This is an optimization exercise on Yosys and OpenROAD, whose aim is small area, not a production implementation.
RTL that was checked went through simulation tests only; none was proved equivalent to the original.
Some runs may be left out. An edit can pass the tests and still lose a function that they never use.
For runs 2 and 3, only the layout was checked, not whether the RTL still works.

==> flow/run.sh <==
#!/bin/bash
# synth_recipe.tcl (not shown) runs the flow's synth.tcl, then flattens the netlist and writes it again
# the make line also repeats each setting of config.mk as NAME=value (left out here)
make -C /OpenROAD-flow-scripts/flow DESIGN_CONFIG=/design/flow/config.mk WORK_HOME=/design/flow/orfs CLKGATE_MAP_FILE= SYNTH_SCRIPT=/design/flow/synth_recipe.tcl finish
==> flow/config.mk <==
export PLATFORM = sky130hd
export DESIGN_NAME = fir_ctrl
export DESIGN_NICKNAME = fir_ctrl
export VERILOG_FILES = /design/flow/design.v
export SDC_FILE = /design/flow/constraint.sdc
export NUM_CORES = 4
export LEC_CHECK = 0
export CAP_MARGIN = 20
export CORE_MARGIN = 2
export CORE_UTILIZATION = 40
export SLEW_MARGIN = 20
==> flow/constraint.sdc <==
create_clock -name core_clock -period 10.0 [get_ports {sys_clk}]
set_input_delay 2.0000 -clock core_clock [delete_from_list [all_inputs] [get_ports {sys_clk}]]
set_output_delay 2.0000 -clock core_clock [all_outputs]
set_load 0.01 [all_outputs]
==> flow/design.v <==
module mult_x8_h10_p18_dis3 (
    input  wire               CLK,
    input  wire signed [15:0] A,
    input  wire signed [9:0]  B,
    output wire signed [25:0] P
);
    assign P = A * B;
endmodule
module  fir_ctrl
#(
    parameter   FIR_IN  = 16,
    parameter   FIR_OUT = 16
)  
(
    input   wire                             sys_clk     ,
    input   wire                             sys_rst_n   ,  
    input   signed  [FIR_IN  - 1:0]          data_in     ,
    input   wire                             data_valid  ,
    output  signed  [FIR_OUT - 1:0]          fir_out     ,
    output  wire                             fir_out_valid
);
reg     signed  [9:0]   h[0:31];   
integer i;      
always@(posedge sys_clk or negedge sys_rst_n)
    if(sys_rst_n == 1'b0)
        begin
            for(i = 0;i < 32;i = i + 1)
                begin
                    h[i] <= 0;
                end
        end        
    else
        begin
            h[0 ] <= 10'd0;
            h[1 ] <= 10'd1;
            h[2 ] <= 10'd1;
            h[3 ] <= 10'd3;
            h[4 ] <= 10'd5;
            h[5 ] <= 10'd9;
            h[6 ] <= 10'd14;
            h[7 ] <= 10'd20;
            h[8 ] <= 10'd28;
            h[9 ] <= 10'd37;
            h[10] <= 10'd46;
            h[11] <= 10'd55;
            h[12] <= 10'd64;
            h[13] <= 10'd72;
            h[14] <= 10'd77;
            h[15] <= 10'd80;
            h[16] <= 10'd80;
            h[17] <= 10'd77;
            h[18] <= 10'd72;
            h[19] <= 10'd64;
            h[20] <= 10'd55;
            h[21] <= 10'd46;
            h[22] <= 10'd37;
            h[23] <= 10'd28;
            h[24] <= 10'd20;
            h[25] <= 10'd14;
            h[26] <= 10'd9;
            h[27] <= 10'd5;
            h[28] <= 10'd3;
            h[29] <= 10'd1;
            h[30] <= 10'd1;
            h[31] <= 10'd0; 
        end
reg     signed  [FIR_IN  - 1:0]  x[0:31];
genvar  k;
generate
    always@(posedge sys_clk or negedge sys_rst_n)
        if(sys_rst_n == 1'b0)
            x[0] <= 0;
        else 
            x[0] <= data_in;
    for(k = 1;k <  32;k = k + 1)    
        begin
            always@(posedge sys_clk or negedge sys_rst_n)
                if(sys_rst_n == 1'b0)
                    x[k] <= 0;
                else 
                    x[k] <= x[k - 1];
        end    
endgenerate               
wire     signed      [25:0]      xh_mul  [0:31];
genvar  q;
generate
    for(q = 0;q<32;q = q + 1)
        begin
            mult_x8_h10_p18_dis3  mult_x8_h10_p18_dis3_inst
            (
                .CLK  (sys_clk  ),            
                .A    (x[q]     ),            
                .B    (h[q]     ),            
                .P    (xh_mul[q])            
            );
        end
endgenerate
reg     signed    [26:0]    xh_add[0:7];    
integer     jk;
always@(posedge sys_clk or negedge sys_rst_n)
    if(sys_rst_n == 1'b0)
        for(jk = 0;jk < 8;jk = jk + 1)
            xh_add[jk] <= 0;
    else if(data_valid == 1'b1) 
        begin
            xh_add[0] <=  xh_mul[0 ] + xh_mul[1 ] + xh_mul[2 ] + xh_mul[3 ];
            xh_add[1] <=  xh_mul[4 ] + xh_mul[5 ] + xh_mul[6 ] + xh_mul[7 ]; 
            xh_add[2] <=  xh_mul[8 ] + xh_mul[9 ] + xh_mul[10] + xh_mul[11];
            xh_add[3] <=  xh_mul[12] + xh_mul[13] + xh_mul[14] + xh_mul[15];
            xh_add[4] <=  xh_mul[16] + xh_mul[17] + xh_mul[18] + xh_mul[19];
            xh_add[5] <=  xh_mul[20] + xh_mul[21] + xh_mul[22] + xh_mul[23];
            xh_add[6] <=  xh_mul[24] + xh_mul[25] + xh_mul[26] + xh_mul[27];
            xh_add[7] <=  xh_mul[28] + xh_mul[29] + xh_mul[30] + xh_mul[31];
        end
reg     signed    [26:0]    xh_add0123, xh_add4567;    
always@(posedge sys_clk or negedge sys_rst_n)
    if(sys_rst_n == 1'b0)
        begin
            xh_add0123 <= 0;
            xh_add4567 <= 0;
        end
    else if(data_valid == 1'b1) 
        begin
            xh_add0123 <=  xh_add[0] + xh_add[1] + xh_add[2] + xh_add[3];
            xh_add4567 <=  xh_add[4] + xh_add[5] + xh_add[6] + xh_add[7]; 
        end
reg     signed    [26:0]    xh_sum;    
always@(posedge sys_clk or negedge sys_rst_n)
    if(sys_rst_n == 1'b0)
        begin
            xh_sum <= 0;
        end
    else if(data_valid == 1'b1) 
            xh_sum <=  xh_add0123 + xh_add4567;
reg     signed        [FIR_OUT - 1:0]       fir_out_reg;          
always@(posedge sys_clk or negedge sys_rst_n)
    if(sys_rst_n == 1'b0)                  
        fir_out_reg <= 0;
    else if(data_valid == 1'b1)              
        fir_out_reg <= xh_sum[26:11];    
reg     out_valid_r1;        
reg     out_valid_r2;        
always@(posedge sys_clk or negedge sys_rst_n)
    if(sys_rst_n == 1'b0) 
        begin
            out_valid_r1 <= 1'b0;
            out_valid_r2 <= 1'b0;  
        end
    else             
        begin
            out_valid_r1 <= data_valid  ;
            out_valid_r2 <= out_valid_r1;
        end
reg     signed        [FIR_OUT - 1:0]       fir_out_hold;
always@(posedge sys_clk or negedge sys_rst_n)
    if(sys_rst_n == 1'b0)
        fir_out_hold <= 0;
    else if(data_valid == 1'b1)
        fir_out_hold <= fir_out_reg;
assign  fir_out = (data_valid == 1'b1)?fir_out_reg:fir_out_hold;                  
assign  fir_out_valid = out_valid_r2;                
endmodule                    
==> summary.txt, run 1 <==
The run gives 0.905 as the final RePlAce weighted congestion. For the via count of the routed design, the log shows 55.1k. The logs give 9,929 for the synthesized net count and 9 for the number of antenna violations at the first check in global routing. Setup violations remaining at the end of the flow were counted as 0. After clock tree synthesis, the setup repair step added 0 buffers. For the sum of overflow across all layers after global routing, the log shows 0. In the final routed layout, each cell accounts on average for 17.6 um.

In the routed layout, each cell is associated on average with a via count of 5.10. The register bit count reported by yosys was 817; the shortest period the worst path allows was 8.51 ns. The flow ran to the end and the layout has no timing, DRC or antenna violations. Hold is met by 0.339 ns.

TritonCTS built the clock tree. For this block, the routed nets add up to 190,000 um of wire. The highest clock rate came out at 117 MHz. After synthesis, the most frequently instantiated cells are sky130_fd_sc_hd__inv_1, sky130_fd_sc_hd__ha_1, sky130_fd_sc_hd__dfrtp_1, sky130_fd_sc_hd__fa_1, sky130_fd_sc_hd__nand2_1.

The nature of the critical path endpoint was a flop. The area growth from synthesis to layout is 8.46%. Fraction of the mapped netlist area in simple logic gates: 10.7%. Counting tap cells, the placed design contains a total of 10.6k instances.

For the number of tap cells inserted, the log shows 2,640. The initial utilization of the core area, before any placement, comes to 40.3%. STA classifies the critical path startpoint as a flop.

Leaving out fill and tap cells, the most frequent cell in the layout is sky130_fd_sc_hd__inv_1. In the routed design, unresolved DRC markers number 0. In this design, the critical path's most frequently occurring cell is sky130_fd_sc_hd__inv_1. The most area-hungry cell class in the final design was multi-input gates.

The register ranked first by flip-flop count was x. The number of buffers added on ports is 35, and the I/O pin count is 36. At the worst endpoint, the required time is 10.56 ns.

The run gives 9.07 ns as the arrival time of data at the critical path endpoint. Adding up every negative setup slack in the final design gives 0 ns. The tools report the global-route met2 utilization as 33.5%. By area the synthesized netlist is led by sky130_fd_sc_hd__dfrtp_1, sky130_fd_sc_hd__ha_1, sky130_fd_sc_hd__fa_1. The final layout contains a sequential cell count of 817. In this design, the largest share of critical-path delay is due to adder cells. The run gives 0 as the post-cts repair resize count. The worst register-to-register path begins at genblk2[10].mult_x8_h10_p18_dis3_inst.B[1]. The tightest min-delay check is of the flop to flop type. The tools report the wire length of the first global-routing pass as 312,000 um. At the end of the flow, the number of nets in the layout was 9,953. The slowest cell on the critical path is sky130_fd_sc_hd__dfrtp_4.

At the pin with the least slew margin, the transition time is 1.02 ns.
[run 1: routing by layer]
metal  routed length (um)  share of wire, %  vias to the layer above
met5                    0                 0                        -
met4                 4710               2.5                        0
met3                 5270               2.8                      226
met2                94200                50                      766
met1                86000                45                    27200
li1                     -                 -                    26900
[run 1: stage by stage]
step,utilization [%]
CTS,43.7
floorplan,-
global placement,42.0
global route,43.7
finish,43.7
detailed placement,42.0
[run 1: how the worst min path moves through the flow]
| stage | startpoint | cells past startpoint | to | slack [ns] |
|---|---|---|---|---|
| finish | x[0][0] | 0 | x[1][0] | 0.34 |
| global route | x[0][0] | 0 | x[1][0] | 0.36 |
| CTS | x[0][0] | 0 | x[1][0] | 0.34 |
| detailed placement | out_valid_r1 | 0 | out_valid_r2 | 0.33 |
| global placement | x[0][11] | 0 | x[1][11] | 0.33 |
| floorplan | out_valid_r1 | 0 | out_valid_r2 | 0.33 |
==> run_1/cts.png <==
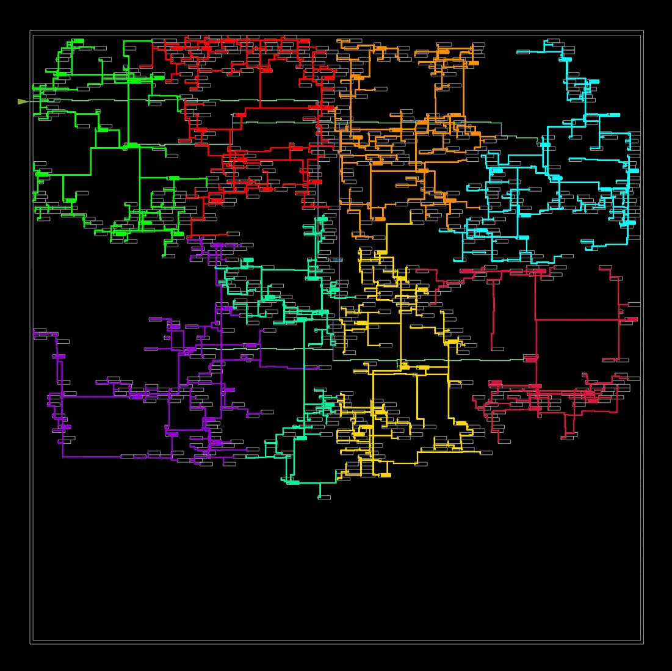
root buffer cell: sky130_fd_sc_hd__clkbuf_16
level count of the clock H-tree: 3
number of clock buffers inserted by TritonCTS: 95

==> run_1/ff_map.png <==
Other sequential cells in the stronger grey, the rest of the logic in the fainter grey.
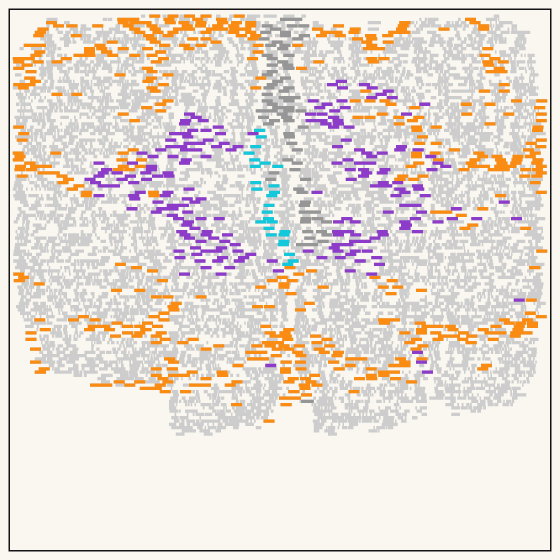
legend:
  `xh_add`:
    colour: purple
    placed_flops: 216
  `x`:
    colour: orange
    placed_flops: 496
    where: spread over the die
  `xh_add0123`:
    colour: cyan
    placed_flops: 27
not coloured: 78

==> run_1/pinout.png <==
Pins as bars across the die edge, other pins in grey.
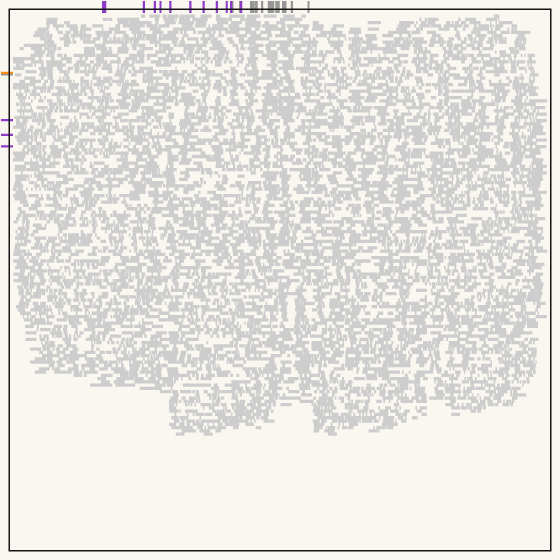
legend:
  `sys_clk`:
    colour: orange
    pins: 1
    direction: input
    edge: west
  `data_in`:
    colour: purple
    pins: 16
    direction: input
    edge: 13 north, 3 west

==> run_1/util_map.png <==
Scale bar: 100 um. The die is cut into 22 by 22 equal tiles; dark blue is low, red is high, 0 to 100% covered.
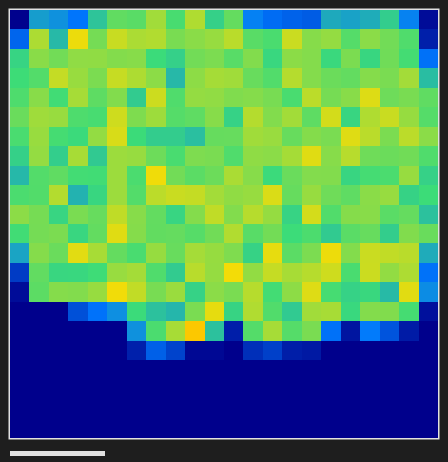
nearly empty tiles: 24%
mean over tiles: 41%
emptiest ninth of the die: south-west
fullest tile: 77%
tiles over 75% full: 0.20%

==> run_1/clock_wires.png <==
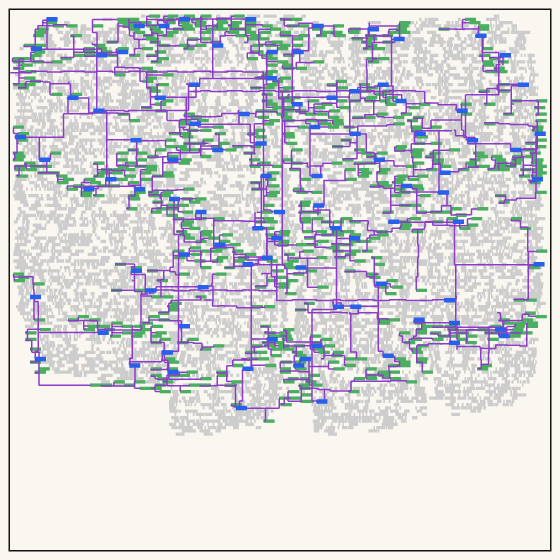

--- run 2 (changed files replaced; the others as in run 1) ---
==> flow/design.v <==
module mult_x8_h10_p18_dis3 (
    input  wire               CLK,
    input  wire signed [15:0] A,
    input  wire signed [9:0]  B,
    output wire signed [25:0] P
);
    assign P = A * B;
endmodule
module fir_ctrl
#(
    parameter   FIR_IN  = 16,
    parameter   FIR_OUT = 16
)
(
    input   wire                             sys_clk     ,
    input   wire                             sys_rst_n   ,
    input   signed  [FIR_IN  - 1:0]          data_in     ,
    input   wire                             data_valid  ,
    output  signed  [FIR_OUT - 1:0]          fir_out     ,
    output  wire                             fir_out_valid
);
    reg [15:0] x0;
    reg [15:0] x1;
    reg [15:0] x2;
    reg [15:0] x3;
    reg [15:0] x4;
    reg [15:0] x5;
    reg [15:0] x6;
    reg [15:0] x7;
    reg [15:0] x8;
    reg [15:0] x9;
    reg [15:0] x10;
    reg [15:0] x11;
    reg [15:0] x12;
    reg [15:0] x13;
    reg [15:0] x14;
    reg [15:0] x15;
    reg [15:0] x16;
    reg [15:0] x17;
    reg [15:0] x18;
    reg [15:0] x19;
    reg [15:0] x20;
    reg [15:0] x21;
    reg [15:0] x22;
    reg [15:0] x23;
    reg [15:0] x24;
    reg [15:0] x25;
    reg [15:0] x26;
    reg [15:0] x27;
    reg [15:0] x28;
    reg [15:0] x29;
    reg [15:0] x30;
    always @(posedge sys_clk or negedge sys_rst_n)
        if (!sys_rst_n) begin
            x0 <= 16'd0;
            x1 <= 16'd0;
            x2 <= 16'd0;
            x3 <= 16'd0;
            x4 <= 16'd0;
            x5 <= 16'd0;
            x6 <= 16'd0;
            x7 <= 16'd0;
            x8 <= 16'd0;
            x9 <= 16'd0;
            x10 <= 16'd0;
            x11 <= 16'd0;
            x12 <= 16'd0;
            x13 <= 16'd0;
            x14 <= 16'd0;
            x15 <= 16'd0;
            x16 <= 16'd0;
            x17 <= 16'd0;
            x18 <= 16'd0;
            x19 <= 16'd0;
            x20 <= 16'd0;
            x21 <= 16'd0;
            x22 <= 16'd0;
            x23 <= 16'd0;
            x24 <= 16'd0;
            x25 <= 16'd0;
            x26 <= 16'd0;
            x27 <= 16'd0;
            x28 <= 16'd0;
            x29 <= 16'd0;
            x30 <= 16'd0;
        end else begin
            x0 <= data_in;
            x1 <= x0;
            x2 <= x1;
            x3 <= x2;
            x4 <= x3;
            x5 <= x4;
            x6 <= x5;
            x7 <= x6;
            x8 <= x7;
            x9 <= x8;
            x10 <= x9;
            x11 <= x10;
            x12 <= x11;
            x13 <= x12;
            x14 <= x13;
            x15 <= x14;
            x16 <= x15;
            x17 <= x16;
            x18 <= x17;
            x19 <= x18;
            x20 <= x19;
            x21 <= x20;
            x22 <= x21;
            x23 <= x22;
            x24 <= x23;
            x25 <= x24;
            x26 <= x25;
            x27 <= x26;
            x28 <= x27;
            x29 <= x28;
            x30 <= x29;
        end
    reg [23:0] W;    
    reg [25:0] Y;    
    reg        cy;
    reg [14:0] pa, pb, ps, pr, ph;
    reg        pa_c;
    wire s1, c2;
    fir_fa us1 (.a(x11[3]), .b(x13[0]), .c(x16[0]), .s(s1), .co(c2));
    wire s3, c4;
    fir_fa us3 (.a(x11[4]), .b(x13[1]), .c(x16[1]), .s(s3), .co(c4));
    wire s5, c6;
    fir_fa us5 (.a(x18[4]), .b(c2), .c(s3), .s(s5), .co(c6));
    wire s7, c8;
    fir_fa us7 (.a(x11[5]), .b(x13[2]), .c(x16[2]), .s(s7), .co(c8));
    wire s9, c10;
    fir_fa us9 (.a(x18[5]), .b(c4), .c(s7), .s(s9), .co(c10));
    wire s11, c12;
    fir_fa us11 (.a(x11[6]), .b(x13[3]), .c(x16[3]), .s(s11), .co(c12));
    wire s13, c14;
    fir_fa us13 (.a(x18[6]), .b(c8), .c(s11), .s(s13), .co(c14));
    wire s15, c16;
    fir_fa us15 (.a(x11[7]), .b(x13[4]), .c(x16[4]), .s(s15), .co(c16));
    wire s17, c18;
    fir_fa us17 (.a(x18[7]), .b(c12), .c(s15), .s(s17), .co(c18));
    wire s19, c20;
    fir_fa us19 (.a(x11[8]), .b(x13[5]), .c(x16[5]), .s(s19), .co(c20));
    wire s21, c22;
    fir_fa us21 (.a(x18[8]), .b(c16), .c(s19), .s(s21), .co(c22));
    wire s23, c24;
    fir_fa us23 (.a(x11[9]), .b(x13[6]), .c(x16[6]), .s(s23), .co(c24));
    wire s25, c26;
    fir_fa us25 (.a(x18[9]), .b(c20), .c(s23), .s(s25), .co(c26));
    wire s27, c28;
    fir_fa us27 (.a(x11[10]), .b(x13[7]), .c(x16[7]), .s(s27), .co(c28));
    wire s29, c30;
    fir_fa us29 (.a(x18[10]), .b(c24), .c(s27), .s(s29), .co(c30));
    wire s31, c32;
    fir_fa us31 (.a(x11[11]), .b(x13[8]), .c(x16[8]), .s(s31), .co(c32));
    wire s33, c34;
    fir_fa us33 (.a(x18[11]), .b(c28), .c(s31), .s(s33), .co(c34));
    wire s35, c36;
    fir_fa us35 (.a(x11[12]), .b(x13[9]), .c(x16[9]), .s(s35), .co(c36));
    wire s37, c38;
    fir_fa us37 (.a(x18[12]), .b(c32), .c(s35), .s(s37), .co(c38));
    wire s39, c40;
    fir_fa us39 (.a(x11[13]), .b(x13[10]), .c(x16[10]), .s(s39), .co(c40));
    wire s41, c42;
    fir_fa us41 (.a(x18[13]), .b(c36), .c(s39), .s(s41), .co(c42));
    wire s43, c44;
    fir_fa us43 (.a(x11[14]), .b(x13[11]), .c(x16[11]), .s(s43), .co(c44));
    wire s45, c46;
    fir_fa us45 (.a(x18[14]), .b(c40), .c(s43), .s(s45), .co(c46));
    wire s47, c48;
    fir_fa us47 (.a(x4[15]), .b(x13[12]), .c(x16[12]), .s(s47), .co(c48));
    wire s49, c50;
    fir_fa us49 (.a(x25[15]), .b(c44), .c(s47), .s(s49), .co(c50));
    wire s51, c52;
    fir_fa us51 (.a(x1[15]), .b(x3[15]), .c(x13[13]), .s(s51), .co(c52));
    wire s53, c54;
    fir_fa us53 (.a(x16[13]), .b(x26[15]), .c(x28[15]), .s(s53), .co(c54));
    wire s55, c56;
    fir_fa us55 (.a(c48), .b(s51), .c(s53), .s(s55), .co(c56));
    wire s57, c58;
    fir_fa us57 (.a(x6[15]), .b(x13[14]), .c(x16[14]), .s(s57), .co(c58));
    wire s59, c60;
    fir_fa us59 (.a(x23[15]), .b(c52), .c(c54), .s(s59), .co(c60));
    wire s61, c62;
    fir_fa us61 (.a(s57), .b(c56), .c(s59), .s(s61), .co(c62));
    wire s63, c64;
    fir_fa us63 (.a(c58), .b(c60), .c(c62), .s(s63), .co(c64));
    wire i65 = ~x11[0];
    wire i66 = ~x18[0];
    wire i67 = ~x11[1];
    wire i68 = ~x18[1];
    wire i69 = ~x11[2];
    wire i70 = ~x18[2];
    wire i71 = ~x18[3];
    wire i72 = ~s1;
    wire i73 = ~s5;
    wire i74 = ~c6;
    wire i75 = ~s9;
    wire i76 = ~c10;
    wire i77 = ~s13;
    wire i78 = ~c14;
    wire i79 = ~s17;
    wire i80 = ~c18;
    wire i81 = ~s21;
    wire i82 = ~c22;
    wire i83 = ~s25;
    wire i84 = ~c26;
    wire i85 = ~s29;
    wire i86 = ~c30;
    wire i87 = ~s33;
    wire i88 = ~c34;
    wire i89 = ~s37;
    wire i90 = ~c38;
    wire i91 = ~s41;
    wire i92 = ~c42;
    wire i93 = ~s45;
    wire i94 = ~c46;
    wire i95 = ~s49;
    wire i96 = ~c50;
    wire i97 = ~s55;
    wire i98 = ~s61;
    wire i99 = ~s63;
    wire i100 = ~c64;
    wire s101, c102;
    fir_fa us101 (.a(W[0]), .b(x4[0]), .c(x25[0]), .s(s101), .co(c102));
    wire s103, c104;
    fir_fa us103 (.a(i65), .b(i66), .c(s101), .s(s103), .co(c104));
    wire s105 = ~(W[1] ^ x1[0]);
    wire c106 = W[1] | x1[0];
    wire s107, c108;
    fir_fa us107 (.a(x3[0]), .b(x4[1]), .c(x25[1]), .s(s107), .co(c108));
    wire s109, c110;
    fir_fa us109 (.a(x26[0]), .b(x28[0]), .c(i67), .s(s109), .co(c110));
    wire s111, c112;
    fir_fa us111 (.a(i68), .b(s105), .c(c102), .s(s111), .co(c112));
    wire s113, c114;
    fir_fa us113 (.a(s107), .b(s109), .c(c104), .s(s113), .co(c114));
    wire s115, c116;
    fir_fa us115 (.a(W[2]), .b(x1[1]), .c(x3[1]), .s(s115), .co(c116));
    wire s117, c118;
    fir_fa us117 (.a(x4[2]), .b(x6[0]), .c(x23[0]), .s(s117), .co(c118));
    wire s119, c120;
    fir_fa us119 (.a(x25[2]), .b(x26[1]), .c(x28[1]), .s(s119), .co(c120));
    wire s121, c122;
    fir_fa us121 (.a(i69), .b(i70), .c(c106), .s(s121), .co(c122));
    wire s123, c124;
    fir_fa us123 (.a(c108), .b(c110), .c(s115), .s(s123), .co(c124));
    wire s125, c126;
    fir_fa us125 (.a(s117), .b(s119), .c(s121), .s(s125), .co(c126));
    wire s127, c128;
    fir_fa us127 (.a(c112), .b(s123), .c(s125), .s(s127), .co(c128));
    wire s129, c130;
    fir_fa us129 (.a(W[3]), .b(x1[2]), .c(x3[2]), .s(s129), .co(c130));
    wire s131, c132;
    fir_fa us131 (.a(x4[3]), .b(x6[1]), .c(x23[1]), .s(s131), .co(c132));
    wire s133, c134;
    fir_fa us133 (.a(x25[3]), .b(x26[2]), .c(x28[2]), .s(s133), .co(c134));
    wire s135, c136;
    fir_fa us135 (.a(i71), .b(c116), .c(c118), .s(s135), .co(c136));
    wire s137, c138;
    fir_fa us137 (.a(c120), .b(s129), .c(s131), .s(s137), .co(c138));
    wire s139, c140;
    fir_fa us139 (.a(s133), .b(i72), .c(c122), .s(s139), .co(c140));
    wire s141, c142;
    fir_fa us141 (.a(c124), .b(s135), .c(s137), .s(s141), .co(c142));
    wire s143, c144;
    fir_fa us143 (.a(c126), .b(s139), .c(s141), .s(s143), .co(c144));
    wire s145 = ~(W[4] ^ x1[3]);
    wire c146 = W[4] | x1[3];
    wire s147, c148;
    fir_fa us147 (.a(x3[3]), .b(x4[4]), .c(x6[2]), .s(s147), .co(c148));
    wire s149, c150;
    fir_fa us149 (.a(x23[2]), .b(x25[4]), .c(x26[3]), .s(s149), .co(c150));
    wire s151, c152;
    fir_fa us151 (.a(x28[3]), .b(s145), .c(c130), .s(s151), .co(c152));
    wire s153, c154;
    fir_fa us153 (.a(c132), .b(c134), .c(s147), .s(s153), .co(c154));
    wire s155, c156;
    fir_fa us155 (.a(s149), .b(c136), .c(c138), .s(s155), .co(c156));
    wire s157, c158;
    fir_fa us157 (.a(s151), .b(s153), .c(c140), .s(s157), .co(c158));
    wire s159, c160;
    fir_fa us159 (.a(i73), .b(c142), .c(s155), .s(s159), .co(c160));
    wire s161, c162;
    fir_fa us161 (.a(s157), .b(c144), .c(s159), .s(s161), .co(c162));
    wire s163, c164;
    fir_fa us163 (.a(W[5]), .b(x1[4]), .c(x3[4]), .s(s163), .co(c164));
    wire s165, c166;
    fir_fa us165 (.a(x4[5]), .b(x6[3]), .c(x23[3]), .s(s165), .co(c166));
    wire s167, c168;
    fir_fa us167 (.a(x25[5]), .b(x26[4]), .c(x28[4]), .s(s167), .co(c168));
    wire s169, c170;
    fir_fa us169 (.a(c146), .b(c148), .c(c150), .s(s169), .co(c170));
    wire s171, c172;
    fir_fa us171 (.a(s163), .b(s165), .c(s167), .s(s171), .co(c172));
    wire s173, c174;
    fir_fa us173 (.a(c152), .b(c154), .c(s169), .s(s173), .co(c174));
    wire s175, c176;
    fir_fa us175 (.a(s171), .b(i74), .c(i75), .s(s175), .co(c176));
    wire s177, c178;
    fir_fa us177 (.a(c156), .b(s173), .c(c158), .s(s177), .co(c178));
    wire s179, c180;
    fir_fa us179 (.a(s175), .b(c160), .c(s177), .s(s179), .co(c180));
    wire s181, c182;
    fir_fa us181 (.a(W[6]), .b(x1[5]), .c(x3[5]), .s(s181), .co(c182));
    wire s183, c184;
    fir_fa us183 (.a(x4[6]), .b(x6[4]), .c(x23[4]), .s(s183), .co(c184));
    wire s185, c186;
    fir_fa us185 (.a(x25[6]), .b(x26[5]), .c(x28[5]), .s(s185), .co(c186));
    wire s187, c188;
    fir_fa us187 (.a(c164), .b(c166), .c(c168), .s(s187), .co(c188));
    wire s189, c190;
    fir_fa us189 (.a(s181), .b(s183), .c(s185), .s(s189), .co(c190));
    wire s191, c192;
    fir_fa us191 (.a(c170), .b(c172), .c(s187), .s(s191), .co(c192));
    wire s193, c194;
    fir_fa us193 (.a(s189), .b(i76), .c(i77), .s(s193), .co(c194));
    wire s195, c196;
    fir_fa us195 (.a(c174), .b(s191), .c(c176), .s(s195), .co(c196));
    wire s197, c198;
    fir_fa us197 (.a(s193), .b(c178), .c(s195), .s(s197), .co(c198));
    wire s199, c200;
    fir_fa us199 (.a(W[7]), .b(x1[6]), .c(x3[6]), .s(s199), .co(c200));
    wire s201, c202;
    fir_fa us201 (.a(x4[7]), .b(x6[5]), .c(x23[5]), .s(s201), .co(c202));
    wire s203, c204;
    fir_fa us203 (.a(x25[7]), .b(x26[6]), .c(x28[6]), .s(s203), .co(c204));
    wire s205, c206;
    fir_fa us205 (.a(c182), .b(c184), .c(c186), .s(s205), .co(c206));
    wire s207, c208;
    fir_fa us207 (.a(s199), .b(s201), .c(s203), .s(s207), .co(c208));
    wire s209, c210;
    fir_fa us209 (.a(c188), .b(c190), .c(s205), .s(s209), .co(c210));
    wire s211, c212;
    fir_fa us211 (.a(s207), .b(i78), .c(i79), .s(s211), .co(c212));
    wire s213, c214;
    fir_fa us213 (.a(c192), .b(s209), .c(c194), .s(s213), .co(c214));
    wire s215, c216;
    fir_fa us215 (.a(s211), .b(c196), .c(s213), .s(s215), .co(c216));
    wire s217, c218;
    fir_fa us217 (.a(W[8]), .b(x1[7]), .c(x3[7]), .s(s217), .co(c218));
    wire s219, c220;
    fir_fa us219 (.a(x4[8]), .b(x6[6]), .c(x23[6]), .s(s219), .co(c220));
    wire s221, c222;
    fir_fa us221 (.a(x25[8]), .b(x26[7]), .c(x28[7]), .s(s221), .co(c222));
    wire s223, c224;
    fir_fa us223 (.a(c200), .b(c202), .c(c204), .s(s223), .co(c224));
    wire s225, c226;
    fir_fa us225 (.a(s217), .b(s219), .c(s221), .s(s225), .co(c226));
    wire s227, c228;
    fir_fa us227 (.a(c206), .b(c208), .c(s223), .s(s227), .co(c228));
    wire s229, c230;
    fir_fa us229 (.a(s225), .b(i80), .c(i81), .s(s229), .co(c230));
    wire s231, c232;
    fir_fa us231 (.a(c210), .b(s227), .c(c212), .s(s231), .co(c232));
    wire s233, c234;
    fir_fa us233 (.a(s229), .b(c214), .c(s231), .s(s233), .co(c234));
    wire s235, c236;
    fir_fa us235 (.a(W[9]), .b(x1[8]), .c(x3[8]), .s(s235), .co(c236));
    wire s237, c238;
    fir_fa us237 (.a(x4[9]), .b(x6[7]), .c(x23[7]), .s(s237), .co(c238));
    wire s239, c240;
    fir_fa us239 (.a(x25[9]), .b(x26[8]), .c(x28[8]), .s(s239), .co(c240));
    wire s241, c242;
    fir_fa us241 (.a(c218), .b(c220), .c(c222), .s(s241), .co(c242));
    wire s243, c244;
    fir_fa us243 (.a(s235), .b(s237), .c(s239), .s(s243), .co(c244));
    wire s245, c246;
    fir_fa us245 (.a(c224), .b(c226), .c(s241), .s(s245), .co(c246));
    wire s247, c248;
    fir_fa us247 (.a(s243), .b(i82), .c(i83), .s(s247), .co(c248));
    wire s249, c250;
    fir_fa us249 (.a(c228), .b(s245), .c(c230), .s(s249), .co(c250));
    wire s251, c252;
    fir_fa us251 (.a(s247), .b(c232), .c(s249), .s(s251), .co(c252));
    wire s253, c254;
    fir_fa us253 (.a(W[10]), .b(x1[9]), .c(x3[9]), .s(s253), .co(c254));
    wire s255, c256;
    fir_fa us255 (.a(x4[10]), .b(x6[8]), .c(x23[8]), .s(s255), .co(c256));
    wire s257, c258;
    fir_fa us257 (.a(x25[10]), .b(x26[9]), .c(x28[9]), .s(s257), .co(c258));
    wire s259, c260;
    fir_fa us259 (.a(c236), .b(c238), .c(c240), .s(s259), .co(c260));
    wire s261, c262;
    fir_fa us261 (.a(s253), .b(s255), .c(s257), .s(s261), .co(c262));
    wire s263, c264;
    fir_fa us263 (.a(c242), .b(c244), .c(s259), .s(s263), .co(c264));
    wire s265, c266;
    fir_fa us265 (.a(s261), .b(i84), .c(i85), .s(s265), .co(c266));
    wire s267, c268;
    fir_fa us267 (.a(c246), .b(s263), .c(c248), .s(s267), .co(c268));
    wire s269, c270;
    fir_fa us269 (.a(s265), .b(c250), .c(s267), .s(s269), .co(c270));
    wire s271, c272;
    fir_fa us271 (.a(W[11]), .b(x1[10]), .c(x3[10]), .s(s271), .co(c272));
    wire s273, c274;
    fir_fa us273 (.a(x4[11]), .b(x6[9]), .c(x23[9]), .s(s273), .co(c274));
    wire s275, c276;
    fir_fa us275 (.a(x25[11]), .b(x26[10]), .c(x28[10]), .s(s275), .co(c276));
    wire s277, c278;
    fir_fa us277 (.a(c254), .b(c256), .c(c258), .s(s277), .co(c278));
    wire s279, c280;
    fir_fa us279 (.a(s271), .b(s273), .c(s275), .s(s279), .co(c280));
    wire s281, c282;
    fir_fa us281 (.a(c260), .b(c262), .c(s277), .s(s281), .co(c282));
    wire s283, c284;
    fir_fa us283 (.a(s279), .b(i86), .c(i87), .s(s283), .co(c284));
    wire s285, c286;
    fir_fa us285 (.a(c264), .b(s281), .c(c266), .s(s285), .co(c286));
    wire s287, c288;
    fir_fa us287 (.a(s283), .b(c268), .c(s285), .s(s287), .co(c288));
    wire s289, c290;
    fir_fa us289 (.a(W[12]), .b(x1[11]), .c(x3[11]), .s(s289), .co(c290));
    wire s291, c292;
    fir_fa us291 (.a(x4[12]), .b(x6[10]), .c(x23[10]), .s(s291), .co(c292));
    wire s293, c294;
    fir_fa us293 (.a(x25[12]), .b(x26[11]), .c(x28[11]), .s(s293), .co(c294));
    wire s295, c296;
    fir_fa us295 (.a(c272), .b(c274), .c(c276), .s(s295), .co(c296));
    wire s297, c298;
    fir_fa us297 (.a(s289), .b(s291), .c(s293), .s(s297), .co(c298));
    wire s299, c300;
    fir_fa us299 (.a(c278), .b(c280), .c(s295), .s(s299), .co(c300));
    wire s301, c302;
    fir_fa us301 (.a(s297), .b(i88), .c(i89), .s(s301), .co(c302));
    wire s303, c304;
    fir_fa us303 (.a(c282), .b(s299), .c(c284), .s(s303), .co(c304));
    wire s305, c306;
    fir_fa us305 (.a(s301), .b(c286), .c(s303), .s(s305), .co(c306));
    wire s307, c308;
    fir_fa us307 (.a(W[13]), .b(x1[12]), .c(x3[12]), .s(s307), .co(c308));
    wire s309, c310;
    fir_fa us309 (.a(x4[13]), .b(x6[11]), .c(x23[11]), .s(s309), .co(c310));
    wire s311, c312;
    fir_fa us311 (.a(x25[13]), .b(x26[12]), .c(x28[12]), .s(s311), .co(c312));
    wire s313, c314;
    fir_fa us313 (.a(c290), .b(c292), .c(c294), .s(s313), .co(c314));
    wire s315, c316;
    fir_fa us315 (.a(s307), .b(s309), .c(s311), .s(s315), .co(c316));
    wire s317, c318;
    fir_fa us317 (.a(c296), .b(c298), .c(s313), .s(s317), .co(c318));
    wire s319, c320;
    fir_fa us319 (.a(s315), .b(i90), .c(i91), .s(s319), .co(c320));
    wire s321, c322;
    fir_fa us321 (.a(c300), .b(s317), .c(c302), .s(s321), .co(c322));
    wire s323, c324;
    fir_fa us323 (.a(s319), .b(c304), .c(s321), .s(s323), .co(c324));
    wire s325, c326;
    fir_fa us325 (.a(W[14]), .b(x1[13]), .c(x3[13]), .s(s325), .co(c326));
    wire s327, c328;
    fir_fa us327 (.a(x4[14]), .b(x6[12]), .c(x23[12]), .s(s327), .co(c328));
    wire s329, c330;
    fir_fa us329 (.a(x25[14]), .b(x26[13]), .c(x28[13]), .s(s329), .co(c330));
    wire s331, c332;
    fir_fa us331 (.a(c308), .b(c310), .c(c312), .s(s331), .co(c332));
    wire s333, c334;
    fir_fa us333 (.a(s325), .b(s327), .c(s329), .s(s333), .co(c334));
    wire s335, c336;
    fir_fa us335 (.a(c314), .b(c316), .c(s331), .s(s335), .co(c336));
    wire s337, c338;
    fir_fa us337 (.a(s333), .b(i92), .c(i93), .s(s337), .co(c338));
    wire s339, c340;
    fir_fa us339 (.a(c318), .b(s335), .c(c320), .s(s339), .co(c340));
    wire s341, c342;
    fir_fa us341 (.a(s337), .b(c322), .c(s339), .s(s341), .co(c342));
    wire s343, c344;
    fir_fa us343 (.a(W[15]), .b(x1[14]), .c(x3[14]), .s(s343), .co(c344));
    wire s345, c346;
    fir_fa us345 (.a(x6[13]), .b(x11[15]), .c(x18[15]), .s(s345), .co(c346));
    wire s347, c348;
    fir_fa us347 (.a(x23[13]), .b(x26[14]), .c(x28[14]), .s(s347), .co(c348));
    wire s349, c350;
    fir_fa us349 (.a(c326), .b(c328), .c(c330), .s(s349), .co(c350));
    wire s351, c352;
    fir_fa us351 (.a(s343), .b(s345), .c(s347), .s(s351), .co(c352));
    wire s353, c354;
    fir_fa us353 (.a(c332), .b(c334), .c(s349), .s(s353), .co(c354));
    wire s355, c356;
    fir_fa us355 (.a(s351), .b(i94), .c(i95), .s(s355), .co(c356));
    wire s357, c358;
    fir_fa us357 (.a(c336), .b(s353), .c(c338), .s(s357), .co(c358));
    wire s359, c360;
    fir_fa us359 (.a(s355), .b(c340), .c(s357), .s(s359), .co(c360));
    wire s361, c362;
    fir_fa us361 (.a(W[16]), .b(x6[14]), .c(x23[14]), .s(s361), .co(c362));
    wire s363, c364;
    fir_fa us363 (.a(c344), .b(c346), .c(c348), .s(s363), .co(c364));
    wire s365, c366;
    fir_fa us365 (.a(s361), .b(c350), .c(c352), .s(s365), .co(c366));
    wire s367, c368;
    fir_fa us367 (.a(s363), .b(i96), .c(i97), .s(s367), .co(c368));
    wire s369, c370;
    fir_fa us369 (.a(c354), .b(s365), .c(c356), .s(s369), .co(c370));
    wire s371, c372;
    fir_fa us371 (.a(s367), .b(c358), .c(s369), .s(s371), .co(c372));
    wire s373 = ~(W[17] ^ c362);
    wire c374 = W[17] | c362;
    wire s375, c376;
    fir_fa us375 (.a(s373), .b(c364), .c(c366), .s(s375), .co(c376));
    wire s377, c378;
    fir_fa us377 (.a(c368), .b(i98), .c(s375), .s(s377), .co(c378));
    wire s379, c380;
    fir_fa us379 (.a(c370), .b(s377), .c(c372), .s(s379), .co(c380));
    wire s381 = ~(W[18] ^ x13[15]);
    wire c382 = W[18] | x13[15];
    wire s383, c384;
    fir_fa us383 (.a(x16[15]), .b(s381), .c(c374), .s(s383), .co(c384));
    wire s385, c386;
    fir_fa us385 (.a(s383), .b(c376), .c(i99), .s(s385), .co(c386));
    wire s387, c388;
    fir_fa us387 (.a(c378), .b(s385), .c(c380), .s(s387), .co(c388));
    wire s389 = ~(W[19] ^ c382);
    wire c390 = W[19] | c382;
    wire s391, c392;
    fir_fa us391 (.a(s389), .b(c384), .c(i100), .s(s391), .co(c392));
    wire s393, c394;
    fir_fa us393 (.a(c386), .b(s391), .c(c388), .s(s393), .co(c394));
    wire s395, c396;
    fir_fa us395 (.a(W[20]), .b(c390), .c(c392), .s(s395), .co(c396));
    wire s397 = ~(W[21] ^ c396);
    wire c398 = W[21] | c396;
    wire s399 = ~(W[22] ^ c398);
    wire c400 = W[22] | c398;
    wire s401 = ~(W[23] ^ c400);
    wire c402 = W[23] | c400;
    wire s403, c404;
    fir_ha us403 (.a(s111), .b(s113), .s(s403), .co(c404));
    wire s405, c406;
    fir_fa us405 (.a(c114), .b(s127), .c(c404), .s(s405), .co(c406));
    wire s407, c408;
    fir_fa us407 (.a(c128), .b(s143), .c(c406), .s(s407), .co(c408));
    wire s409, c410;
    fir_ha us409 (.a(s161), .b(c408), .s(s409), .co(c410));
    wire s411, c412;
    fir_fa us411 (.a(c162), .b(s179), .c(c410), .s(s411), .co(c412));
    wire s413, c414;
    fir_fa us413 (.a(c180), .b(s197), .c(c412), .s(s413), .co(c414));
    wire s415, c416;
    fir_fa us415 (.a(c198), .b(s215), .c(c414), .s(s415), .co(c416));
    wire s417, c418;
    fir_fa us417 (.a(c216), .b(s233), .c(c416), .s(s417), .co(c418));
    wire s419, c420;
    fir_fa us419 (.a(c234), .b(s251), .c(c418), .s(s419), .co(c420));
    wire s421, c422;
    fir_fa us421 (.a(c252), .b(s269), .c(c420), .s(s421), .co(c422));
    wire s423, c424;
    fir_fa us423 (.a(c270), .b(s287), .c(c422), .s(s423), .co(c424));
    wire s425, c426;
    fir_fa us425 (.a(c288), .b(s305), .c(c424), .s(s425), .co(c426));
    wire s427, c428;
    fir_fa us427 (.a(c306), .b(s323), .c(c426), .s(s427), .co(c428));
    wire s429, c430;
    fir_ha us429 (.a(c324), .b(s341), .s(s429), .co(c430));
    wire s431, c432;
    fir_fa us431 (.a(c342), .b(s359), .c(c430), .s(s431), .co(c432));
    wire s433, c434;
    fir_fa us433 (.a(c360), .b(s371), .c(c432), .s(s433), .co(c434));
    wire s435, c436;
    fir_ha us435 (.a(s379), .b(c434), .s(s435), .co(c436));
    wire s437, c438;
    fir_ha us437 (.a(s387), .b(c436), .s(s437), .co(c438));
    wire s439, c440;
    fir_ha us439 (.a(s393), .b(c438), .s(s439), .co(c440));
    wire s441, c442;
    fir_fa us441 (.a(s395), .b(c394), .c(c440), .s(s441), .co(c442));
    wire s443, c444;
    fir_ha us443 (.a(s397), .b(c442), .s(s443), .co(c444));
    wire s445, c446;
    fir_ha us445 (.a(s399), .b(c444), .s(s445), .co(c446));
    wire s447, c448;
    fir_ha us447 (.a(s401), .b(c446), .s(s447), .co(c448));
    wire s449 = ~(c324 ^ s341);
    wire c450 = c324 | s341;
    wire s451, c452;
    fir_fa us451 (.a(c342), .b(s359), .c(c450), .s(s451), .co(c452));
    wire s453, c454;
    fir_fa us453 (.a(c360), .b(s371), .c(c452), .s(s453), .co(c454));
    wire s455, c456;
    fir_ha us455 (.a(s379), .b(c454), .s(s455), .co(c456));
    wire s457, c458;
    fir_ha us457 (.a(s387), .b(c456), .s(s457), .co(c458));
    wire s459, c460;
    fir_ha us459 (.a(s393), .b(c458), .s(s459), .co(c460));
    wire s461, c462;
    fir_fa us461 (.a(s395), .b(c394), .c(c460), .s(s461), .co(c462));
    wire s463, c464;
    fir_ha us463 (.a(s397), .b(c462), .s(s463), .co(c464));
    wire s465, c466;
    fir_ha us465 (.a(s399), .b(c464), .s(s465), .co(c466));
    wire s467, c468;
    fir_ha us467 (.a(s401), .b(c466), .s(s467), .co(c468));
    wire m469 = c428 ? s449 : s429;
    wire m470 = c428 ? s451 : s431;
    wire m471 = c428 ? s453 : s433;
    wire m472 = c428 ? s455 : s435;
    wire m473 = c428 ? s457 : s437;
    wire m474 = c428 ? s459 : s439;
    wire m475 = c428 ? s461 : s441;
    wire m476 = c428 ? s463 : s443;
    wire m477 = c428 ? s465 : s445;
    wire m478 = c428 ? s467 : s447;
    wire [23:0] W_next;
    assign W_next[0] = s103;
    assign W_next[1] = s403;
    assign W_next[2] = s405;
    assign W_next[3] = s407;
    assign W_next[4] = s409;
    assign W_next[5] = s411;
    assign W_next[6] = s413;
    assign W_next[7] = s415;
    assign W_next[8] = s417;
    assign W_next[9] = s419;
    assign W_next[10] = s421;
    assign W_next[11] = s423;
    assign W_next[12] = s425;
    assign W_next[13] = s427;
    assign W_next[14] = m469;
    assign W_next[15] = m470;
    assign W_next[16] = m471;
    assign W_next[17] = m472;
    assign W_next[18] = m473;
    assign W_next[19] = m474;
    assign W_next[20] = m475;
    assign W_next[21] = m476;
    assign W_next[22] = m477;
    assign W_next[23] = m478;
    wire i479 = ~x30[0];
    wire i480 = ~x30[1];
    wire i481 = ~x30[2];
    wire i482 = ~x30[3];
    wire i483 = ~x30[4];
    wire i484 = ~x30[5];
    wire i485 = ~x30[6];
    wire i486 = ~x30[7];
    wire i487 = ~x30[8];
    wire i488 = ~x30[9];
    wire i489 = ~x30[10];
    wire i490 = ~x30[11];
    wire i491 = ~x30[12];
    wire i492 = ~x30[13];
    wire i493 = ~x30[14];
    wire i494 = ~x0[15];
    wire s495 = ~(Y[0] ^ W[0]);
    wire c496 = Y[0] | W[0];
    wire s497, c498;
    fir_fa us497 (.a(x0[0]), .b(i479), .c(s495), .s(s497), .co(c498));
    wire s499, c500;
    fir_fa us499 (.a(Y[1]), .b(W[1]), .c(x0[1]), .s(s499), .co(c500));
    wire s501, c502;
    fir_fa us501 (.a(i480), .b(c496), .c(s499), .s(s501), .co(c502));
    wire s503, c504;
    fir_fa us503 (.a(Y[2]), .b(W[2]), .c(x0[2]), .s(s503), .co(c504));
    wire s505, c506;
    fir_fa us505 (.a(i481), .b(c500), .c(s503), .s(s505), .co(c506));
    wire s507, c508;
    fir_fa us507 (.a(Y[3]), .b(W[3]), .c(x0[3]), .s(s507), .co(c508));
    wire s509, c510;
    fir_fa us509 (.a(i482), .b(c504), .c(s507), .s(s509), .co(c510));
    wire s511, c512;
    fir_fa us511 (.a(Y[4]), .b(W[4]), .c(x0[4]), .s(s511), .co(c512));
    wire s513, c514;
    fir_fa us513 (.a(i483), .b(c508), .c(s511), .s(s513), .co(c514));
    wire s515, c516;
    fir_fa us515 (.a(Y[5]), .b(W[5]), .c(x0[5]), .s(s515), .co(c516));
    wire s517, c518;
    fir_fa us517 (.a(i484), .b(c512), .c(s515), .s(s517), .co(c518));
    wire s519, c520;
    fir_fa us519 (.a(Y[6]), .b(W[6]), .c(x0[6]), .s(s519), .co(c520));
    wire s521, c522;
    fir_fa us521 (.a(i485), .b(c516), .c(s519), .s(s521), .co(c522));
    wire s523, c524;
    fir_fa us523 (.a(Y[7]), .b(W[7]), .c(x0[7]), .s(s523), .co(c524));
    wire s525, c526;
    fir_fa us525 (.a(i486), .b(c520), .c(s523), .s(s525), .co(c526));
    wire s527, c528;
    fir_fa us527 (.a(Y[8]), .b(W[8]), .c(x0[8]), .s(s527), .co(c528));
    wire s529, c530;
    fir_fa us529 (.a(i487), .b(c524), .c(s527), .s(s529), .co(c530));
    wire s531, c532;
    fir_fa us531 (.a(Y[9]), .b(W[9]), .c(x0[9]), .s(s531), .co(c532));
    wire s533, c534;
    fir_fa us533 (.a(i488), .b(c528), .c(s531), .s(s533), .co(c534));
    wire s535, c536;
    fir_fa us535 (.a(Y[10]), .b(W[10]), .c(x0[10]), .s(s535), .co(c536));
    wire s537, c538;
    fir_fa us537 (.a(i489), .b(c532), .c(s535), .s(s537), .co(c538));
    wire s539, c540;
    fir_fa us539 (.a(Y[11]), .b(W[11]), .c(x0[11]), .s(s539), .co(c540));
    wire s541, c542;
    fir_fa us541 (.a(i490), .b(c536), .c(s539), .s(s541), .co(c542));
    wire s543, c544;
    fir_fa us543 (.a(Y[12]), .b(W[12]), .c(x0[12]), .s(s543), .co(c544));
    wire s545, c546;
    fir_fa us545 (.a(i491), .b(c540), .c(s543), .s(s545), .co(c546));
    wire s547, c548;
    fir_fa us547 (.a(Y[13]), .b(W[13]), .c(x0[13]), .s(s547), .co(c548));
    wire s549, c550;
    fir_fa us549 (.a(i492), .b(c544), .c(s547), .s(s549), .co(c550));
    wire s551, c552;
    fir_fa us551 (.a(Y[14]), .b(W[14]), .c(x0[14]), .s(s551), .co(c552));
    wire s553, c554;
    fir_fa us553 (.a(i493), .b(c548), .c(s551), .s(s553), .co(c554));
    wire s555, c556;
    fir_fa us555 (.a(Y[15]), .b(W[15]), .c(x30[15]), .s(s555), .co(c556));
    wire s557, c558;
    fir_fa us557 (.a(i494), .b(c552), .c(s555), .s(s557), .co(c558));
    wire s559 = ~(Y[16] ^ W[16]);
    wire c560 = Y[16] | W[16];
    wire s561, c562;
    fir_fa us561 (.a(s559), .b(c556), .c(c558), .s(s561), .co(c562));
    wire s563 = ~(Y[17] ^ cy);
    wire c564 = Y[17] | cy;
    wire s565, c566;
    fir_fa us565 (.a(W[17]), .b(c560), .c(s563), .s(s565), .co(c566));
    wire s567 = ~(Y[18] ^ W[18]);
    wire c568 = Y[18] | W[18];
    wire s569, c570;
    fir_fa us569 (.a(c564), .b(s567), .c(c566), .s(s569), .co(c570));
    wire s571 = ~(Y[19] ^ W[19]);
    wire c572 = Y[19] | W[19];
    wire s573, c574;
    fir_fa us573 (.a(c568), .b(s571), .c(c570), .s(s573), .co(c574));
    wire s575 = ~(Y[20] ^ W[20]);
    wire c576 = Y[20] | W[20];
    wire s577, c578;
    fir_fa us577 (.a(c572), .b(s575), .c(c574), .s(s577), .co(c578));
    wire s579 = ~(Y[21] ^ W[21]);
    wire c580 = Y[21] | W[21];
    wire s581, c582;
    fir_fa us581 (.a(c576), .b(s579), .c(c578), .s(s581), .co(c582));
    wire s583 = ~(Y[22] ^ W[22]);
    wire c584 = Y[22] | W[22];
    wire s585, c586;
    fir_fa us585 (.a(c580), .b(s583), .c(c582), .s(s585), .co(c586));
    wire s587, c588;
    fir_fa us587 (.a(Y[23]), .b(W[23]), .c(c584), .s(s587), .co(c588));
    wire s589 = ~(Y[24] ^ c588);
    wire c590 = Y[24] | c588;
    wire s591 = ~(Y[25] ^ c590);
    wire c592 = Y[25] | c590;
    wire s593, c594;
    fir_ha us593 (.a(c498), .b(s501), .s(s593), .co(c594));
    wire s595, c596;
    fir_fa us595 (.a(c502), .b(s505), .c(c594), .s(s595), .co(c596));
    wire s597, c598;
    fir_fa us597 (.a(c506), .b(s509), .c(c596), .s(s597), .co(c598));
    wire s599, c600;
    fir_fa us599 (.a(c510), .b(s513), .c(c598), .s(s599), .co(c600));
    wire s601, c602;
    fir_fa us601 (.a(c514), .b(s517), .c(c600), .s(s601), .co(c602));
    wire s603, c604;
    fir_fa us603 (.a(c518), .b(s521), .c(c602), .s(s603), .co(c604));
    wire s605, c606;
    fir_fa us605 (.a(c522), .b(s525), .c(c604), .s(s605), .co(c606));
    wire s607, c608;
    fir_fa us607 (.a(c526), .b(s529), .c(c606), .s(s607), .co(c608));
    wire s609, c610;
    fir_fa us609 (.a(c530), .b(s533), .c(c608), .s(s609), .co(c610));
    wire s611, c612;
    fir_fa us611 (.a(c534), .b(s537), .c(c610), .s(s611), .co(c612));
    wire s613, c614;
    fir_fa us613 (.a(c538), .b(s541), .c(c612), .s(s613), .co(c614));
    wire s615, c616;
    fir_fa us615 (.a(c542), .b(s545), .c(c614), .s(s615), .co(c616));
    wire s617, c618;
    fir_fa us617 (.a(c546), .b(s549), .c(c616), .s(s617), .co(c618));
    wire s619, c620;
    fir_fa us619 (.a(c550), .b(s553), .c(c618), .s(s619), .co(c620));
    wire s621, c622;
    fir_fa us621 (.a(c554), .b(s557), .c(c620), .s(s621), .co(c622));
    wire s623, c624;
    fir_ha us623 (.a(s561), .b(c622), .s(s623), .co(c624));
    wire s625, c626;
    fir_ha us625 (.a(s565), .b(c562), .s(s625), .co(c626));
    wire s627, c628;
    fir_ha us627 (.a(s569), .b(c626), .s(s627), .co(c628));
    wire s629, c630;
    fir_ha us629 (.a(s573), .b(c628), .s(s629), .co(c630));
    wire s631, c632;
    fir_ha us631 (.a(s577), .b(c630), .s(s631), .co(c632));
    wire s633, c634;
    fir_ha us633 (.a(s581), .b(c632), .s(s633), .co(c634));
    wire s635, c636;
    fir_ha us635 (.a(s585), .b(c634), .s(s635), .co(c636));
    wire s637, c638;
    fir_fa us637 (.a(s587), .b(c586), .c(c636), .s(s637), .co(c638));
    wire s639, c640;
    fir_ha us639 (.a(s589), .b(c638), .s(s639), .co(c640));
    wire s641, c642;
    fir_ha us641 (.a(s591), .b(c640), .s(s641), .co(c642));
    wire [25:0] Y_next;
    assign Y_next[0] = s497;
    assign Y_next[1] = s593;
    assign Y_next[2] = s595;
    assign Y_next[3] = s597;
    assign Y_next[4] = s599;
    assign Y_next[5] = s601;
    assign Y_next[6] = s603;
    assign Y_next[7] = s605;
    assign Y_next[8] = s607;
    assign Y_next[9] = s609;
    assign Y_next[10] = s611;
    assign Y_next[11] = s613;
    assign Y_next[12] = s615;
    assign Y_next[13] = s617;
    assign Y_next[14] = s619;
    assign Y_next[15] = s621;
    assign Y_next[16] = s623;
    assign Y_next[17] = s625;
    assign Y_next[18] = s627;
    assign Y_next[19] = s629;
    assign Y_next[20] = s631;
    assign Y_next[21] = s633;
    assign Y_next[22] = s635;
    assign Y_next[23] = s637;
    assign Y_next[24] = s639;
    assign Y_next[25] = s641;
    wire cy_next = c624;
    wire s643, c644;
    fir_fa us643 (.a(x7[15]), .b(x14[15]), .c(x14[13]), .s(s643), .co(c644));
    wire s645, c646;
    fir_fa us645 (.a(x17[15]), .b(x17[13]), .c(x24[15]), .s(s645), .co(c646));
    wire s647, c648;
    fir_fa us647 (.a(x14[14]), .b(x17[14]), .c(c644), .s(s647), .co(c648));
    wire i649 = ~x14[0];
    wire i650 = ~x17[0];
    wire i651 = ~x14[1];
    wire i652 = ~x17[1];
    wire i653 = ~x14[2];
    wire i654 = ~x17[2];
    wire i655 = ~x14[3];
    wire i656 = ~x17[3];
    wire i657 = ~x14[4];
    wire i658 = ~x17[4];
    wire i659 = ~x14[5];
    wire i660 = ~x17[5];
    wire i661 = ~x14[6];
    wire i662 = ~x17[6];
    wire i663 = ~x14[7];
    wire i664 = ~x17[7];
    wire i665 = ~x14[8];
    wire i666 = ~x17[8];
    wire i667 = ~x14[9];
    wire i668 = ~x17[9];
    wire i669 = ~x14[10];
    wire i670 = ~x17[10];
    wire i671 = ~x14[11];
    wire i672 = ~x17[11];
    wire i673 = ~x14[12];
    wire i674 = ~x17[12];
    wire i675 = ~s643;
    wire i676 = ~s645;
    wire i677 = ~c646;
    wire i678 = ~s647;
    wire i679 = ~c648;
    wire s680, c681;
    fir_fa us680 (.a(Y[0]), .b(x7[0]), .c(x14[0]), .s(s680), .co(c681));
    wire s682, c683;
    fir_fa us682 (.a(x17[0]), .b(x24[0]), .c(s680), .s(s682), .co(c683));
    wire s684, c685;
    fir_fa us684 (.a(Y[1]), .b(x7[1]), .c(x14[1]), .s(s684), .co(c685));
    wire s686, c687;
    fir_fa us686 (.a(x17[1]), .b(x24[1]), .c(c681), .s(s686), .co(c687));
    wire s688, c689;
    fir_fa us688 (.a(s684), .b(c683), .c(s686), .s(s688), .co(c689));
    wire s690, c691;
    fir_fa us690 (.a(Y[2]), .b(x7[2]), .c(x14[2]), .s(s690), .co(c691));
    wire s692, c693;
    fir_fa us692 (.a(x17[2]), .b(x24[2]), .c(i649), .s(s692), .co(c693));
    wire s694, c695;
    fir_fa us694 (.a(i650), .b(c685), .c(s690), .s(s694), .co(c695));
    wire s696, c697;
    fir_fa us696 (.a(s692), .b(c687), .c(s694), .s(s696), .co(c697));
    wire s698 = ~(Y[3] ^ x7[3]);
    wire c699 = Y[3] | x7[3];
    wire s700, c701;
    fir_fa us700 (.a(x14[3]), .b(x17[3]), .c(x24[3]), .s(s700), .co(c701));
    wire s702, c703;
    fir_fa us702 (.a(i651), .b(i652), .c(s698), .s(s702), .co(c703));
    wire s704, c705;
    fir_fa us704 (.a(c691), .b(c693), .c(s700), .s(s704), .co(c705));
    wire s706, c707;
    fir_fa us706 (.a(s702), .b(c695), .c(s704), .s(s706), .co(c707));
    wire s708, c709;
    fir_fa us708 (.a(Y[4]), .b(x7[4]), .c(x14[4]), .s(s708), .co(c709));
    wire s710, c711;
    fir_fa us710 (.a(x17[4]), .b(x24[4]), .c(i653), .s(s710), .co(c711));
    wire s712, c713;
    fir_fa us712 (.a(i654), .b(c699), .c(c701), .s(s712), .co(c713));
    wire s714, c715;
    fir_fa us714 (.a(s708), .b(s710), .c(c703), .s(s714), .co(c715));
    wire s716, c717;
    fir_fa us716 (.a(c705), .b(s712), .c(s714), .s(s716), .co(c717));
    wire s718, c719;
    fir_fa us718 (.a(Y[5]), .b(x7[5]), .c(x14[5]), .s(s718), .co(c719));
    wire s720, c721;
    fir_fa us720 (.a(x17[5]), .b(x24[5]), .c(i655), .s(s720), .co(c721));
    wire s722, c723;
    fir_fa us722 (.a(i656), .b(c709), .c(c711), .s(s722), .co(c723));
    wire s724, c725;
    fir_fa us724 (.a(s718), .b(s720), .c(c713), .s(s724), .co(c725));
    wire s726, c727;
    fir_fa us726 (.a(s722), .b(c715), .c(s724), .s(s726), .co(c727));
    wire s728, c729;
    fir_fa us728 (.a(Y[6]), .b(x7[6]), .c(x14[6]), .s(s728), .co(c729));
    wire s730, c731;
    fir_fa us730 (.a(x17[6]), .b(x24[6]), .c(i657), .s(s730), .co(c731));
    wire s732, c733;
    fir_fa us732 (.a(i658), .b(c719), .c(c721), .s(s732), .co(c733));
    wire s734, c735;
    fir_fa us734 (.a(s728), .b(s730), .c(c723), .s(s734), .co(c735));
    wire s736, c737;
    fir_fa us736 (.a(s732), .b(c725), .c(s734), .s(s736), .co(c737));
    wire s738, c739;
    fir_fa us738 (.a(Y[7]), .b(x7[7]), .c(x14[7]), .s(s738), .co(c739));
    wire s740, c741;
    fir_fa us740 (.a(x17[7]), .b(x24[7]), .c(i659), .s(s740), .co(c741));
    wire s742, c743;
    fir_fa us742 (.a(i660), .b(c729), .c(c731), .s(s742), .co(c743));
    wire s744, c745;
    fir_fa us744 (.a(s738), .b(s740), .c(c733), .s(s744), .co(c745));
    wire s746, c747;
    fir_fa us746 (.a(s742), .b(c735), .c(s744), .s(s746), .co(c747));
    wire s748, c749;
    fir_fa us748 (.a(Y[8]), .b(x7[8]), .c(x14[8]), .s(s748), .co(c749));
    wire s750, c751;
    fir_fa us750 (.a(x17[8]), .b(x24[8]), .c(i661), .s(s750), .co(c751));
    wire s752, c753;
    fir_fa us752 (.a(i662), .b(c739), .c(c741), .s(s752), .co(c753));
    wire s754, c755;
    fir_fa us754 (.a(s748), .b(s750), .c(c743), .s(s754), .co(c755));
    wire s756, c757;
    fir_fa us756 (.a(s752), .b(c745), .c(s754), .s(s756), .co(c757));
    wire s758, c759;
    fir_fa us758 (.a(Y[9]), .b(x7[9]), .c(x14[9]), .s(s758), .co(c759));
    wire s760, c761;
    fir_fa us760 (.a(x17[9]), .b(x24[9]), .c(i663), .s(s760), .co(c761));
    wire s762, c763;
    fir_fa us762 (.a(i664), .b(c749), .c(c751), .s(s762), .co(c763));
    wire s764, c765;
    fir_fa us764 (.a(s758), .b(s760), .c(c753), .s(s764), .co(c765));
    wire s766, c767;
    fir_fa us766 (.a(s762), .b(c755), .c(s764), .s(s766), .co(c767));
    wire s768, c769;
    fir_fa us768 (.a(Y[10]), .b(x7[10]), .c(x14[10]), .s(s768), .co(c769));
    wire s770, c771;
    fir_fa us770 (.a(x17[10]), .b(x24[10]), .c(i665), .s(s770), .co(c771));
    wire s772, c773;
    fir_fa us772 (.a(i666), .b(c759), .c(c761), .s(s772), .co(c773));
    wire s774, c775;
    fir_fa us774 (.a(s768), .b(s770), .c(c763), .s(s774), .co(c775));
    wire s776, c777;
    fir_fa us776 (.a(s772), .b(c765), .c(s774), .s(s776), .co(c777));
    wire s778, c779;
    fir_fa us778 (.a(Y[11]), .b(x7[11]), .c(x14[11]), .s(s778), .co(c779));
    wire s780, c781;
    fir_fa us780 (.a(x17[11]), .b(x24[11]), .c(i667), .s(s780), .co(c781));
    wire s782, c783;
    fir_fa us782 (.a(i668), .b(c769), .c(c771), .s(s782), .co(c783));
    wire s784, c785;
    fir_fa us784 (.a(s778), .b(s780), .c(c773), .s(s784), .co(c785));
    wire s786, c787;
    fir_fa us786 (.a(s782), .b(c775), .c(s784), .s(s786), .co(c787));
    wire s788, c789;
    fir_fa us788 (.a(Y[12]), .b(x7[12]), .c(x14[12]), .s(s788), .co(c789));
    wire s790, c791;
    fir_fa us790 (.a(x17[12]), .b(x24[12]), .c(i669), .s(s790), .co(c791));
    wire s792, c793;
    fir_fa us792 (.a(i670), .b(c779), .c(c781), .s(s792), .co(c793));
    wire s794, c795;
    fir_fa us794 (.a(s788), .b(s790), .c(c783), .s(s794), .co(c795));
    wire s796, c797;
    fir_fa us796 (.a(s792), .b(c785), .c(s794), .s(s796), .co(c797));
    wire s798, c799;
    fir_fa us798 (.a(Y[13]), .b(x7[13]), .c(x14[13]), .s(s798), .co(c799));
    wire s800, c801;
    fir_fa us800 (.a(x17[13]), .b(x24[13]), .c(i671), .s(s800), .co(c801));
    wire s802, c803;
    fir_fa us802 (.a(i672), .b(c789), .c(c791), .s(s802), .co(c803));
    wire s804, c805;
    fir_fa us804 (.a(s798), .b(s800), .c(c793), .s(s804), .co(c805));
    wire s806, c807;
    fir_fa us806 (.a(s802), .b(c795), .c(s804), .s(s806), .co(c807));
    wire s808, c809;
    fir_fa us808 (.a(Y[14]), .b(x7[14]), .c(x14[14]), .s(s808), .co(c809));
    wire s810, c811;
    fir_fa us810 (.a(x17[14]), .b(x24[14]), .c(i673), .s(s810), .co(c811));
    wire s812, c813;
    fir_fa us812 (.a(i674), .b(c799), .c(c801), .s(s812), .co(c813));
    wire s814, c815;
    fir_fa us814 (.a(s808), .b(s810), .c(c803), .s(s814), .co(c815));
    wire s816, c817;
    fir_fa us816 (.a(s812), .b(c805), .c(s814), .s(s816), .co(c817));
    wire s818, c819;
    fir_fa us818 (.a(Y[15]), .b(c809), .c(c811), .s(s818), .co(c819));
    wire s820, c821;
    fir_fa us820 (.a(i675), .b(i676), .c(c813), .s(s820), .co(c821));
    wire s822, c823;
    fir_fa us822 (.a(s818), .b(c815), .c(s820), .s(s822), .co(c823));
    wire s824, c825;
    fir_fa us824 (.a(Y[16]), .b(i677), .c(c819), .s(s824), .co(c825));
    wire s826, c827;
    fir_fa us826 (.a(i678), .b(c821), .c(s824), .s(s826), .co(c827));
    wire s828 = ~(Y[17] ^ cy);
    wire c829 = Y[17] | cy;
    wire s830, c831;
    fir_fa us830 (.a(x14[15]), .b(x17[15]), .c(s828), .s(s830), .co(c831));
    wire s832, c833;
    fir_fa us832 (.a(s830), .b(i679), .c(c825), .s(s832), .co(c833));
    wire s834, c835;
    fir_fa us834 (.a(Y[18]), .b(c829), .c(c831), .s(s834), .co(c835));
    wire s836 = ~(Y[19] ^ c835);
    wire c837 = Y[19] | c835;
    wire s838 = ~(Y[20] ^ c837);
    wire c839 = Y[20] | c837;
    wire s840 = ~(Y[21] ^ c839);
    wire c841 = Y[21] | c839;
    wire s842 = ~(Y[22] ^ c841);
    wire c843 = Y[22] | c841;
    wire s844 = ~(Y[23] ^ c843);
    wire c845 = Y[23] | c843;
    wire s846 = ~(Y[24] ^ c845);
    wire c847 = Y[24] | c845;
    wire s848 = ~(Y[25] ^ c847);
    wire c849 = Y[25] | c847;
    wire c850 = c689 & s696;
    wire c851 = (c697 & s706) | (c697 & c850) | (s706 & c850);
    wire c852 = (c707 & s716) | (c707 & c851) | (s716 & c851);
    wire c853 = (c717 & s726) | (c717 & c852) | (s726 & c852);
    wire c854 = (c727 & s736) | (c727 & c853) | (s736 & c853);
    wire c855 = (c737 & s746) | (c737 & c854) | (s746 & c854);
    wire c856 = (c747 & s756) | (c747 & c855) | (s756 & c855);
    wire c857 = (c757 & s766) | (c757 & c856) | (s766 & c856);
    wire c858 = (c767 & s776) | (c767 & c857) | (s776 & c857);
    wire s859, c860;
    fir_fa us859 (.a(c777), .b(s786), .c(c858), .s(s859), .co(c860));
    wire s861, c862;
    fir_fa us861 (.a(c787), .b(s796), .c(c860), .s(s861), .co(c862));
    wire s863, c864;
    fir_fa us863 (.a(c797), .b(s806), .c(c862), .s(s863), .co(c864));
    wire s865, c866;
    fir_ha us865 (.a(c807), .b(s816), .s(s865), .co(c866));
    wire s867, c868;
    fir_fa us867 (.a(c817), .b(s822), .c(c866), .s(s867), .co(c868));
    wire s869, c870;
    fir_fa us869 (.a(c823), .b(s826), .c(c868), .s(s869), .co(c870));
    wire s871, c872;
    fir_fa us871 (.a(c827), .b(s832), .c(c870), .s(s871), .co(c872));
    wire s873, c874;
    fir_fa us873 (.a(s834), .b(c833), .c(c872), .s(s873), .co(c874));
    wire s875, c876;
    fir_ha us875 (.a(s836), .b(c874), .s(s875), .co(c876));
    wire s877, c878;
    fir_ha us877 (.a(s838), .b(c876), .s(s877), .co(c878));
    wire s879, c880;
    fir_ha us879 (.a(s840), .b(c878), .s(s879), .co(c880));
    wire s881, c882;
    fir_ha us881 (.a(s842), .b(c880), .s(s881), .co(c882));
    wire s883, c884;
    fir_ha us883 (.a(s844), .b(c882), .s(s883), .co(c884));
    wire s885, c886;
    fir_ha us885 (.a(s846), .b(c884), .s(s885), .co(c886));
    wire s887, c888;
    fir_ha us887 (.a(s848), .b(c886), .s(s887), .co(c888));
    wire [14:0] a_in;
    assign a_in[0] = s859;
    assign a_in[1] = s861;
    assign a_in[2] = s863;
    assign a_in[3] = s865;
    assign a_in[4] = s867;
    assign a_in[5] = s869;
    assign a_in[6] = s871;
    assign a_in[7] = s873;
    assign a_in[8] = s875;
    assign a_in[9] = s877;
    assign a_in[10] = s879;
    assign a_in[11] = s881;
    assign a_in[12] = s883;
    assign a_in[13] = s885;
    assign a_in[14] = s887;
    wire a_c = c864;
    wire s889, c890;
    fir_ha us889 (.a(pa[3]), .b(pa_c), .s(s889), .co(c890));
    wire s891, c892;
    fir_ha us891 (.a(pa[4]), .b(c890), .s(s891), .co(c892));
    wire s893, c894;
    fir_ha us893 (.a(pa[5]), .b(c892), .s(s893), .co(c894));
    wire s895, c896;
    fir_ha us895 (.a(pa[6]), .b(c894), .s(s895), .co(c896));
    wire s897, c898;
    fir_ha us897 (.a(pa[7]), .b(c896), .s(s897), .co(c898));
    wire s899, c900;
    fir_ha us899 (.a(pa[8]), .b(c898), .s(s899), .co(c900));
    wire s901, c902;
    fir_ha us901 (.a(pa[9]), .b(c900), .s(s901), .co(c902));
    wire s903, c904;
    fir_ha us903 (.a(pa[10]), .b(c902), .s(s903), .co(c904));
    wire s905, c906;
    fir_ha us905 (.a(pa[11]), .b(c904), .s(s905), .co(c906));
    wire s907, c908;
    fir_ha us907 (.a(pa[12]), .b(c906), .s(s907), .co(c908));
    wire s909, c910;
    fir_ha us909 (.a(pa[13]), .b(c908), .s(s909), .co(c910));
    wire s911, c912;
    fir_ha us911 (.a(pa[14]), .b(c910), .s(s911), .co(c912));
    wire [14:0] b_in;
    assign b_in[0] = pa[0];
    assign b_in[1] = pa[1];
    assign b_in[2] = pa[2];
    assign b_in[3] = s889;
    assign b_in[4] = s891;
    assign b_in[5] = s893;
    assign b_in[6] = s895;
    assign b_in[7] = s897;
    assign b_in[8] = s899;
    assign b_in[9] = s901;
    assign b_in[10] = s903;
    assign b_in[11] = s905;
    assign b_in[12] = s907;
    assign b_in[13] = s909;
    assign b_in[14] = s911;
    always @(posedge sys_clk or negedge sys_rst_n)
        if (!sys_rst_n) begin
            W  <= 24'h800000;
            Y  <= 0;
            cy <= 1'b0;
        end else begin
            W  <= W_next;
            Y  <= Y_next;
            cy <= cy_next;
        end
    always @(posedge sys_clk or negedge sys_rst_n)
        if (!sys_rst_n) begin
            pa <= 0; pa_c <= 1'b0; pb <= 0; ps <= 0; pr <= 0; ph <= 0;
        end else if (data_valid) begin
            pa <= a_in;
            pa_c <= a_c;
            pb <= b_in;
            ps <= pb;
            pr <= ps;
            ph <= pr;
        end
    reg out_valid_r1, out_valid_r2;
    always @(posedge sys_clk or negedge sys_rst_n)
        if (!sys_rst_n) begin
            out_valid_r1 <= 1'b0;
            out_valid_r2 <= 1'b0;
        end else begin
            out_valid_r1 <= data_valid;
            out_valid_r2 <= out_valid_r1;
        end
    wire [14:0] o = data_valid ? pr : ph;
    assign fir_out = {o[14], o};
    assign fir_out_valid = out_valid_r2;
endmodule
module fir_fa (input wire a, input wire b, input wire c, output wire s, output wire co);
    assign s  = a ^ b ^ c;
    assign co = (a & b) | (a & c) | (b & c);
endmodule
module fir_ha (input wire a, input wire b, output wire s, output wire co);
    assign s  = a ^ b;
    assign co = a & b;
endmodule
==> flow/config.mk <==
export PLATFORM = sky130hd
export DESIGN_NAME = fir_ctrl
export DESIGN_NICKNAME = fir_ctrl
export VERILOG_FILES = /design/flow/design.v
export SDC_FILE = /design/flow/constraint.sdc
export NUM_CORES = 4
export LEC_CHECK = 0
export ABC_AREA = 1
export CAP_MARGIN = 20
export CORE_MARGIN = 2
export CORE_UTILIZATION = 40
export SLEW_MARGIN = 20
export SYNTH_HIERARCHICAL = 1
==> run_2/clock_wires.png <==
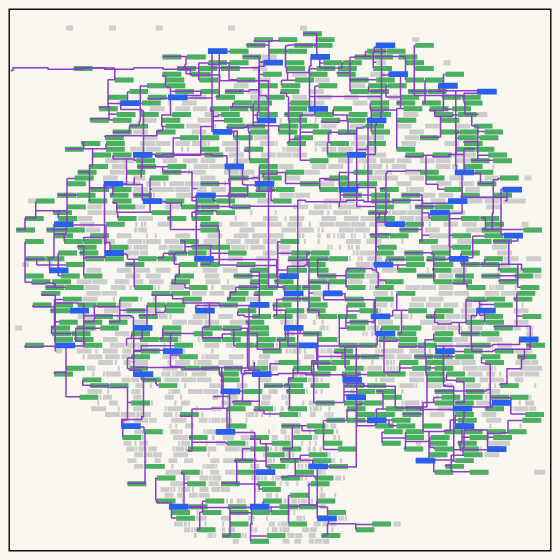
legend:
  clock-net drivers:
    colour: blue
    count: 67
  flip-flops:
    colour: green
    count: 625
  clock wires:
    colour: purple
    length: 7,850 um
flops lie: spread over the die

==> run_2/congestion_map.png <==
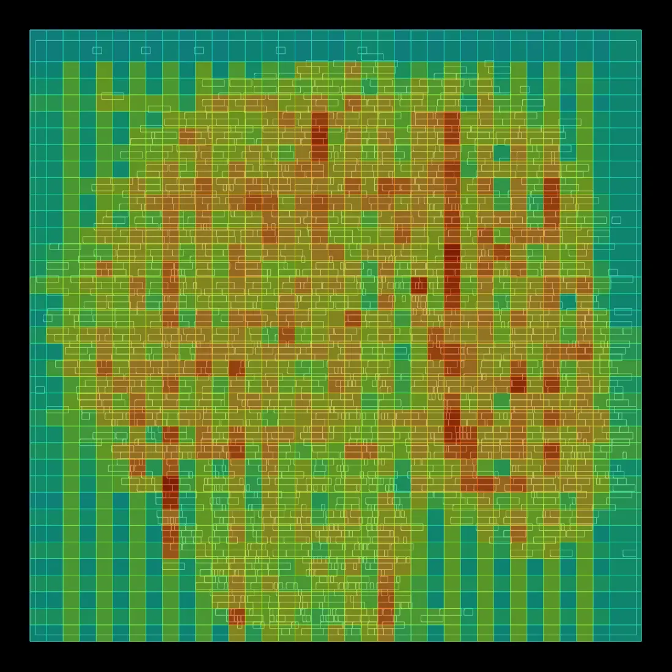
global routing met3 resource utilization: 2.87%
GR Layer Usage met2: 23.5%
Wirelength per Cell: 17.6 um

==> run_2/util_map.png <==
Scale bar: 100 um. The die is cut into 25 by 25 equal tiles; dark blue is low, red is high, 0 to 100% covered.
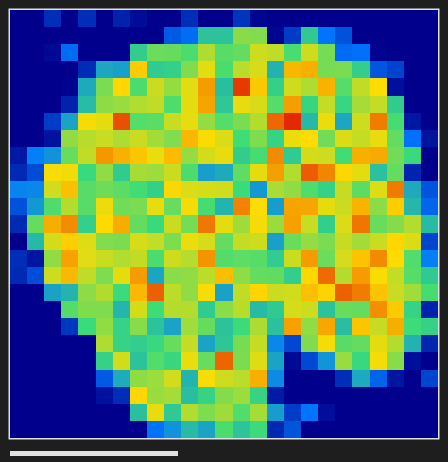
nearly empty tiles: 23%
emptiest ninth of the die: south-west
tiles over 75% full: 11%
mean over tiles: 43%
fullest tile: 95%

==> run 2 against run 1 <==
  * Routed wire length is 78% lower
  * Fmax is 11% higher
  * Global-route usage is 4.7 points lower
  * Register-to-register slack better by 0.86 ns
  * Critical path type unchanged
  * Count of clock-buffer cells in the layout is 25 lower
  * Synthesized cell count is 82% lower
  * Critical endpoint is now Y[16]
  * Die area is 68% lower
  * Hold slack worse by 0.0067 ns
==> summary.txt, run 2 <==
After clock tree synthesis, the clock-pin slew on the worst setup and hold paths is 0.06 ns. The die covers 0.0649 mm2. The gate family responsible for the most delay along the worst path was adder cells.

The utilization after layout is 46.6% (+2.9 points), and the ratio of final minimum period to clock period is 76.5%.

The category of the worst setup path launch point was a flop. The run finished with no timing, DRC or antenna violations. The master cell of the clock root buffer is sky130_fd_sc_hd__clkbuf_16.

The run gives 0.332 ns (-0.00671 ns) as the smallest hold slack. The logs give 0.784 (-13%) for the final RePlAce weighted congestion and 0 ns (unchanged) for the setup total negative slack. The shortest period the worst path allows works out to 7.65 ns (-0.865 ns).

The sum of overflow across all layers after global routing is 0 (unchanged). The worst hold path terminates at x10[10].

The tools report the starting utilization of the core area as 40.6% (+0.32 points). The worst min-delay path startpoint was x9[10]. The slew at the pin with the worst max-slew slack is 1.05 ns (+0.0281 ns). The per-cell via count in the routed design was 4.33 (-15%); the layout overhead on the synthesized area was 14.8%. Nature of the critical path endpoint: a flop.

The logs give 0 (unchanged) for the count of final setup violators and 0 (-9) for the number of antenna violations at the first check in global routing. The wire length of the first global-routing pass is 70,000 um (-78%). TritonCTS built the clock tree.

The tools report the highest clock rate as 131 MHz (+11%). The class of the tightest hold or removal check is flop to flop. The tools report the synthesized net count as 1,834 (-82%).

The register bit count reported by yosys was 625 (-24%). The run gives 0 (unchanged) as the post-CTS setup-driven buffer insertion count. I/O pin count: 36 (unchanged). Ranked by total cell area, the synthesized netlist is headed by sky130_fd_sc_hd__dfrtp_1, sky130_fd_sc_hd__fa_1, sky130_fd_sc_hd__ha_1. In this run the critical register-to-register path is launched from Y[1].

Slowest cell on the critical path: sky130_fd_sc_hd__fa_1. The logs give 0 (unchanged) for the post-cts repair resize count and 0 (unchanged) for the total DRC errors in the routed layout. The tools report the post-detailed-routing wire length as 42,200 um (-78%). The number of buffers added on ports is 35 (unchanged). For the number of buffers added by the clock tree synthesis step, the log shows 67 (-29%). Counting instances in the post-synthesis netlist gives the leading cell types as sky130_fd_sc_hd__dfrtp_1, sky130_fd_sc_hd__fa_1, sky130_fd_sc_hd__inv_1, sky130_fd_sc_hd__ha_1, sky130_fd_sc_hd__nand2_1.

The logs give 10.4k (-81%) for the via count of the routed design and 10.48 ns (-0.08 ns) for the critical path required time. By instance count, the cell type seen most on the critical path is sky130_fd_sc_hd__fa_1. Ranked by flip-flop count, first place goes to Y.
[run 2: cell families after synthesis]
family,after synthesis,share of synthesized area (%)
DFF,625,62.2
adders and majority gates,401,29.9
buffers and inverters,214,3.46
and+or+nand+nor,80,1.20
AOI/OAI and AO/OA,66,1.78
muxes,25,1.36
xor gates and xnor gates,3,0.105
[run 2: layout make-up]
class | count | area (um2) | area share [%]
Antenna cell | 2 | 5.00 | 0.0173
Timing Repair Buffer | 40 | 448 | 1.55
Sequential cell | 625 | 15600 | 54.2
Multi-Input combinational cell | 575 | 8630 | 29.9
Clock buffer | 91 | 1920 | 6.64
Tap cell | 837 | 1050 | 3.63
Inverter | 197 | 739 | 2.56
Clock inverter | 28 | 444 | 1.54
[run 2: Yosys stat by module (local to each module, per instance)]
module / flops+latches / cell area [um2]
fir_ctrl: 625 / 17900
fir_ha: 0 / 12.5
fir_fa: 0 / 20.0
[run 2: layer usage]
layer  vias to the layer above  track usage [%]  share of wire [%]
met5                         -                0                  0
met4                         0             4.48                2.1
met3                        81             2.87                3.3
met2                       117             23.5                 50
met1                      5696             19.9                 44
li1                       4486                -                  -
==> run_2/m3.png <==
Cells faint in the background.
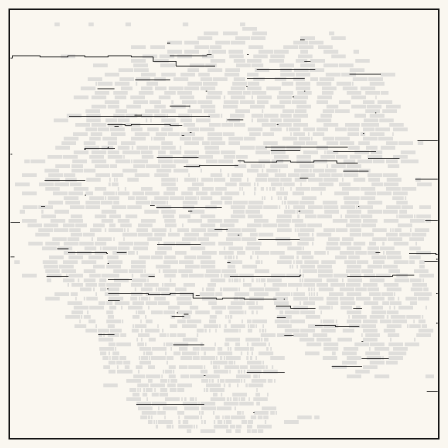

--- run 3 (diff from run 2) ---
--- a/flow/config.mk
+++ b/flow/config.mk
@@ -10,4 +10,7 @@
 export CORE_MARGIN = 2
 export CORE_UTILIZATION = 40
+export CTS_BUF_LIST = sky130_fd_sc_hd__clkbuf_8
+export CTS_CLUSTER_DIAMETER = 60
+export CTS_CLUSTER_SIZE = 20
 export SLEW_MARGIN = 20
 export SYNTH_HIERARCHICAL = 1
==> run_3/m3.png <==
Cells faint in the background.
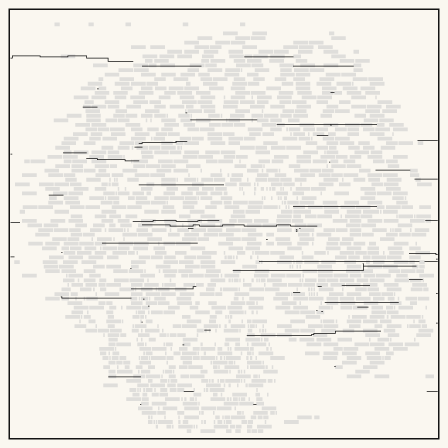
wire length on this layer: 1,290 um
longest straight run: 95.2 um
share of all routed wire: 3.1%
nets with wire on the layer: 28

==> run_3/congestion_map.png <==
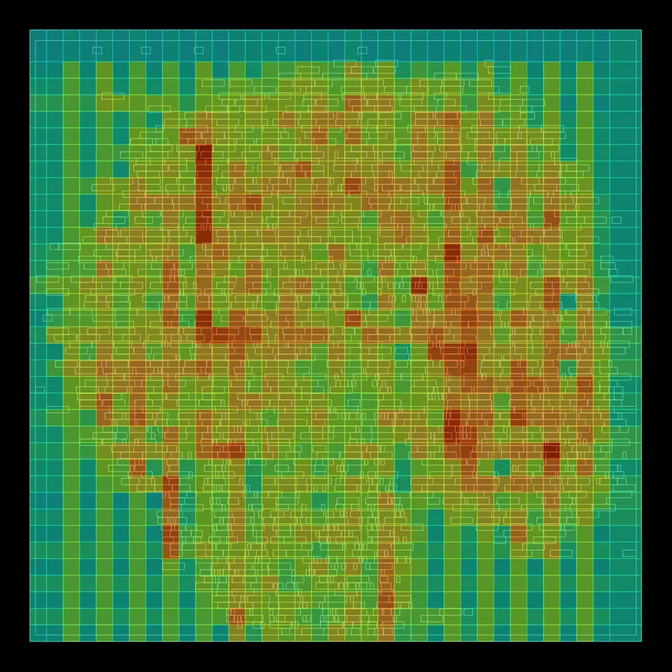
utilization of the core after routing: 44.4%
global routing's busiest layer: met2
Global Route met1 Usage: 20.1%
global routing met3 resource utilization: 2.24%

==> run 3 against run 2 <==
  * Largest cell class unchanged
  * First-iteration DRC count grew 17%
  * Utilization shrank 2.2 points
  * Critical endpoint unchanged
  * Die area is the same
  * Final cell count shrank 1.8%
==> summary.txt, run 3 <==
Met1 layer wirelength in the final routing: 18,700 um (about the same). The flow ran to the end and the layout has no timing, DRC or antenna violations. Area enclosed by the die boundary: 0.0649 mm2 (unchanged).

The share of the synthesized netlist area taken by xor and xnor gates came out at 0.105% (unchanged). The per-cell via count in the routed design was 4.30 (-0.71%); the routed wire length per instance was 17.5 um (-0.50%). Routed signal wires occupy layers up through met4. The logs give 22.6% (-0.87 points) for the global-route met2 utilization and 0.784 (unchanged) for the final RePlAce weighted congestion.

The adder-cell share of the synthesized area works out to 29.9% (unchanged). The class of the tightest hold or removal check was flop to flop. The highest clock rate was 130 MHz (-0.23%). Broken down by cell family, the worst path's largest delay share belongs to adder cells. The complex-gate fraction of the synthesized area came out at 1.78% (unchanged). The tools report the end point of the most critical hold path as x28[0]. The logs give 0 (unchanged) for the sum of overflow across all layers after global routing and 1,834 (unchanged) for the synthesized net count. The fraction of the mapped netlist area in simple logic gates came out at 1.20% (unchanged). Counting stages on the worst path, the most repeated cell is sky130_fd_sc_hd__fa_1. The via count of the routed design is 10.1k (-2.5%). TritonCTS built the clock tree. The ratio of final minimum period to clock period was 76.6% (+0.17 points); the I/O pin count was 36 (unchanged). The layout overhead on the synthesized area works out to 9.33%. Counting flops per register, the top entry is Y.

The run gives 0.338 ns (+0.00574 ns) as the smallest hold slack. Slowest cell on the critical path: sky130_fd_sc_hd__fa_1.

In this run the critical register-to-register path is launched from Y[1]. For the total DRC errors in the routed layout, the log shows 0 (unchanged). In the synthesized netlist, the cells that appear most often are sky130_fd_sc_hd__dfrtp_1, sky130_fd_sc_hd__fa_1, sky130_fd_sc_hd__inv_1, sky130_fd_sc_hd__ha_1, sky130_fd_sc_hd__nand2_1.

The tools report the category of the worst setup path launch point as a flop. For the post-CTS setup-driven buffer insertion count, the log shows 0 (unchanged). The dominant combinational cell family by area after synthesis is adder cells. The count of final setup violators came out at 0 (unchanged). The slew at the pin with the worst max-slew slack came out at 1.06 ns (+0.00814 ns). The tools report the wire length on met3 as 1290 um (-7.4%).

For the post-detailed-routing wire length, the log shows 41,200 um (-2.3%). The starting utilization of the core area was 40.6% (unchanged); the setup total negative slack was 0 ns (unchanged). The register bit count reported by yosys is 625 (unchanged). The run gives 68,400 um (-2.2%) as the wire length of the first global-routing pass.
==> run_3/cts.png <==
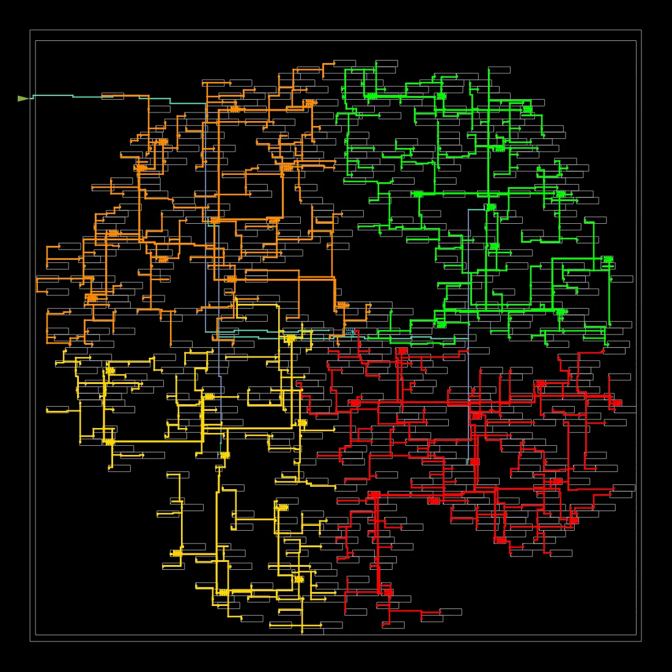
root buffer cell: sky130_fd_sc_hd__clkbuf_8
number of clock buffers inserted by TritonCTS: 46
number of sequential cells: 625
level count of the clock H-tree: 2
clock net sink count: 625

[run 3: cell counts after synthesis]
Identical to the previous run, type by type.
[run 3: layout make-up]
type / instances / area [um2] / area share [%]
repair buffers: 40 / 448 / 1.63
flip-flops and latches: 625 / 15600 / 56.9
clock buffers: 50 / 688 / 2.50
diodes: 2 / 5.00 / 0.0182
well taps: 837 / 1050 / 3.81
inverters: 197 / 739 / 2.69
multi-input cells: 575 / 8630 / 31.4
clock inverters: 25 / 288 / 1.05
[run 3: per-module statistics from Yosys, one instance, submodules excluded]
module    area (um2)  flops+latches
fir_ha          12.5              0
fir_ctrl       17900            625
fir_fa          20.0              0
[run 3: kinds of logic after synthesis]
logic type	count (synthesis)
buffers and inverters	214
DFF	625
muxes	25
AOI/OAI and AO/OA	66
xor gates and xnor gates	3
adders and majority gates	401
and+or+nand+nor	80
[run 3: per-stage QoR]
| stage | std cells | worst slack [ns] |
|---|---|---|
| 2_1_floorplan | 1414 | 2.77 |
| 3_3_place_gp | 2273 | 2.34 |
| 3_5_place_dp | 2273 | 2.24 |
| 4_1_cts | 2348 | 2.25 |
| 5_1_grt | 2349 | 2.13 |
| 6_report | 2351 | 2.34 |
==> run_3/clock_wires.png <==
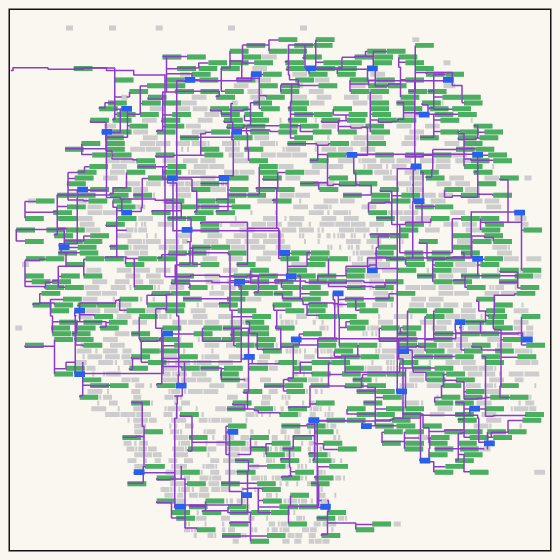

## Run 4: large edit since run 3, in outline
flow/design.v: 1163 -> 1273 lines; modules unchanged: 3
  fir_ctrl: edited, 1147 -> 1257 lines
--- a/flow/config.mk
+++ b/flow/config.mk
@@ -10,7 +10,4 @@
 export CORE_MARGIN = 2
 export CORE_UTILIZATION = 40
-export CTS_BUF_LIST = sky130_fd_sc_hd__clkbuf_8
-export CTS_CLUSTER_DIAMETER = 60
-export CTS_CLUSTER_SIZE = 20
 export SLEW_MARGIN = 20
 export SYNTH_HIERARCHICAL = 1
==> run_4/clock_wires.png <==
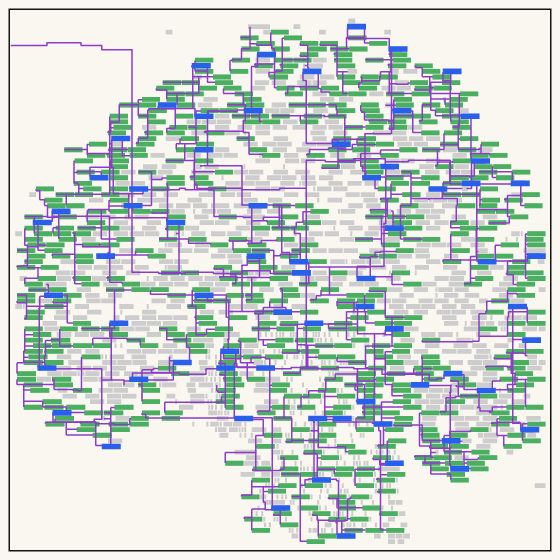
legend:
  clock wires:
    colour: purple
    length: 7,830 um
  clock-net drivers:
    colour: blue
    count: 67
  flip-flops:
    colour: green
    count: 624
routed clock nets: 68
flops lie: spread over the die

==> run_4/util_map.png <==
Scale bar: 100 um. The die is cut into 26 by 26 equal tiles; dark blue is low, red is high, 0 to 100% covered.
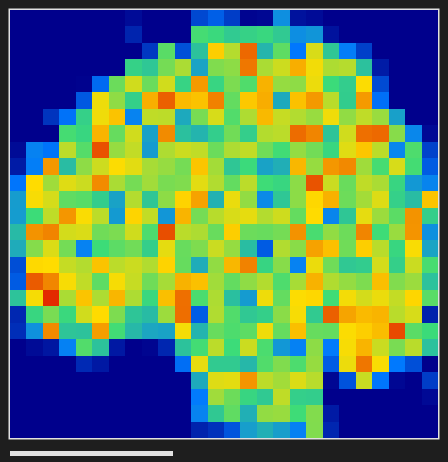
mean over tiles: 43%
nearly empty tiles: 23%
fullest tile: 95%
tiles over 75% full: 13%

==> run_4/m3.png <==
Cells faint in the background.
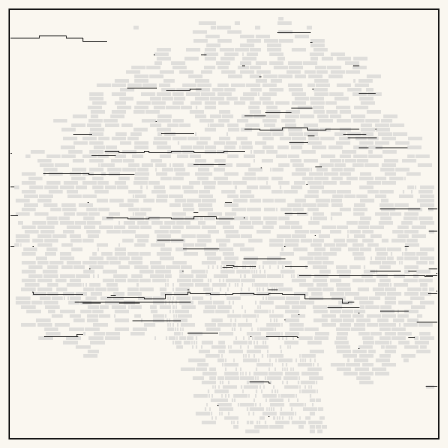
wire length on this layer: 1,390 um
share of all routed wire: 3.0%

==> run 4 against run 3 <==
  * Design area rose by 11%
  * Critical endpoint is now W[18]
  * Routed wire length rose by 12%
  * Final cell count rose by 4.8%
  * Hold slack worse by 0.00088 ns
==> summary.txt, run 4 <==
The flow ran to the end and the layout has no timing, DRC or antenna violations. The buffering overhead was 1.47% (-0.16 points); the wire length on met3 was 1390 um (+7.9%). The run gives 20.9% (+0.86 points) as the met1 track demand over resource.

The total DRC errors in the routed layout is 0 (unchanged). The number of flip-flops and latches is 624 (-0.16%), and the register bit count reported by yosys is 624 (-0.16%). The ratio of final minimum period to clock period is 91.2% (+15 points).

The run gives 3.02% (+0.78 points) as the global-route track usage on met3. Synthesized net count: 1,969 (+7.4%). The path class of the tightest hold or removal check is flop to flop. The starting utilization of the core area was 40.5% (-0.11 points). In this design, the critical path's most frequently occurring cell is sky130_fd_sc_hd__fa_1. The clock net sink count was 624 (-0.16%).

The layout multi-input combinational cell count is 749 (+30%). The number of buffers added by the clock tree synthesis step is 67 (+46%), and the worst path setup slack after routing is 0.884 ns (-1.45 ns).

The final RePlAce weighted congestion came out at 0.822 (+4.8%). After global routing, the most crowded layer is met2. The tools report the number of placed instances with taps included as 2,340 (+2.9%). The pre-CTS worst setup slack was 0.718 ns (-1.52 ns); the adder-cell share of the synthesized area was 36.6% (+6.7 points). Met1 layer wirelength in the final routing: 20,900 um (+12%).

The per-cell via count in the routed design works out to 4.42 (+2.7%). The routed wire length per instance was 18.7 um (+6.8%). The sequential standard cell area is 0.0157 mm2 (about the same). Dominant combinational cell family by area after synthesis: adder cells. The multi-input logic portion of the cell area is 35.1% (+3.7 points), and the complex-gate fraction of the synthesized area is 0% (-1.8 points).

The logs give 23.2% (+0.61 points) for the global-route met2 utilization and 36 (unchanged) for the I/O pin count. The smallest hold slack came out at 0.337 ns (-0.000876 ns). Counting instances in the post-synthesis netlist gives the leading cell types as sky130_fd_sc_hd__dfrtp_1, sky130_fd_sc_hd__fa_1, sky130_fd_sc_hd__nand2_1, sky130_fd_sc_hd__inv_1, sky130_fd_sc_hd__dfstp_2. Sum of overflow across all layers after global routing: 0 (unchanged).

The tools report the master cell of the clock root buffer as sky130_fd_sc_hd__clkbuf_16. Share of the synthesized netlist area taken by xor and xnor gates: 0% (-0.10 points). Slew at the pin with the worst max-slew slack: 1.01 ns (-0.0459 ns). The number of diodes added for antenna fixing was 0 (-2). The fraction of the mapped netlist area in simple logic gates works out to 3.54% (+2.3 points). The number of tap cells inserted was 864 (+3.2%). The slowest cell on the critical path is sky130_fd_sc_hd__fa_1. The tools report the utilization after layout as 46.3% (+1.9 points). Gate family responsible for the most delay along the worst path: adder cells. Clock network contribution to total cell area: 7.82% (+4.3 points). The post-detailed-routing wire length came out at 46,200 um (+12%). For the number of clock buffers in the layout, the log shows 88 (+76%).
-- run 4: cell count changes in the layout (fill, tap and decap cells not counted), moves of 20 or more --
cell	change
sky130_fd_sc_hd__nand2_1	+206
sky130_fd_sc_hd__fa_1	+141
sky130_fd_sc_hd__inv_1	-137
sky130_fd_sc_hd__clkbuf_16	+68
sky130_fd_sc_hd__ha_1	-45
sky130_fd_sc_hd__clkbuf_8	-35
sky130_fd_sc_hd__nor2_1	-33
sky130_fd_sc_hd__dfrtp_1	-31
sky130_fd_sc_hd__a21oi_2	-30
sky130_fd_sc_hd__dfstp_2	+30
sky130_fd_sc_hd__o21ai_0	-20
-- run 4: worst paths after layout --
| check | start | endpoint | slack (ns) | cells after the start |
|---|---|---|---|---|
| setup reg to reg | x17[0] | W[18] | 0.88 | 22 |
| hold / removal | x20[3] | x21[3] | 0.34 | 0 |
| max in group asynchronous | sys_rst_n | x6[10] | 6.27 | 3 |
| hold reg to reg | x20[3] | x21[3] | 0.34 | 0 |
| min in group asynchronous | sys_rst_n | Y[1] | 1.48 | 1 |
| setup / recovery | x17[0] | W[18] | 0.88 | 22 |
==> run_4/pinout.png <==
Pins as bars across the die edge, other pins in grey.
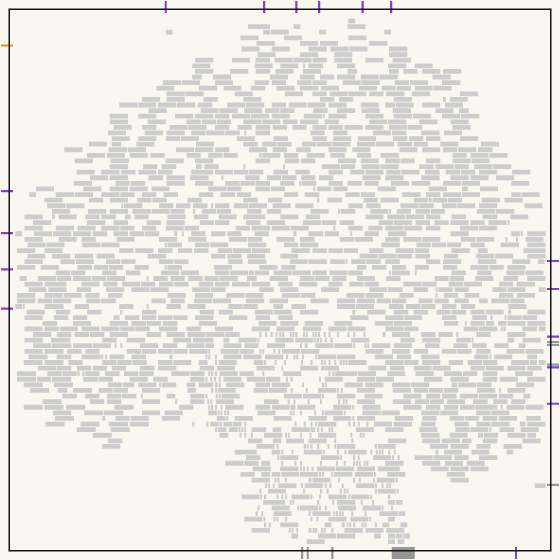

--- run 5 (diff from run 4) ---
--- a/flow/design.v
+++ b/flow/design.v
@@ -1054,9 +1054,9 @@
     fir_fa us931 (.a(c734), .b(s771), .c(c930), .s(s931), .co(c932));
     wire s933, c934;
-    fir_fa us933 (.a(c772), .b(s809), .c(c932), .s(s933), .co(c934));
+    fir_ha us933 (.a(c772), .b(s809), .s(s933), .co(c934));
     wire s935, c936;
     fir_fa us935 (.a(c810), .b(s847), .c(c934), .s(s935), .co(c936));
     wire s937, c938;
-    fir_ha us937 (.a(c848), .b(s873), .s(s937), .co(c938));
+    fir_fa us937 (.a(c848), .b(s873), .c(c936), .s(s937), .co(c938));
     wire s939, c940;
     fir_fa us939 (.a(c874), .b(s887), .c(c938), .s(s939), .co(c940));
@@ -1073,28 +1073,34 @@
     wire s951, c952;
     fir_ha us951 (.a(s909), .b(c950), .s(s951), .co(c952));
-    wire s953 = ~(c848 ^ s873);
-    wire c954 = c848 | s873;
+    wire s953 = ~(c772 ^ s809);
+    wire c954 = c772 | s809;
     wire s955, c956;
-    fir_fa us955 (.a(c874), .b(s887), .c(c954), .s(s955), .co(c956));
+    fir_fa us955 (.a(c810), .b(s847), .c(c954), .s(s955), .co(c956));
     wire s957, c958;
-    fir_fa us957 (.a(s895), .b(c888), .c(c956), .s(s957), .co(c958));
+    fir_fa us957 (.a(c848), .b(s873), .c(c956), .s(s957), .co(c958));
     wire s959, c960;
-    fir_ha us959 (.a(s901), .b(c958), .s(s959), .co(c960));
+    fir_fa us959 (.a(c874), .b(s887), .c(c958), .s(s959), .co(c960));
     wire s961, c962;
-    fir_fa us961 (.a(s903), .b(c902), .c(c960), .s(s961), .co(c962));
+    fir_fa us961 (.a(s895), .b(c888), .c(c960), .s(s961), .co(c962));
     wire s963, c964;
-    fir_ha us963 (.a(s905), .b(c962), .s(s963), .co(c964));
+    fir_ha us963 (.a(s901), .b(c962), .s(s963), .co(c964));
     wire s965, c966;
-    fir_ha us965 (.a(s907), .b(c964), .s(s965), .co(c966));
+    fir_fa us965 (.a(s903), .b(c902), .c(c964), .s(s965), .co(c966));
     wire s967, c968;
-    fir_ha us967 (.a(s909), .b(c966), .s(s967), .co(c968));
-    wire m969 = c936 ? s953 : s937;
-    wire m970 = c936 ? s955 : s939;
-    wire m971 = c936 ? s957 : s941;
-    wire m972 = c936 ? s959 : s943;
-    wire m973 = c936 ? s961 : s945;
-    wire m974 = c936 ? s963 : s947;
-    wire m975 = c936 ? s965 : s949;
-    wire m976 = c936 ? s967 : s951;
+    fir_ha us967 (.a(s905), .b(c966), .s(s967), .co(c968));
+    wire s969, c970;
+    fir_ha us969 (.a(s907), .b(c968), .s(s969), .co(c970));
+    wire s971, c972;
+    fir_ha us971 (.a(s909), .b(c970), .s(s971), .co(c972));
+    wire m973 = c932 ? s953 : s933;
+    wire m974 = c932 ? s955 : s935;
+    wire m975 = c932 ? s957 : s937;
+    wire m976 = c932 ? s959 : s939;
+    wire m977 = c932 ? s961 : s941;
+    wire m978 = c932 ? s963 : s943;
+    wire m979 = c932 ? s965 : s945;
+    wire m980 = c932 ? s967 : s947;
+    wire m981 = c932 ? s969 : s949;
+    wire m982 = c932 ? s971 : s951;
     wire [23:0] W_next;
     assign W_next[0] = s297;
@@ -1112,106 +1118,106 @@
     assign W_next[12] = s929;
     assign W_next[13] = s931;
-    assign W_next[14] = s933;
-    assign W_next[15] = s935;
-    assign W_next[16] = m969;
-    assign W_next[17] = m970;
-    assign W_next[18] = m971;
-    assign W_next[19] = m972;
-    assign W_next[20] = m973;
-    assign W_next[21] = m974;
-    assign W_next[22] = m975;
-    assign W_next[23] = m976;
-    wire s977, c978;
-    fir_ha us977 (.a(Y[0]), .b(W[0]), .s(s977), .co(c978));
-    wire s979, c980;
-    fir_fa us979 (.a(Y[1]), .b(W[1]), .c(c978), .s(s979), .co(c980));
-    wire s981, c982;
-    fir_fa us981 (.a(Y[2]), .b(W[2]), .c(c980), .s(s981), .co(c982));
+    assign W_next[14] = m973;
+    assign W_next[15] = m974;
+    assign W_next[16] = m975;
+    assign W_next[17] = m976;
+    assign W_next[18] = m977;
+    assign W_next[19] = m978;
+    assign W_next[20] = m979;
+    assign W_next[21] = m980;
+    assign W_next[22] = m981;
+    assign W_next[23] = m982;
     wire s983, c984;
-    fir_fa us983 (.a(Y[3]), .b(W[3]), .c(c982), .s(s983), .co(c984));
+    fir_ha us983 (.a(Y[0]), .b(W[0]), .s(s983), .co(c984));
     wire s985, c986;
-    fir_fa us985 (.a(Y[4]), .b(W[4]), .c(c984), .s(s985), .co(c986));
+    fir_fa us985 (.a(Y[1]), .b(W[1]), .c(c984), .s(s985), .co(c986));
     wire s987, c988;
-    fir_fa us987 (.a(Y[5]), .b(W[5]), .c(c986), .s(s987), .co(c988));
+    fir_fa us987 (.a(Y[2]), .b(W[2]), .c(c986), .s(s987), .co(c988));
     wire s989, c990;
-    fir_fa us989 (.a(Y[6]), .b(W[6]), .c(c988), .s(s989), .co(c990));
+    fir_fa us989 (.a(Y[3]), .b(W[3]), .c(c988), .s(s989), .co(c990));
     wire s991, c992;
-    fir_fa us991 (.a(Y[7]), .b(W[7]), .c(c990), .s(s991), .co(c992));
+    fir_fa us991 (.a(Y[4]), .b(W[4]), .c(c990), .s(s991), .co(c992));
     wire s993, c994;
-    fir_fa us993 (.a(Y[8]), .b(W[8]), .c(c992), .s(s993), .co(c994));
+    fir_fa us993 (.a(Y[5]), .b(W[5]), .c(c992), .s(s993), .co(c994));
     wire s995, c996;
-    fir_fa us995 (.a(Y[9]), .b(W[9]), .c(c994), .s(s995), .co(c996));
+    fir_fa us995 (.a(Y[6]), .b(W[6]), .c(c994), .s(s995), .co(c996));
     wire s997, c998;
-    fir_fa us997 (.a(Y[10]), .b(W[10]), .c(c996), .s(s997), .co(c998));
+    fir_fa us997 (.a(Y[7]), .b(W[7]), .c(c996), .s(s997), .co(c998));
     wire s999, c1000;
-    fir_fa us999 (.a(Y[11]), .b(W[11]), .c(c998), .s(s999), .co(c1000));
+    fir_fa us999 (.a(Y[8]), .b(W[8]), .c(c998), .s(s999), .co(c1000));
     wire s1001, c1002;
-    fir_fa us1001 (.a(Y[12]), .b(W[12]), .c(c1000), .s(s1001), .co(c1002));
+    fir_fa us1001 (.a(Y[9]), .b(W[9]), .c(c1000), .s(s1001), .co(c1002));
     wire s1003, c1004;
-    fir_fa us1003 (.a(Y[13]), .b(W[13]), .c(c1002), .s(s1003), .co(c1004));
+    fir_fa us1003 (.a(Y[10]), .b(W[10]), .c(c1002), .s(s1003), .co(c1004));
     wire s1005, c1006;
-    fir_fa us1005 (.a(Y[14]), .b(W[14]), .c(c1004), .s(s1005), .co(c1006));
+    fir_fa us1005 (.a(Y[11]), .b(W[11]), .c(c1004), .s(s1005), .co(c1006));
     wire s1007, c1008;
-    fir_fa us1007 (.a(Y[15]), .b(W[15]), .c(c1006), .s(s1007), .co(c1008));
+    fir_fa us1007 (.a(Y[12]), .b(W[12]), .c(c1006), .s(s1007), .co(c1008));
     wire s1009, c1010;
-    fir_fa us1009 (.a(Y[16]), .b(W[16]), .c(c1008), .s(s1009), .co(c1010));
+    fir_fa us1009 (.a(Y[13]), .b(W[13]), .c(c1008), .s(s1009), .co(c1010));
     wire s1011, c1012;
-    fir_fa us1011 (.a(Y[17]), .b(W[17]), .c(c1010), .s(s1011), .co(c1012));
+    fir_fa us1011 (.a(Y[14]), .b(W[14]), .c(c1010), .s(s1011), .co(c1012));
     wire s1013, c1014;
-    fir_fa us1013 (.a(Y[18]), .b(W[18]), .c(c1012), .s(s1013), .co(c1014));
+    fir_fa us1013 (.a(Y[15]), .b(W[15]), .c(c1012), .s(s1013), .co(c1014));
     wire s1015, c1016;
-    fir_fa us1015 (.a(Y[19]), .b(W[19]), .c(c1014), .s(s1015), .co(c1016));
+    fir_fa us1015 (.a(Y[16]), .b(W[16]), .c(c1014), .s(s1015), .co(c1016));
     wire s1017, c1018;
-    fir_fa us1017 (.a(Y[20]), .b(W[20]), .c(cy), .s(s1017), .co(c1018));
+    fir_fa us1017 (.a(Y[17]), .b(W[17]), .c(c1016), .s(s1017), .co(c1018));
     wire s1019, c1020;
-    fir_fa us1019 (.a(Y[21]), .b(W[21]), .c(c1018), .s(s1019), .co(c1020));
+    fir_fa us1019 (.a(Y[18]), .b(W[18]), .c(c1018), .s(s1019), .co(c1020));
     wire s1021, c1022;
-    fir_fa us1021 (.a(Y[22]), .b(W[22]), .c(c1020), .s(s1021), .co(c1022));
+    fir_fa us1021 (.a(Y[19]), .b(W[19]), .c(c1020), .s(s1021), .co(c1022));
     wire s1023, c1024;
-    fir_fa us1023 (.a(Y[23]), .b(W[23]), .c(c1022), .s(s1023), .co(c1024));
+    fir_fa us1023 (.a(Y[20]), .b(W[20]), .c(cy), .s(s1023), .co(c1024));
     wire s1025, c1026;
-    fir_fa us1025 (.a(Y[24]), .b(W[23]), .c(c1024), .s(s1025), .co(c1026));
+    fir_fa us1025 (.a(Y[21]), .b(W[21]), .c(c1024), .s(s1025), .co(c1026));
     wire s1027, c1028;
-    fir_fa us1027 (.a(Y[25]), .b(W[23]), .c(c1026), .s(s1027), .co(c1028));
-    wire [25:0] Y_next;
-    assign Y_next[0] = s977;
-    assign Y_next[1] = s979;
-    assign Y_next[2] = s981;
-    assign Y_next[3] = s983;
-    assign Y_next[4] = s985;
-    assign Y_next[5] = s987;
-    assign Y_next[6] = s989;
-    assign Y_next[7] = s991;
-    assign Y_next[8] = s993;
-    assign Y_next[9] = s995;
-    assign Y_next[10] = s997;
-    assign Y_next[11] = s999;
-    assign Y_next[12] = s1001;
-    assign Y_next[13] = s1003;
-    assign Y_next[14] = s1005;
-    assign Y_next[15] = s1007;
-    assign Y_next[16] = s1009;
-    assign Y_next[17] = s1011;
-    assign Y_next[18] = s1013;
-    assign Y_next[19] = s1015;
-    assign Y_next[20] = s1017;
-    assign Y_next[21] = s1019;
-    assign Y_next[22] = s1021;
-    assign Y_next[23] = s1023;
-    assign Y_next[24] = s1025;
-    assign Y_next[25] = s1027;
-    wire cy_next = c1016;
+    fir_fa us1027 (.a(Y[22]), .b(W[22]), .c(c1026), .s(s1027), .co(c1028));
     wire s1029, c1030;
-    fir_ha us1029 (.a(Y[20]), .b(cy), .s(s1029), .co(c1030));
+    fir_fa us1029 (.a(Y[23]), .b(W[23]), .c(c1028), .s(s1029), .co(c1030));
     wire s1031, c1032;
-    fir_ha us1031 (.a(Y[21]), .b(c1030), .s(s1031), .co(c1032));
+    fir_fa us1031 (.a(Y[24]), .b(W[23]), .c(c1030), .s(s1031), .co(c1032));
     wire s1033, c1034;
-    fir_ha us1033 (.a(Y[22]), .b(c1032), .s(s1033), .co(c1034));
+    fir_fa us1033 (.a(Y[25]), .b(W[23]), .c(c1032), .s(s1033), .co(c1034));
+    wire [25:0] Y_next;
+    assign Y_next[0] = s983;
+    assign Y_next[1] = s985;
+    assign Y_next[2] = s987;
+    assign Y_next[3] = s989;
+    assign Y_next[4] = s991;
+    assign Y_next[5] = s993;
+    assign Y_next[6] = s995;
+    assign Y_next[7] = s997;
+    assign Y_next[8] = s999;
+    assign Y_next[9] = s1001;
+    assign Y_next[10] = s1003;
+    assign Y_next[11] = s1005;
+    assign Y_next[12] = s1007;
+    assign Y_next[13] = s1009;
+    assign Y_next[14] = s1011;
+    assign Y_next[15] = s1013;
+    assign Y_next[16] = s1015;
+    assign Y_next[17] = s1017;
+    assign Y_next[18] = s1019;
+    assign Y_next[19] = s1021;
+    assign Y_next[20] = s1023;
+    assign Y_next[21] = s1025;
+    assign Y_next[22] = s1027;
+    assign Y_next[23] = s1029;
+    assign Y_next[24] = s1031;
+    assign Y_next[25] = s1033;
+    wire cy_next = c1022;
     wire s1035, c1036;
-    fir_ha us1035 (.a(Y[23]), .b(c1034), .s(s1035), .co(c1036));
+    fir_ha us1035 (.a(Y[20]), .b(cy), .s(s1035), .co(c1036));
     wire s1037, c1038;
-    fir_ha us1037 (.a(Y[24]), .b(c1036), .s(s1037), .co(c1038));
+    fir_ha us1037 (.a(Y[21]), .b(c1036), .s(s1037), .co(c1038));
     wire s1039, c1040;
-    fir_ha us1039 (.a(Y[25]), .b(c1038), .s(s1039), .co(c1040));
+    fir_ha us1039 (.a(Y[22]), .b(c1038), .s(s1039), .co(c1040));
+    wire s1041, c1042;
+    fir_ha us1041 (.a(Y[23]), .b(c1040), .s(s1041), .co(c1042));
+    wire s1043, c1044;
+    fir_ha us1043 (.a(Y[24]), .b(c1042), .s(s1043), .co(c1044));
+    wire s1045, c1046;
+    fir_ha us1045 (.a(Y[25]), .b(c1044), .s(s1045), .co(c1046));
     wire [14:0] a_in;
     assign a_in[0] = Y[11];
@@ -1224,10 +1230,10 @@
     assign a_in[7] = Y[18];
     assign a_in[8] = Y[19];
-    assign a_in[9] = s1029;
-    assign a_in[10] = s1031;
-    assign a_in[11] = s1033;
-    assign a_in[12] = s1035;
-    assign a_in[13] = s1037;
-    assign a_in[14] = s1039;
+    assign a_in[9] = s1035;
+    assign a_in[10] = s1037;
+    assign a_in[11] = s1039;
+    assign a_in[12] = s1041;
+    assign a_in[13] = s1043;
+    assign a_in[14] = s1045;
     always @(posedge sys_clk or negedge sys_rst_n)
         if (!sys_rst_n) begin
==> run_5/pinout.png <==
Pins as bars across the die edge, other pins in grey.
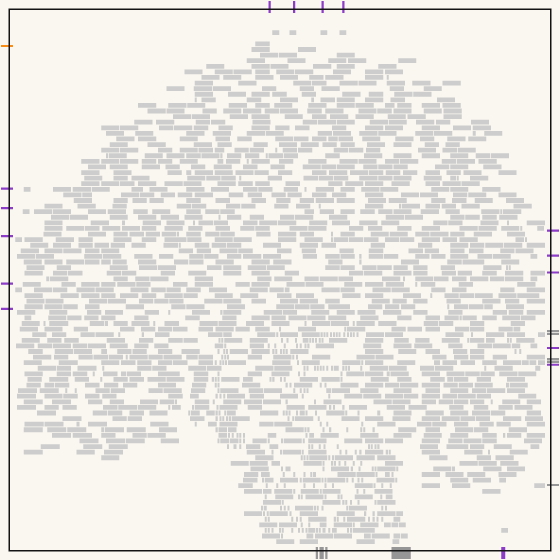
legend:
  `sys_clk`:
    colour: orange
    pins: 1
    direction: input
    edge: west
  `data_in`:
    colour: purple
    pins: 16
    direction: input
    edge: 5 west, 5 east, 4 north, 2 south
all pins by edge: 16 south, 10 east, 6 west, 4 north

==> run_5/util_map.png <==
Scale bar: 100 um. The die is cut into 26 by 26 equal tiles; dark blue is low, red is high, 0 to 100% covered.
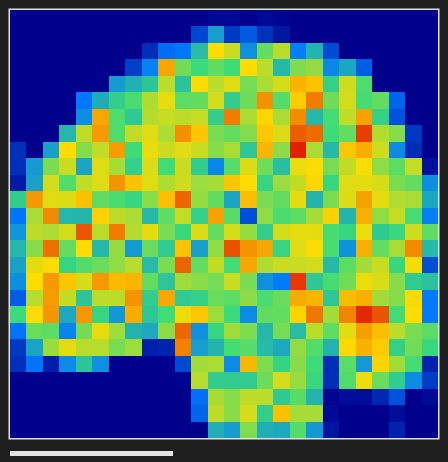
fullest tile: 96%
emptiest ninth of the die: north-west
nearly empty tiles: 24%

==> run 5 against run 4 <==
  * Synthesized cell count increased by 0.55%
  * Design area decreased by 0.45%
  * Count of clock-buffer cells in the layout decreased by 5
  * Global-route usage increased by 0.26 points
  * Non-clock buffer count increased by 1
  * Utilization decreased by 0.21 points
  * Critical path type unchanged
  * Critical endpoint is now W[22]
==> summary.txt, run 5 <==
The run finished with no timing, DRC or antenna violations. The startpoint identified for the worst register-to-register timing path is x17[0]. The complex-gate fraction of the synthesized area is 0% (unchanged). Tracing the worst setup path back leads to its startpoint at x17[0]. The sum of overflow across all layers after global routing is 0 (unchanged). The post-cts repair resize count is 0.

The count of warnings emitted by yosys is 7. Derived from the worst setup path, the maximum achievable clock frequency is 119 MHz. The utilization after layout was 46.0% (-0.21 points); the per-cell via count in the routed design was 4.44 (+0.60%). Smallest hold slack: 0.341 ns (+0.00431 ns).

The tools report the final RePlAce weighted congestion as 0.830 (+1.0%). The class of the tightest hold or removal check is flop to flop. Counting instances in the post-synthesis netlist gives the leading cell types as sky130_fd_sc_hd__dfrtp_1, sky130_fd_sc_hd__fa_1, sky130_fd_sc_hd__nand2_1, sky130_fd_sc_hd__inv_1, sky130_fd_sc_hd__dfstp_2.

The worst path setup slack after routing is 1.61 ns (+0.731 ns), and the post-detailed-routing wire length is 46,500 um (+0.77%). The adder-cell share of the synthesized area came out at 36.7% (+0.076 points). The cell that appears most often on the critical path is sky130_fd_sc_hd__fa_1. Fraction of the mapped netlist area in simple logic gates: 3.62% (+0.077 points). The layer flagged by global routing as most heavily used is met2. Share of the synthesized netlist area taken by xor and xnor gates: 0% (unchanged). The register bit count reported by yosys was 624 (unchanged).

The sequential standard cell area is 0.0157 mm2 (unchanged). For the number of placed instances with taps included, the log shows 2,350 (+0.43%). The synthesized net count was 1,979 (+0.51%); the number of diodes added for antenna fixing was 0 (unchanged). The global-route met2 utilization came out at 23.8% (+0.58 points). In this run the most critical hold path is launched from x9[10].

The slowest stage of the critical path is the sky130_fd_sc_hd__fa_1 cell. The dominant combinational cell family by area after synthesis was adder cells. The slew at the pin with the worst max-slew slack works out to 1.05 ns (+0.0367 ns). The logs give 1.38 ns (+0.665 ns) for the pre-CTS worst setup slack and 0 (unchanged) for the total DRC errors in the routed layout. The starting utilization of the core area is 40.6% (+0.082 points).

The met1 track demand over resource is 21.2% (+0.26 points). The met1 layer wirelength in the final routing came out at 20,600 um (-1.6%). Data arrives at the worst endpoint at 8.91 ns. The routed wire length per instance came out at 18.9 um (+0.65%). Master cell of the clock root buffer: sky130_fd_sc_hd__clkbuf_16. The tools report the wire length on met3 as 1660 um (+19%).
==> run_5/m3.png <==
Cells faint in the background.
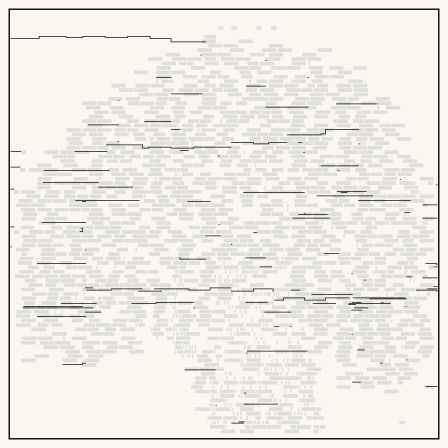
main direction: horizontal
wire length on this layer: 1,660 um
nets with wire on the layer: 50
share of all routed wire: 3.6%

[run 5: cell types whose count changed after synthesis, sizes merged]
cell / previous run / this run
clkbuf: 0 / 1
nand2: 252 / 258
clkinv: 0 / 1
fa: 473 / 475
inv: 62 / 61
buf: 18 / 17
[run 5: worst paths after layout]
path / depth (start not counted) / slack (ns) / to
min in group asynchronous: 1 / 1.45 / x22[0]
setup reg to reg: 20 / 1.61 / W[22]
max in group asynchronous: 3 / 6.21 / x7[12]
hold reg to reg: 0 / 0.34 / x10[10]
hold / removal: 0 / 0.34 / x10[10]
setup / recovery: 20 / 1.61 / W[22]
[run 5: final cells by class]
class / count / area share, %
repair buffers: 43 / 1.39
clock buffers: 83 / 5.98
flip-flops and latches: 624 / 51.5
well taps: 864 / 3.56
clock inverters: 33 / 1.30
inverters: 62 / 0.766
multi-input cells: 757 / 35.5
[run 5: per-module statistics from Yosys (local to each module, per instance)]
module / flip-flops and latches / area (um2)
fir_ctrl: 624 / 17000
fir_fa: 0 / 20.0
fir_ha: 0 / 12.5
[run 5: worst max-delay path, delay by kind of cell (launching register included)]
family	cells	cell delay (ns)
adders and majority gates	17	7.47
buffers and inverters	1	0.24
DFF	1	0.46
and+or+nand+nor	2	0.15
==> run_5/cts.png <==
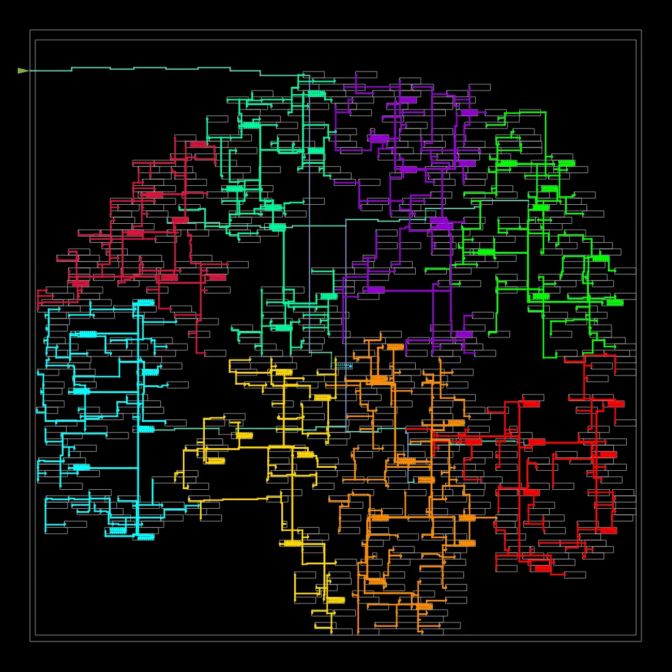

==> run 6: too many edits to list; what changed since run 5 <==
flow/design.v: 1279 -> 1768 lines; modules unchanged: 3
  fir_ctrl: edited, 1263 -> 1731 lines
  fir_xnor2: new, 3 lines
  fir_maj: new, 3 lines
  fir_and2: new, 3 lines
  fir_nand2: new, 3 lines
  fir_or2: new, 3 lines
  fir_inv: new, 3 lines
  fir_ao22: new, 3 lines
==> module fir_nand2 as of run 6 <==
module fir_nand2 (input wire a, input wire b, output wire y);
    assign y = ~(a & b);
endmodule
==> module fir_or2 as of run 6 <==
module fir_or2 (input wire a, input wire b, output wire y);
    assign y = a | b;
endmodule
==> module fir_ao22 as of run 6 <==
module fir_ao22 (input wire a, input wire b, input wire c, input wire d, output wire y);
    assign y = (a & b) | (c & d);
endmodule
==> module fir_maj as of run 6 <==
module fir_maj (input wire a, input wire b, input wire c, output wire y);
    assign y = (a & b) | (a & c) | (b & c);
endmodule
==> module fir_xnor2 as of run 6 <==
module fir_xnor2 (input wire a, input wire b, output wire y);
    assign y = ~(a ^ b);
endmodule
==> module fir_and2 as of run 6 <==
module fir_and2 (input wire a, input wire b, output wire y);
    assign y = a & b;
endmodule
==> module fir_inv as of run 6 <==
module fir_inv (input wire a, output wire y);
    assign y = ~a;
endmodule
==> flow/flow/run.sh (new file) <==
#!/bin/bash
# The standard layout (standard.sh, unchanged synthesis) with two changes:
# a clock tree of fewer, larger clusters without dummy loads, and the smallest
# buffer for the port buffers. The full make output goes to standard.log here.
set -euo pipefail
bash standard.sh \
  "CTS_ARGS=-sink_clustering_enable -repair_clock_nets -dont_use_dummy_load -buf_list sky130_fd_sc_hd__clkbuf_16 -sink_clustering_size 30 -sink_clustering_max_diameter 100" \
  "BUFFER_PORTS_ARGS=-buffer_cell sky130_fd_sc_hd__buf_1" \
  finish > standard.log 2>&1
==> flow/standard.sh (new file) <==
#!/bin/bash
# synth_recipe.tcl (not shown) runs the flow's synth.tcl, then flattens the netlist and writes it again
# the make line also repeats each setting of config.mk as NAME=value (left out here)
make -C /OpenROAD-flow-scripts/flow DESIGN_CONFIG=/design/flow/config.mk WORK_HOME=/design/flow/orfs CLKGATE_MAP_FILE= SYNTH_SCRIPT=/design/flow/synth_recipe.tcl "${@:-finish}"
--- a/flow/config.mk
+++ b/flow/config.mk
@@ -6,5 +6,4 @@
 export NUM_CORES = 4
 export LEC_CHECK = 0
-export ABC_AREA = 1
 export CAP_MARGIN = 20
 export CORE_MARGIN = 2
removed: flow/run.sh
==> run_6/cts.png <==
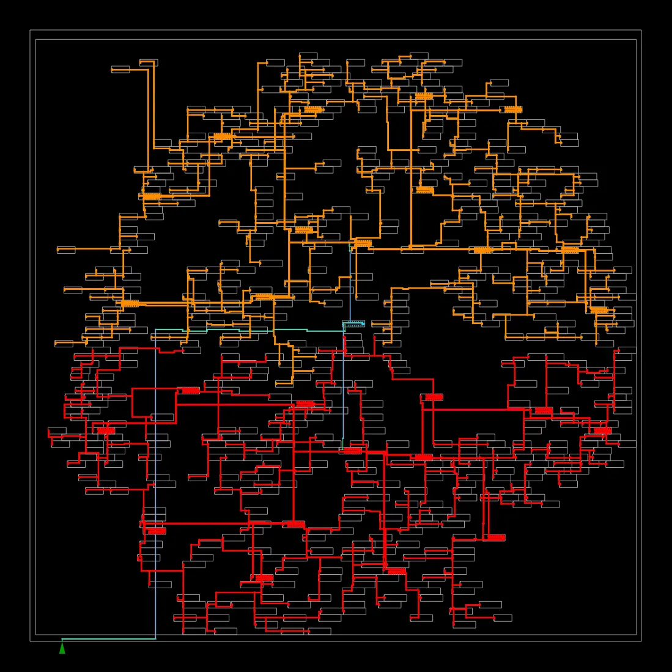
clock net sink count: 630
level count of the clock H-tree: 1
number of clock buffers inserted by TritonCTS: 27
root buffer cell: sky130_fd_sc_hd__clkbuf_16
number of sequential cells: 630

==> run_6/congestion_map.png <==
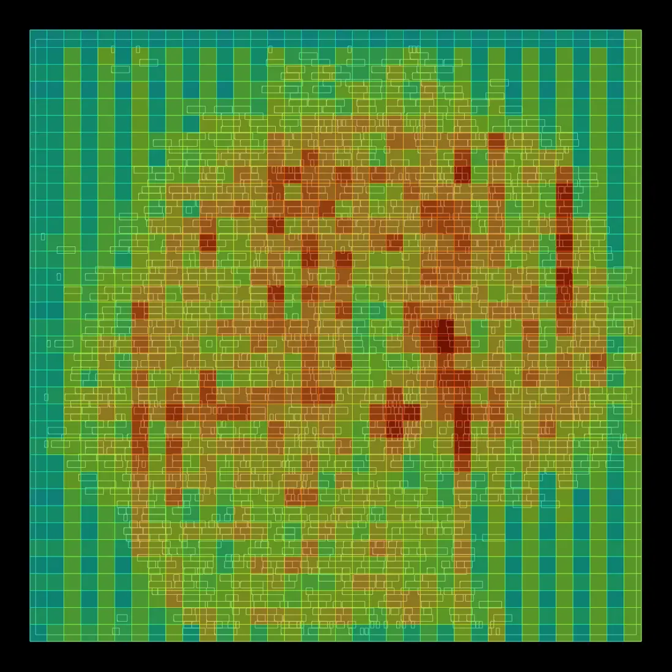
Wirelength per Cell: 20.5 um
Global Route met1 Usage: 24.2%

==> run_6/util_map.png <==
Scale bar: 50 um. The die is cut into 25 by 25 equal tiles; dark blue is low, red is high, 0 to 100% covered.
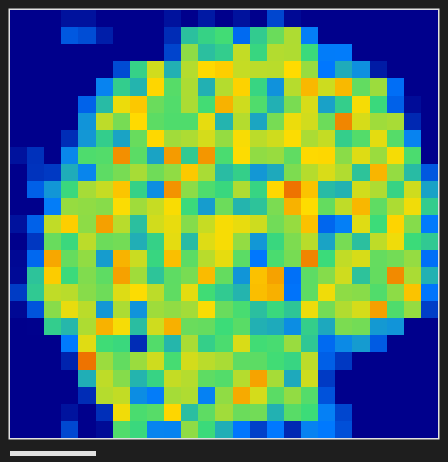
mean over tiles: 40%
fullest tile: 87%
nearly empty tiles: 23%
tiles over 75% full: 8.0%
emptiest ninth of the die: north-west

==> run 6 against run 5 <==
  * Synthesized cell count rose by 5.6%
  * Hold slack got worse by 0.048 ns
  * Via count rose by 4.0%
  * Die area fell by 10%
  * Final cell count fell by 2.9%
  * Clock skew rose by 0.030 ns
  * Global-route usage rose by 1.6 points
  * Count of clock-buffer cells in the layout fell by 56
  * Non-clock buffer count rose by 13
  * Critical path type unchanged
==> summary.txt, run 6 <==
The start of the worst register-to-register path is fill[1]. The pre-CTS worst setup slack is 1.00 ns (-0.383 ns). The share of the synthesized netlist area taken by xor and xnor gates is 1.13% (+1.1 points).

The adder-cell share of the synthesized area works out to 30.7% (-5.9 points). The startpoint identified for the worst hold timing path is x10[15]. The complex-gate fraction of the synthesized area is 4.08% (+4.1 points), and the slack of the worst reg-to-reg path is 0.97 ns (-0.64 ns). The fraction of the mapped netlist area in simple logic gates is 8.22% (+4.6 points). The met1 layer wirelength in the final routing is 22,800 um (+11%), and the count of buffer and inverter cells on the critical path is 2 (+1). The run finished with no timing, DRC or antenna violations.

The most numerous cell type found on the critical path is sky130_fd_sc_hd__fa_1. After global routing, the most crowded layer is met2.
-- run 6: cell count changes in the layout (fill, tap and decap cells not counted), sizes merged, moves of 45 or more --
cell    delta
clkbuf    -55
nand2    -134
a22o     +101
dfxtp    +496
buf       +45
inv       -61
fa       -143
dfrtp    -460
and2     +203
-- run 6: layout make-up --
type                    instances  area [um2]  share of cell area [%]
flip-flops and latches        630       13300                    51.4
repair buffers                 56         298                    1.15
diodes                          1        2.50                 0.00968
inverters                       5        18.8                  0.0726
well taps                     773         967                    3.74
multi-input cells             903       10600                    41.0
clock buffers                  27         676                    2.61
-- run 6: worst max-delay path by stage --
stage | start | end | slack, ns | cells past startpoint
finish | fill[1] | W[20] | 0.97 | 23
global route | fill[1] | W[20] | 0.60 | 23
CTS | fill[1] | W[20] | 0.95 | 23
detailed placement | fill[1] | W[20] | 1.0 | 23
global placement | fill[1] | W[15] | 1.21 | 23
floorplan | fill[0] | Y[16] | 1.98 | 22
-- run 6: cells by family after synthesis --
kind of cell,after synthesis
buf+inv,10
flops,630
fa+ha+maj,389
mux,2
compound gates,116
simple gates,365
xor+xnor,31

## Gallery

Routing congestion map.
picture 1
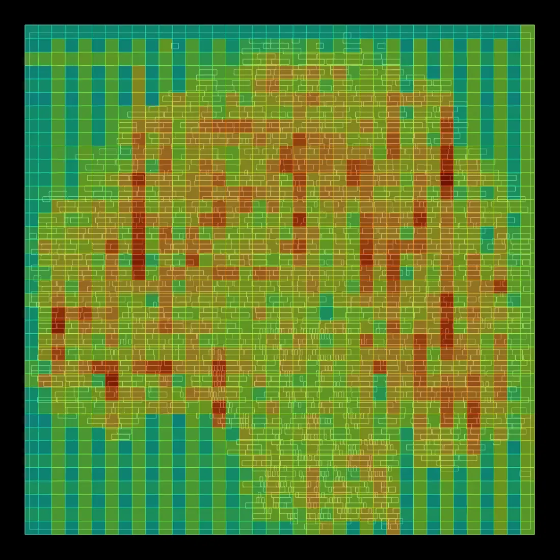
picture 2
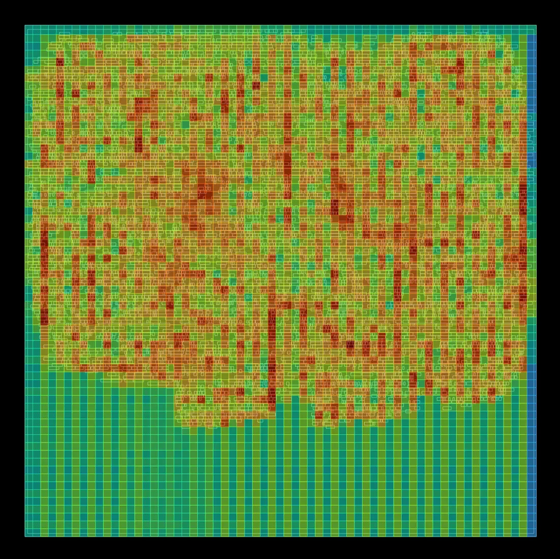
Of these, highest track usage: picture 2
picture 1: run 4
picture 2: run 1


==> notes/layouts.md <==
Pictures saved along the way, in no particular order.

Pin placement.
Pins as bars across the die edge, other pins in grey.
(a)
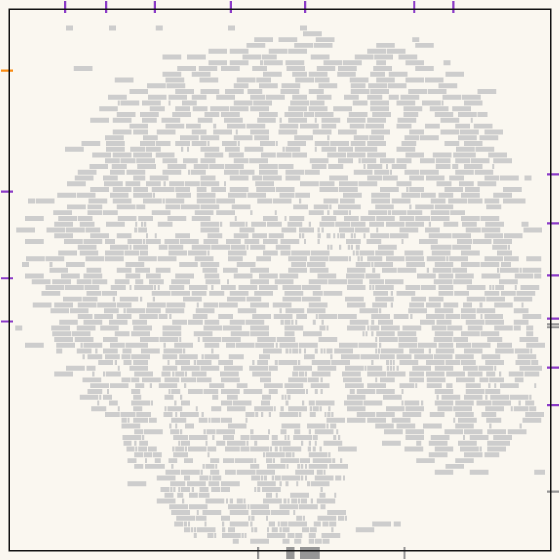
(b)
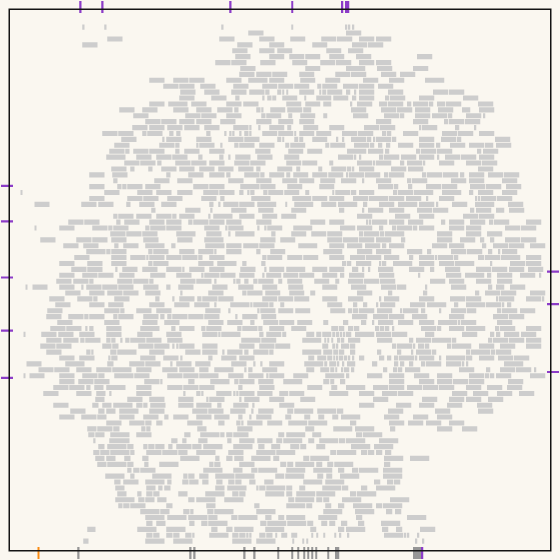
| picture | from |
|---|---|
| (b) | run 6 |
| (a) | run 2 |

Key to (a):
legend:
  `sys_clk`:
    colour: orange
    pins: 1
    direction: input
    edge: west
  `data_in`:
    colour: purple
    pins: 16
    direction: input
    edge: 7 north, 6 east, 3 west
all pins by edge: 16 south, 9 east, 7 north, 4 west

==> re-timing with driven ports <==
No port has a modelled driver above. Below, the same layouts with a new extraction and two added sets of constraints. Step 1 assumes that a clkbuf_16 drives the clock port and a buf_2 every other input. Step 2 adds t to the input delays and takes it off the output delays; t is the mean of the earliest and latest rising clock arrival at the registers after step 1. Input paths then give back, and output paths get back, about the clock's delay inside the block. a / b / c = ideal ports / drivers / drivers and shift; a / b = the first two.
run | t, ns | setup slack, ns | worst setup path after step 2 | cell pins on the clock port's net
run 1 | 0.792 | 1.489 / 1.489 / 1.489 | register to register | 1
run 2 | 0.651 | 2.354 / 2.354 / 2.354 | register to register | 1
run 3 | 0.707 | 2.337 / 2.337 / 2.337 | register to register | 1
run 4 | 0.653 | 0.884 / 0.884 / 0.787 | input to register | 1
run 5 | 0.647 | 1.614 / 1.614 / 1.470 | input to register | 1
run 6 | 0.637 | 0.973 / 0.973 / 0.973 | register to register | 1
After both steps every run listed still meets setup and hold. For run 5, which loses most, drivers alone change the setup slack by 0.000 ns; drivers and shift together by -0.144 ns.
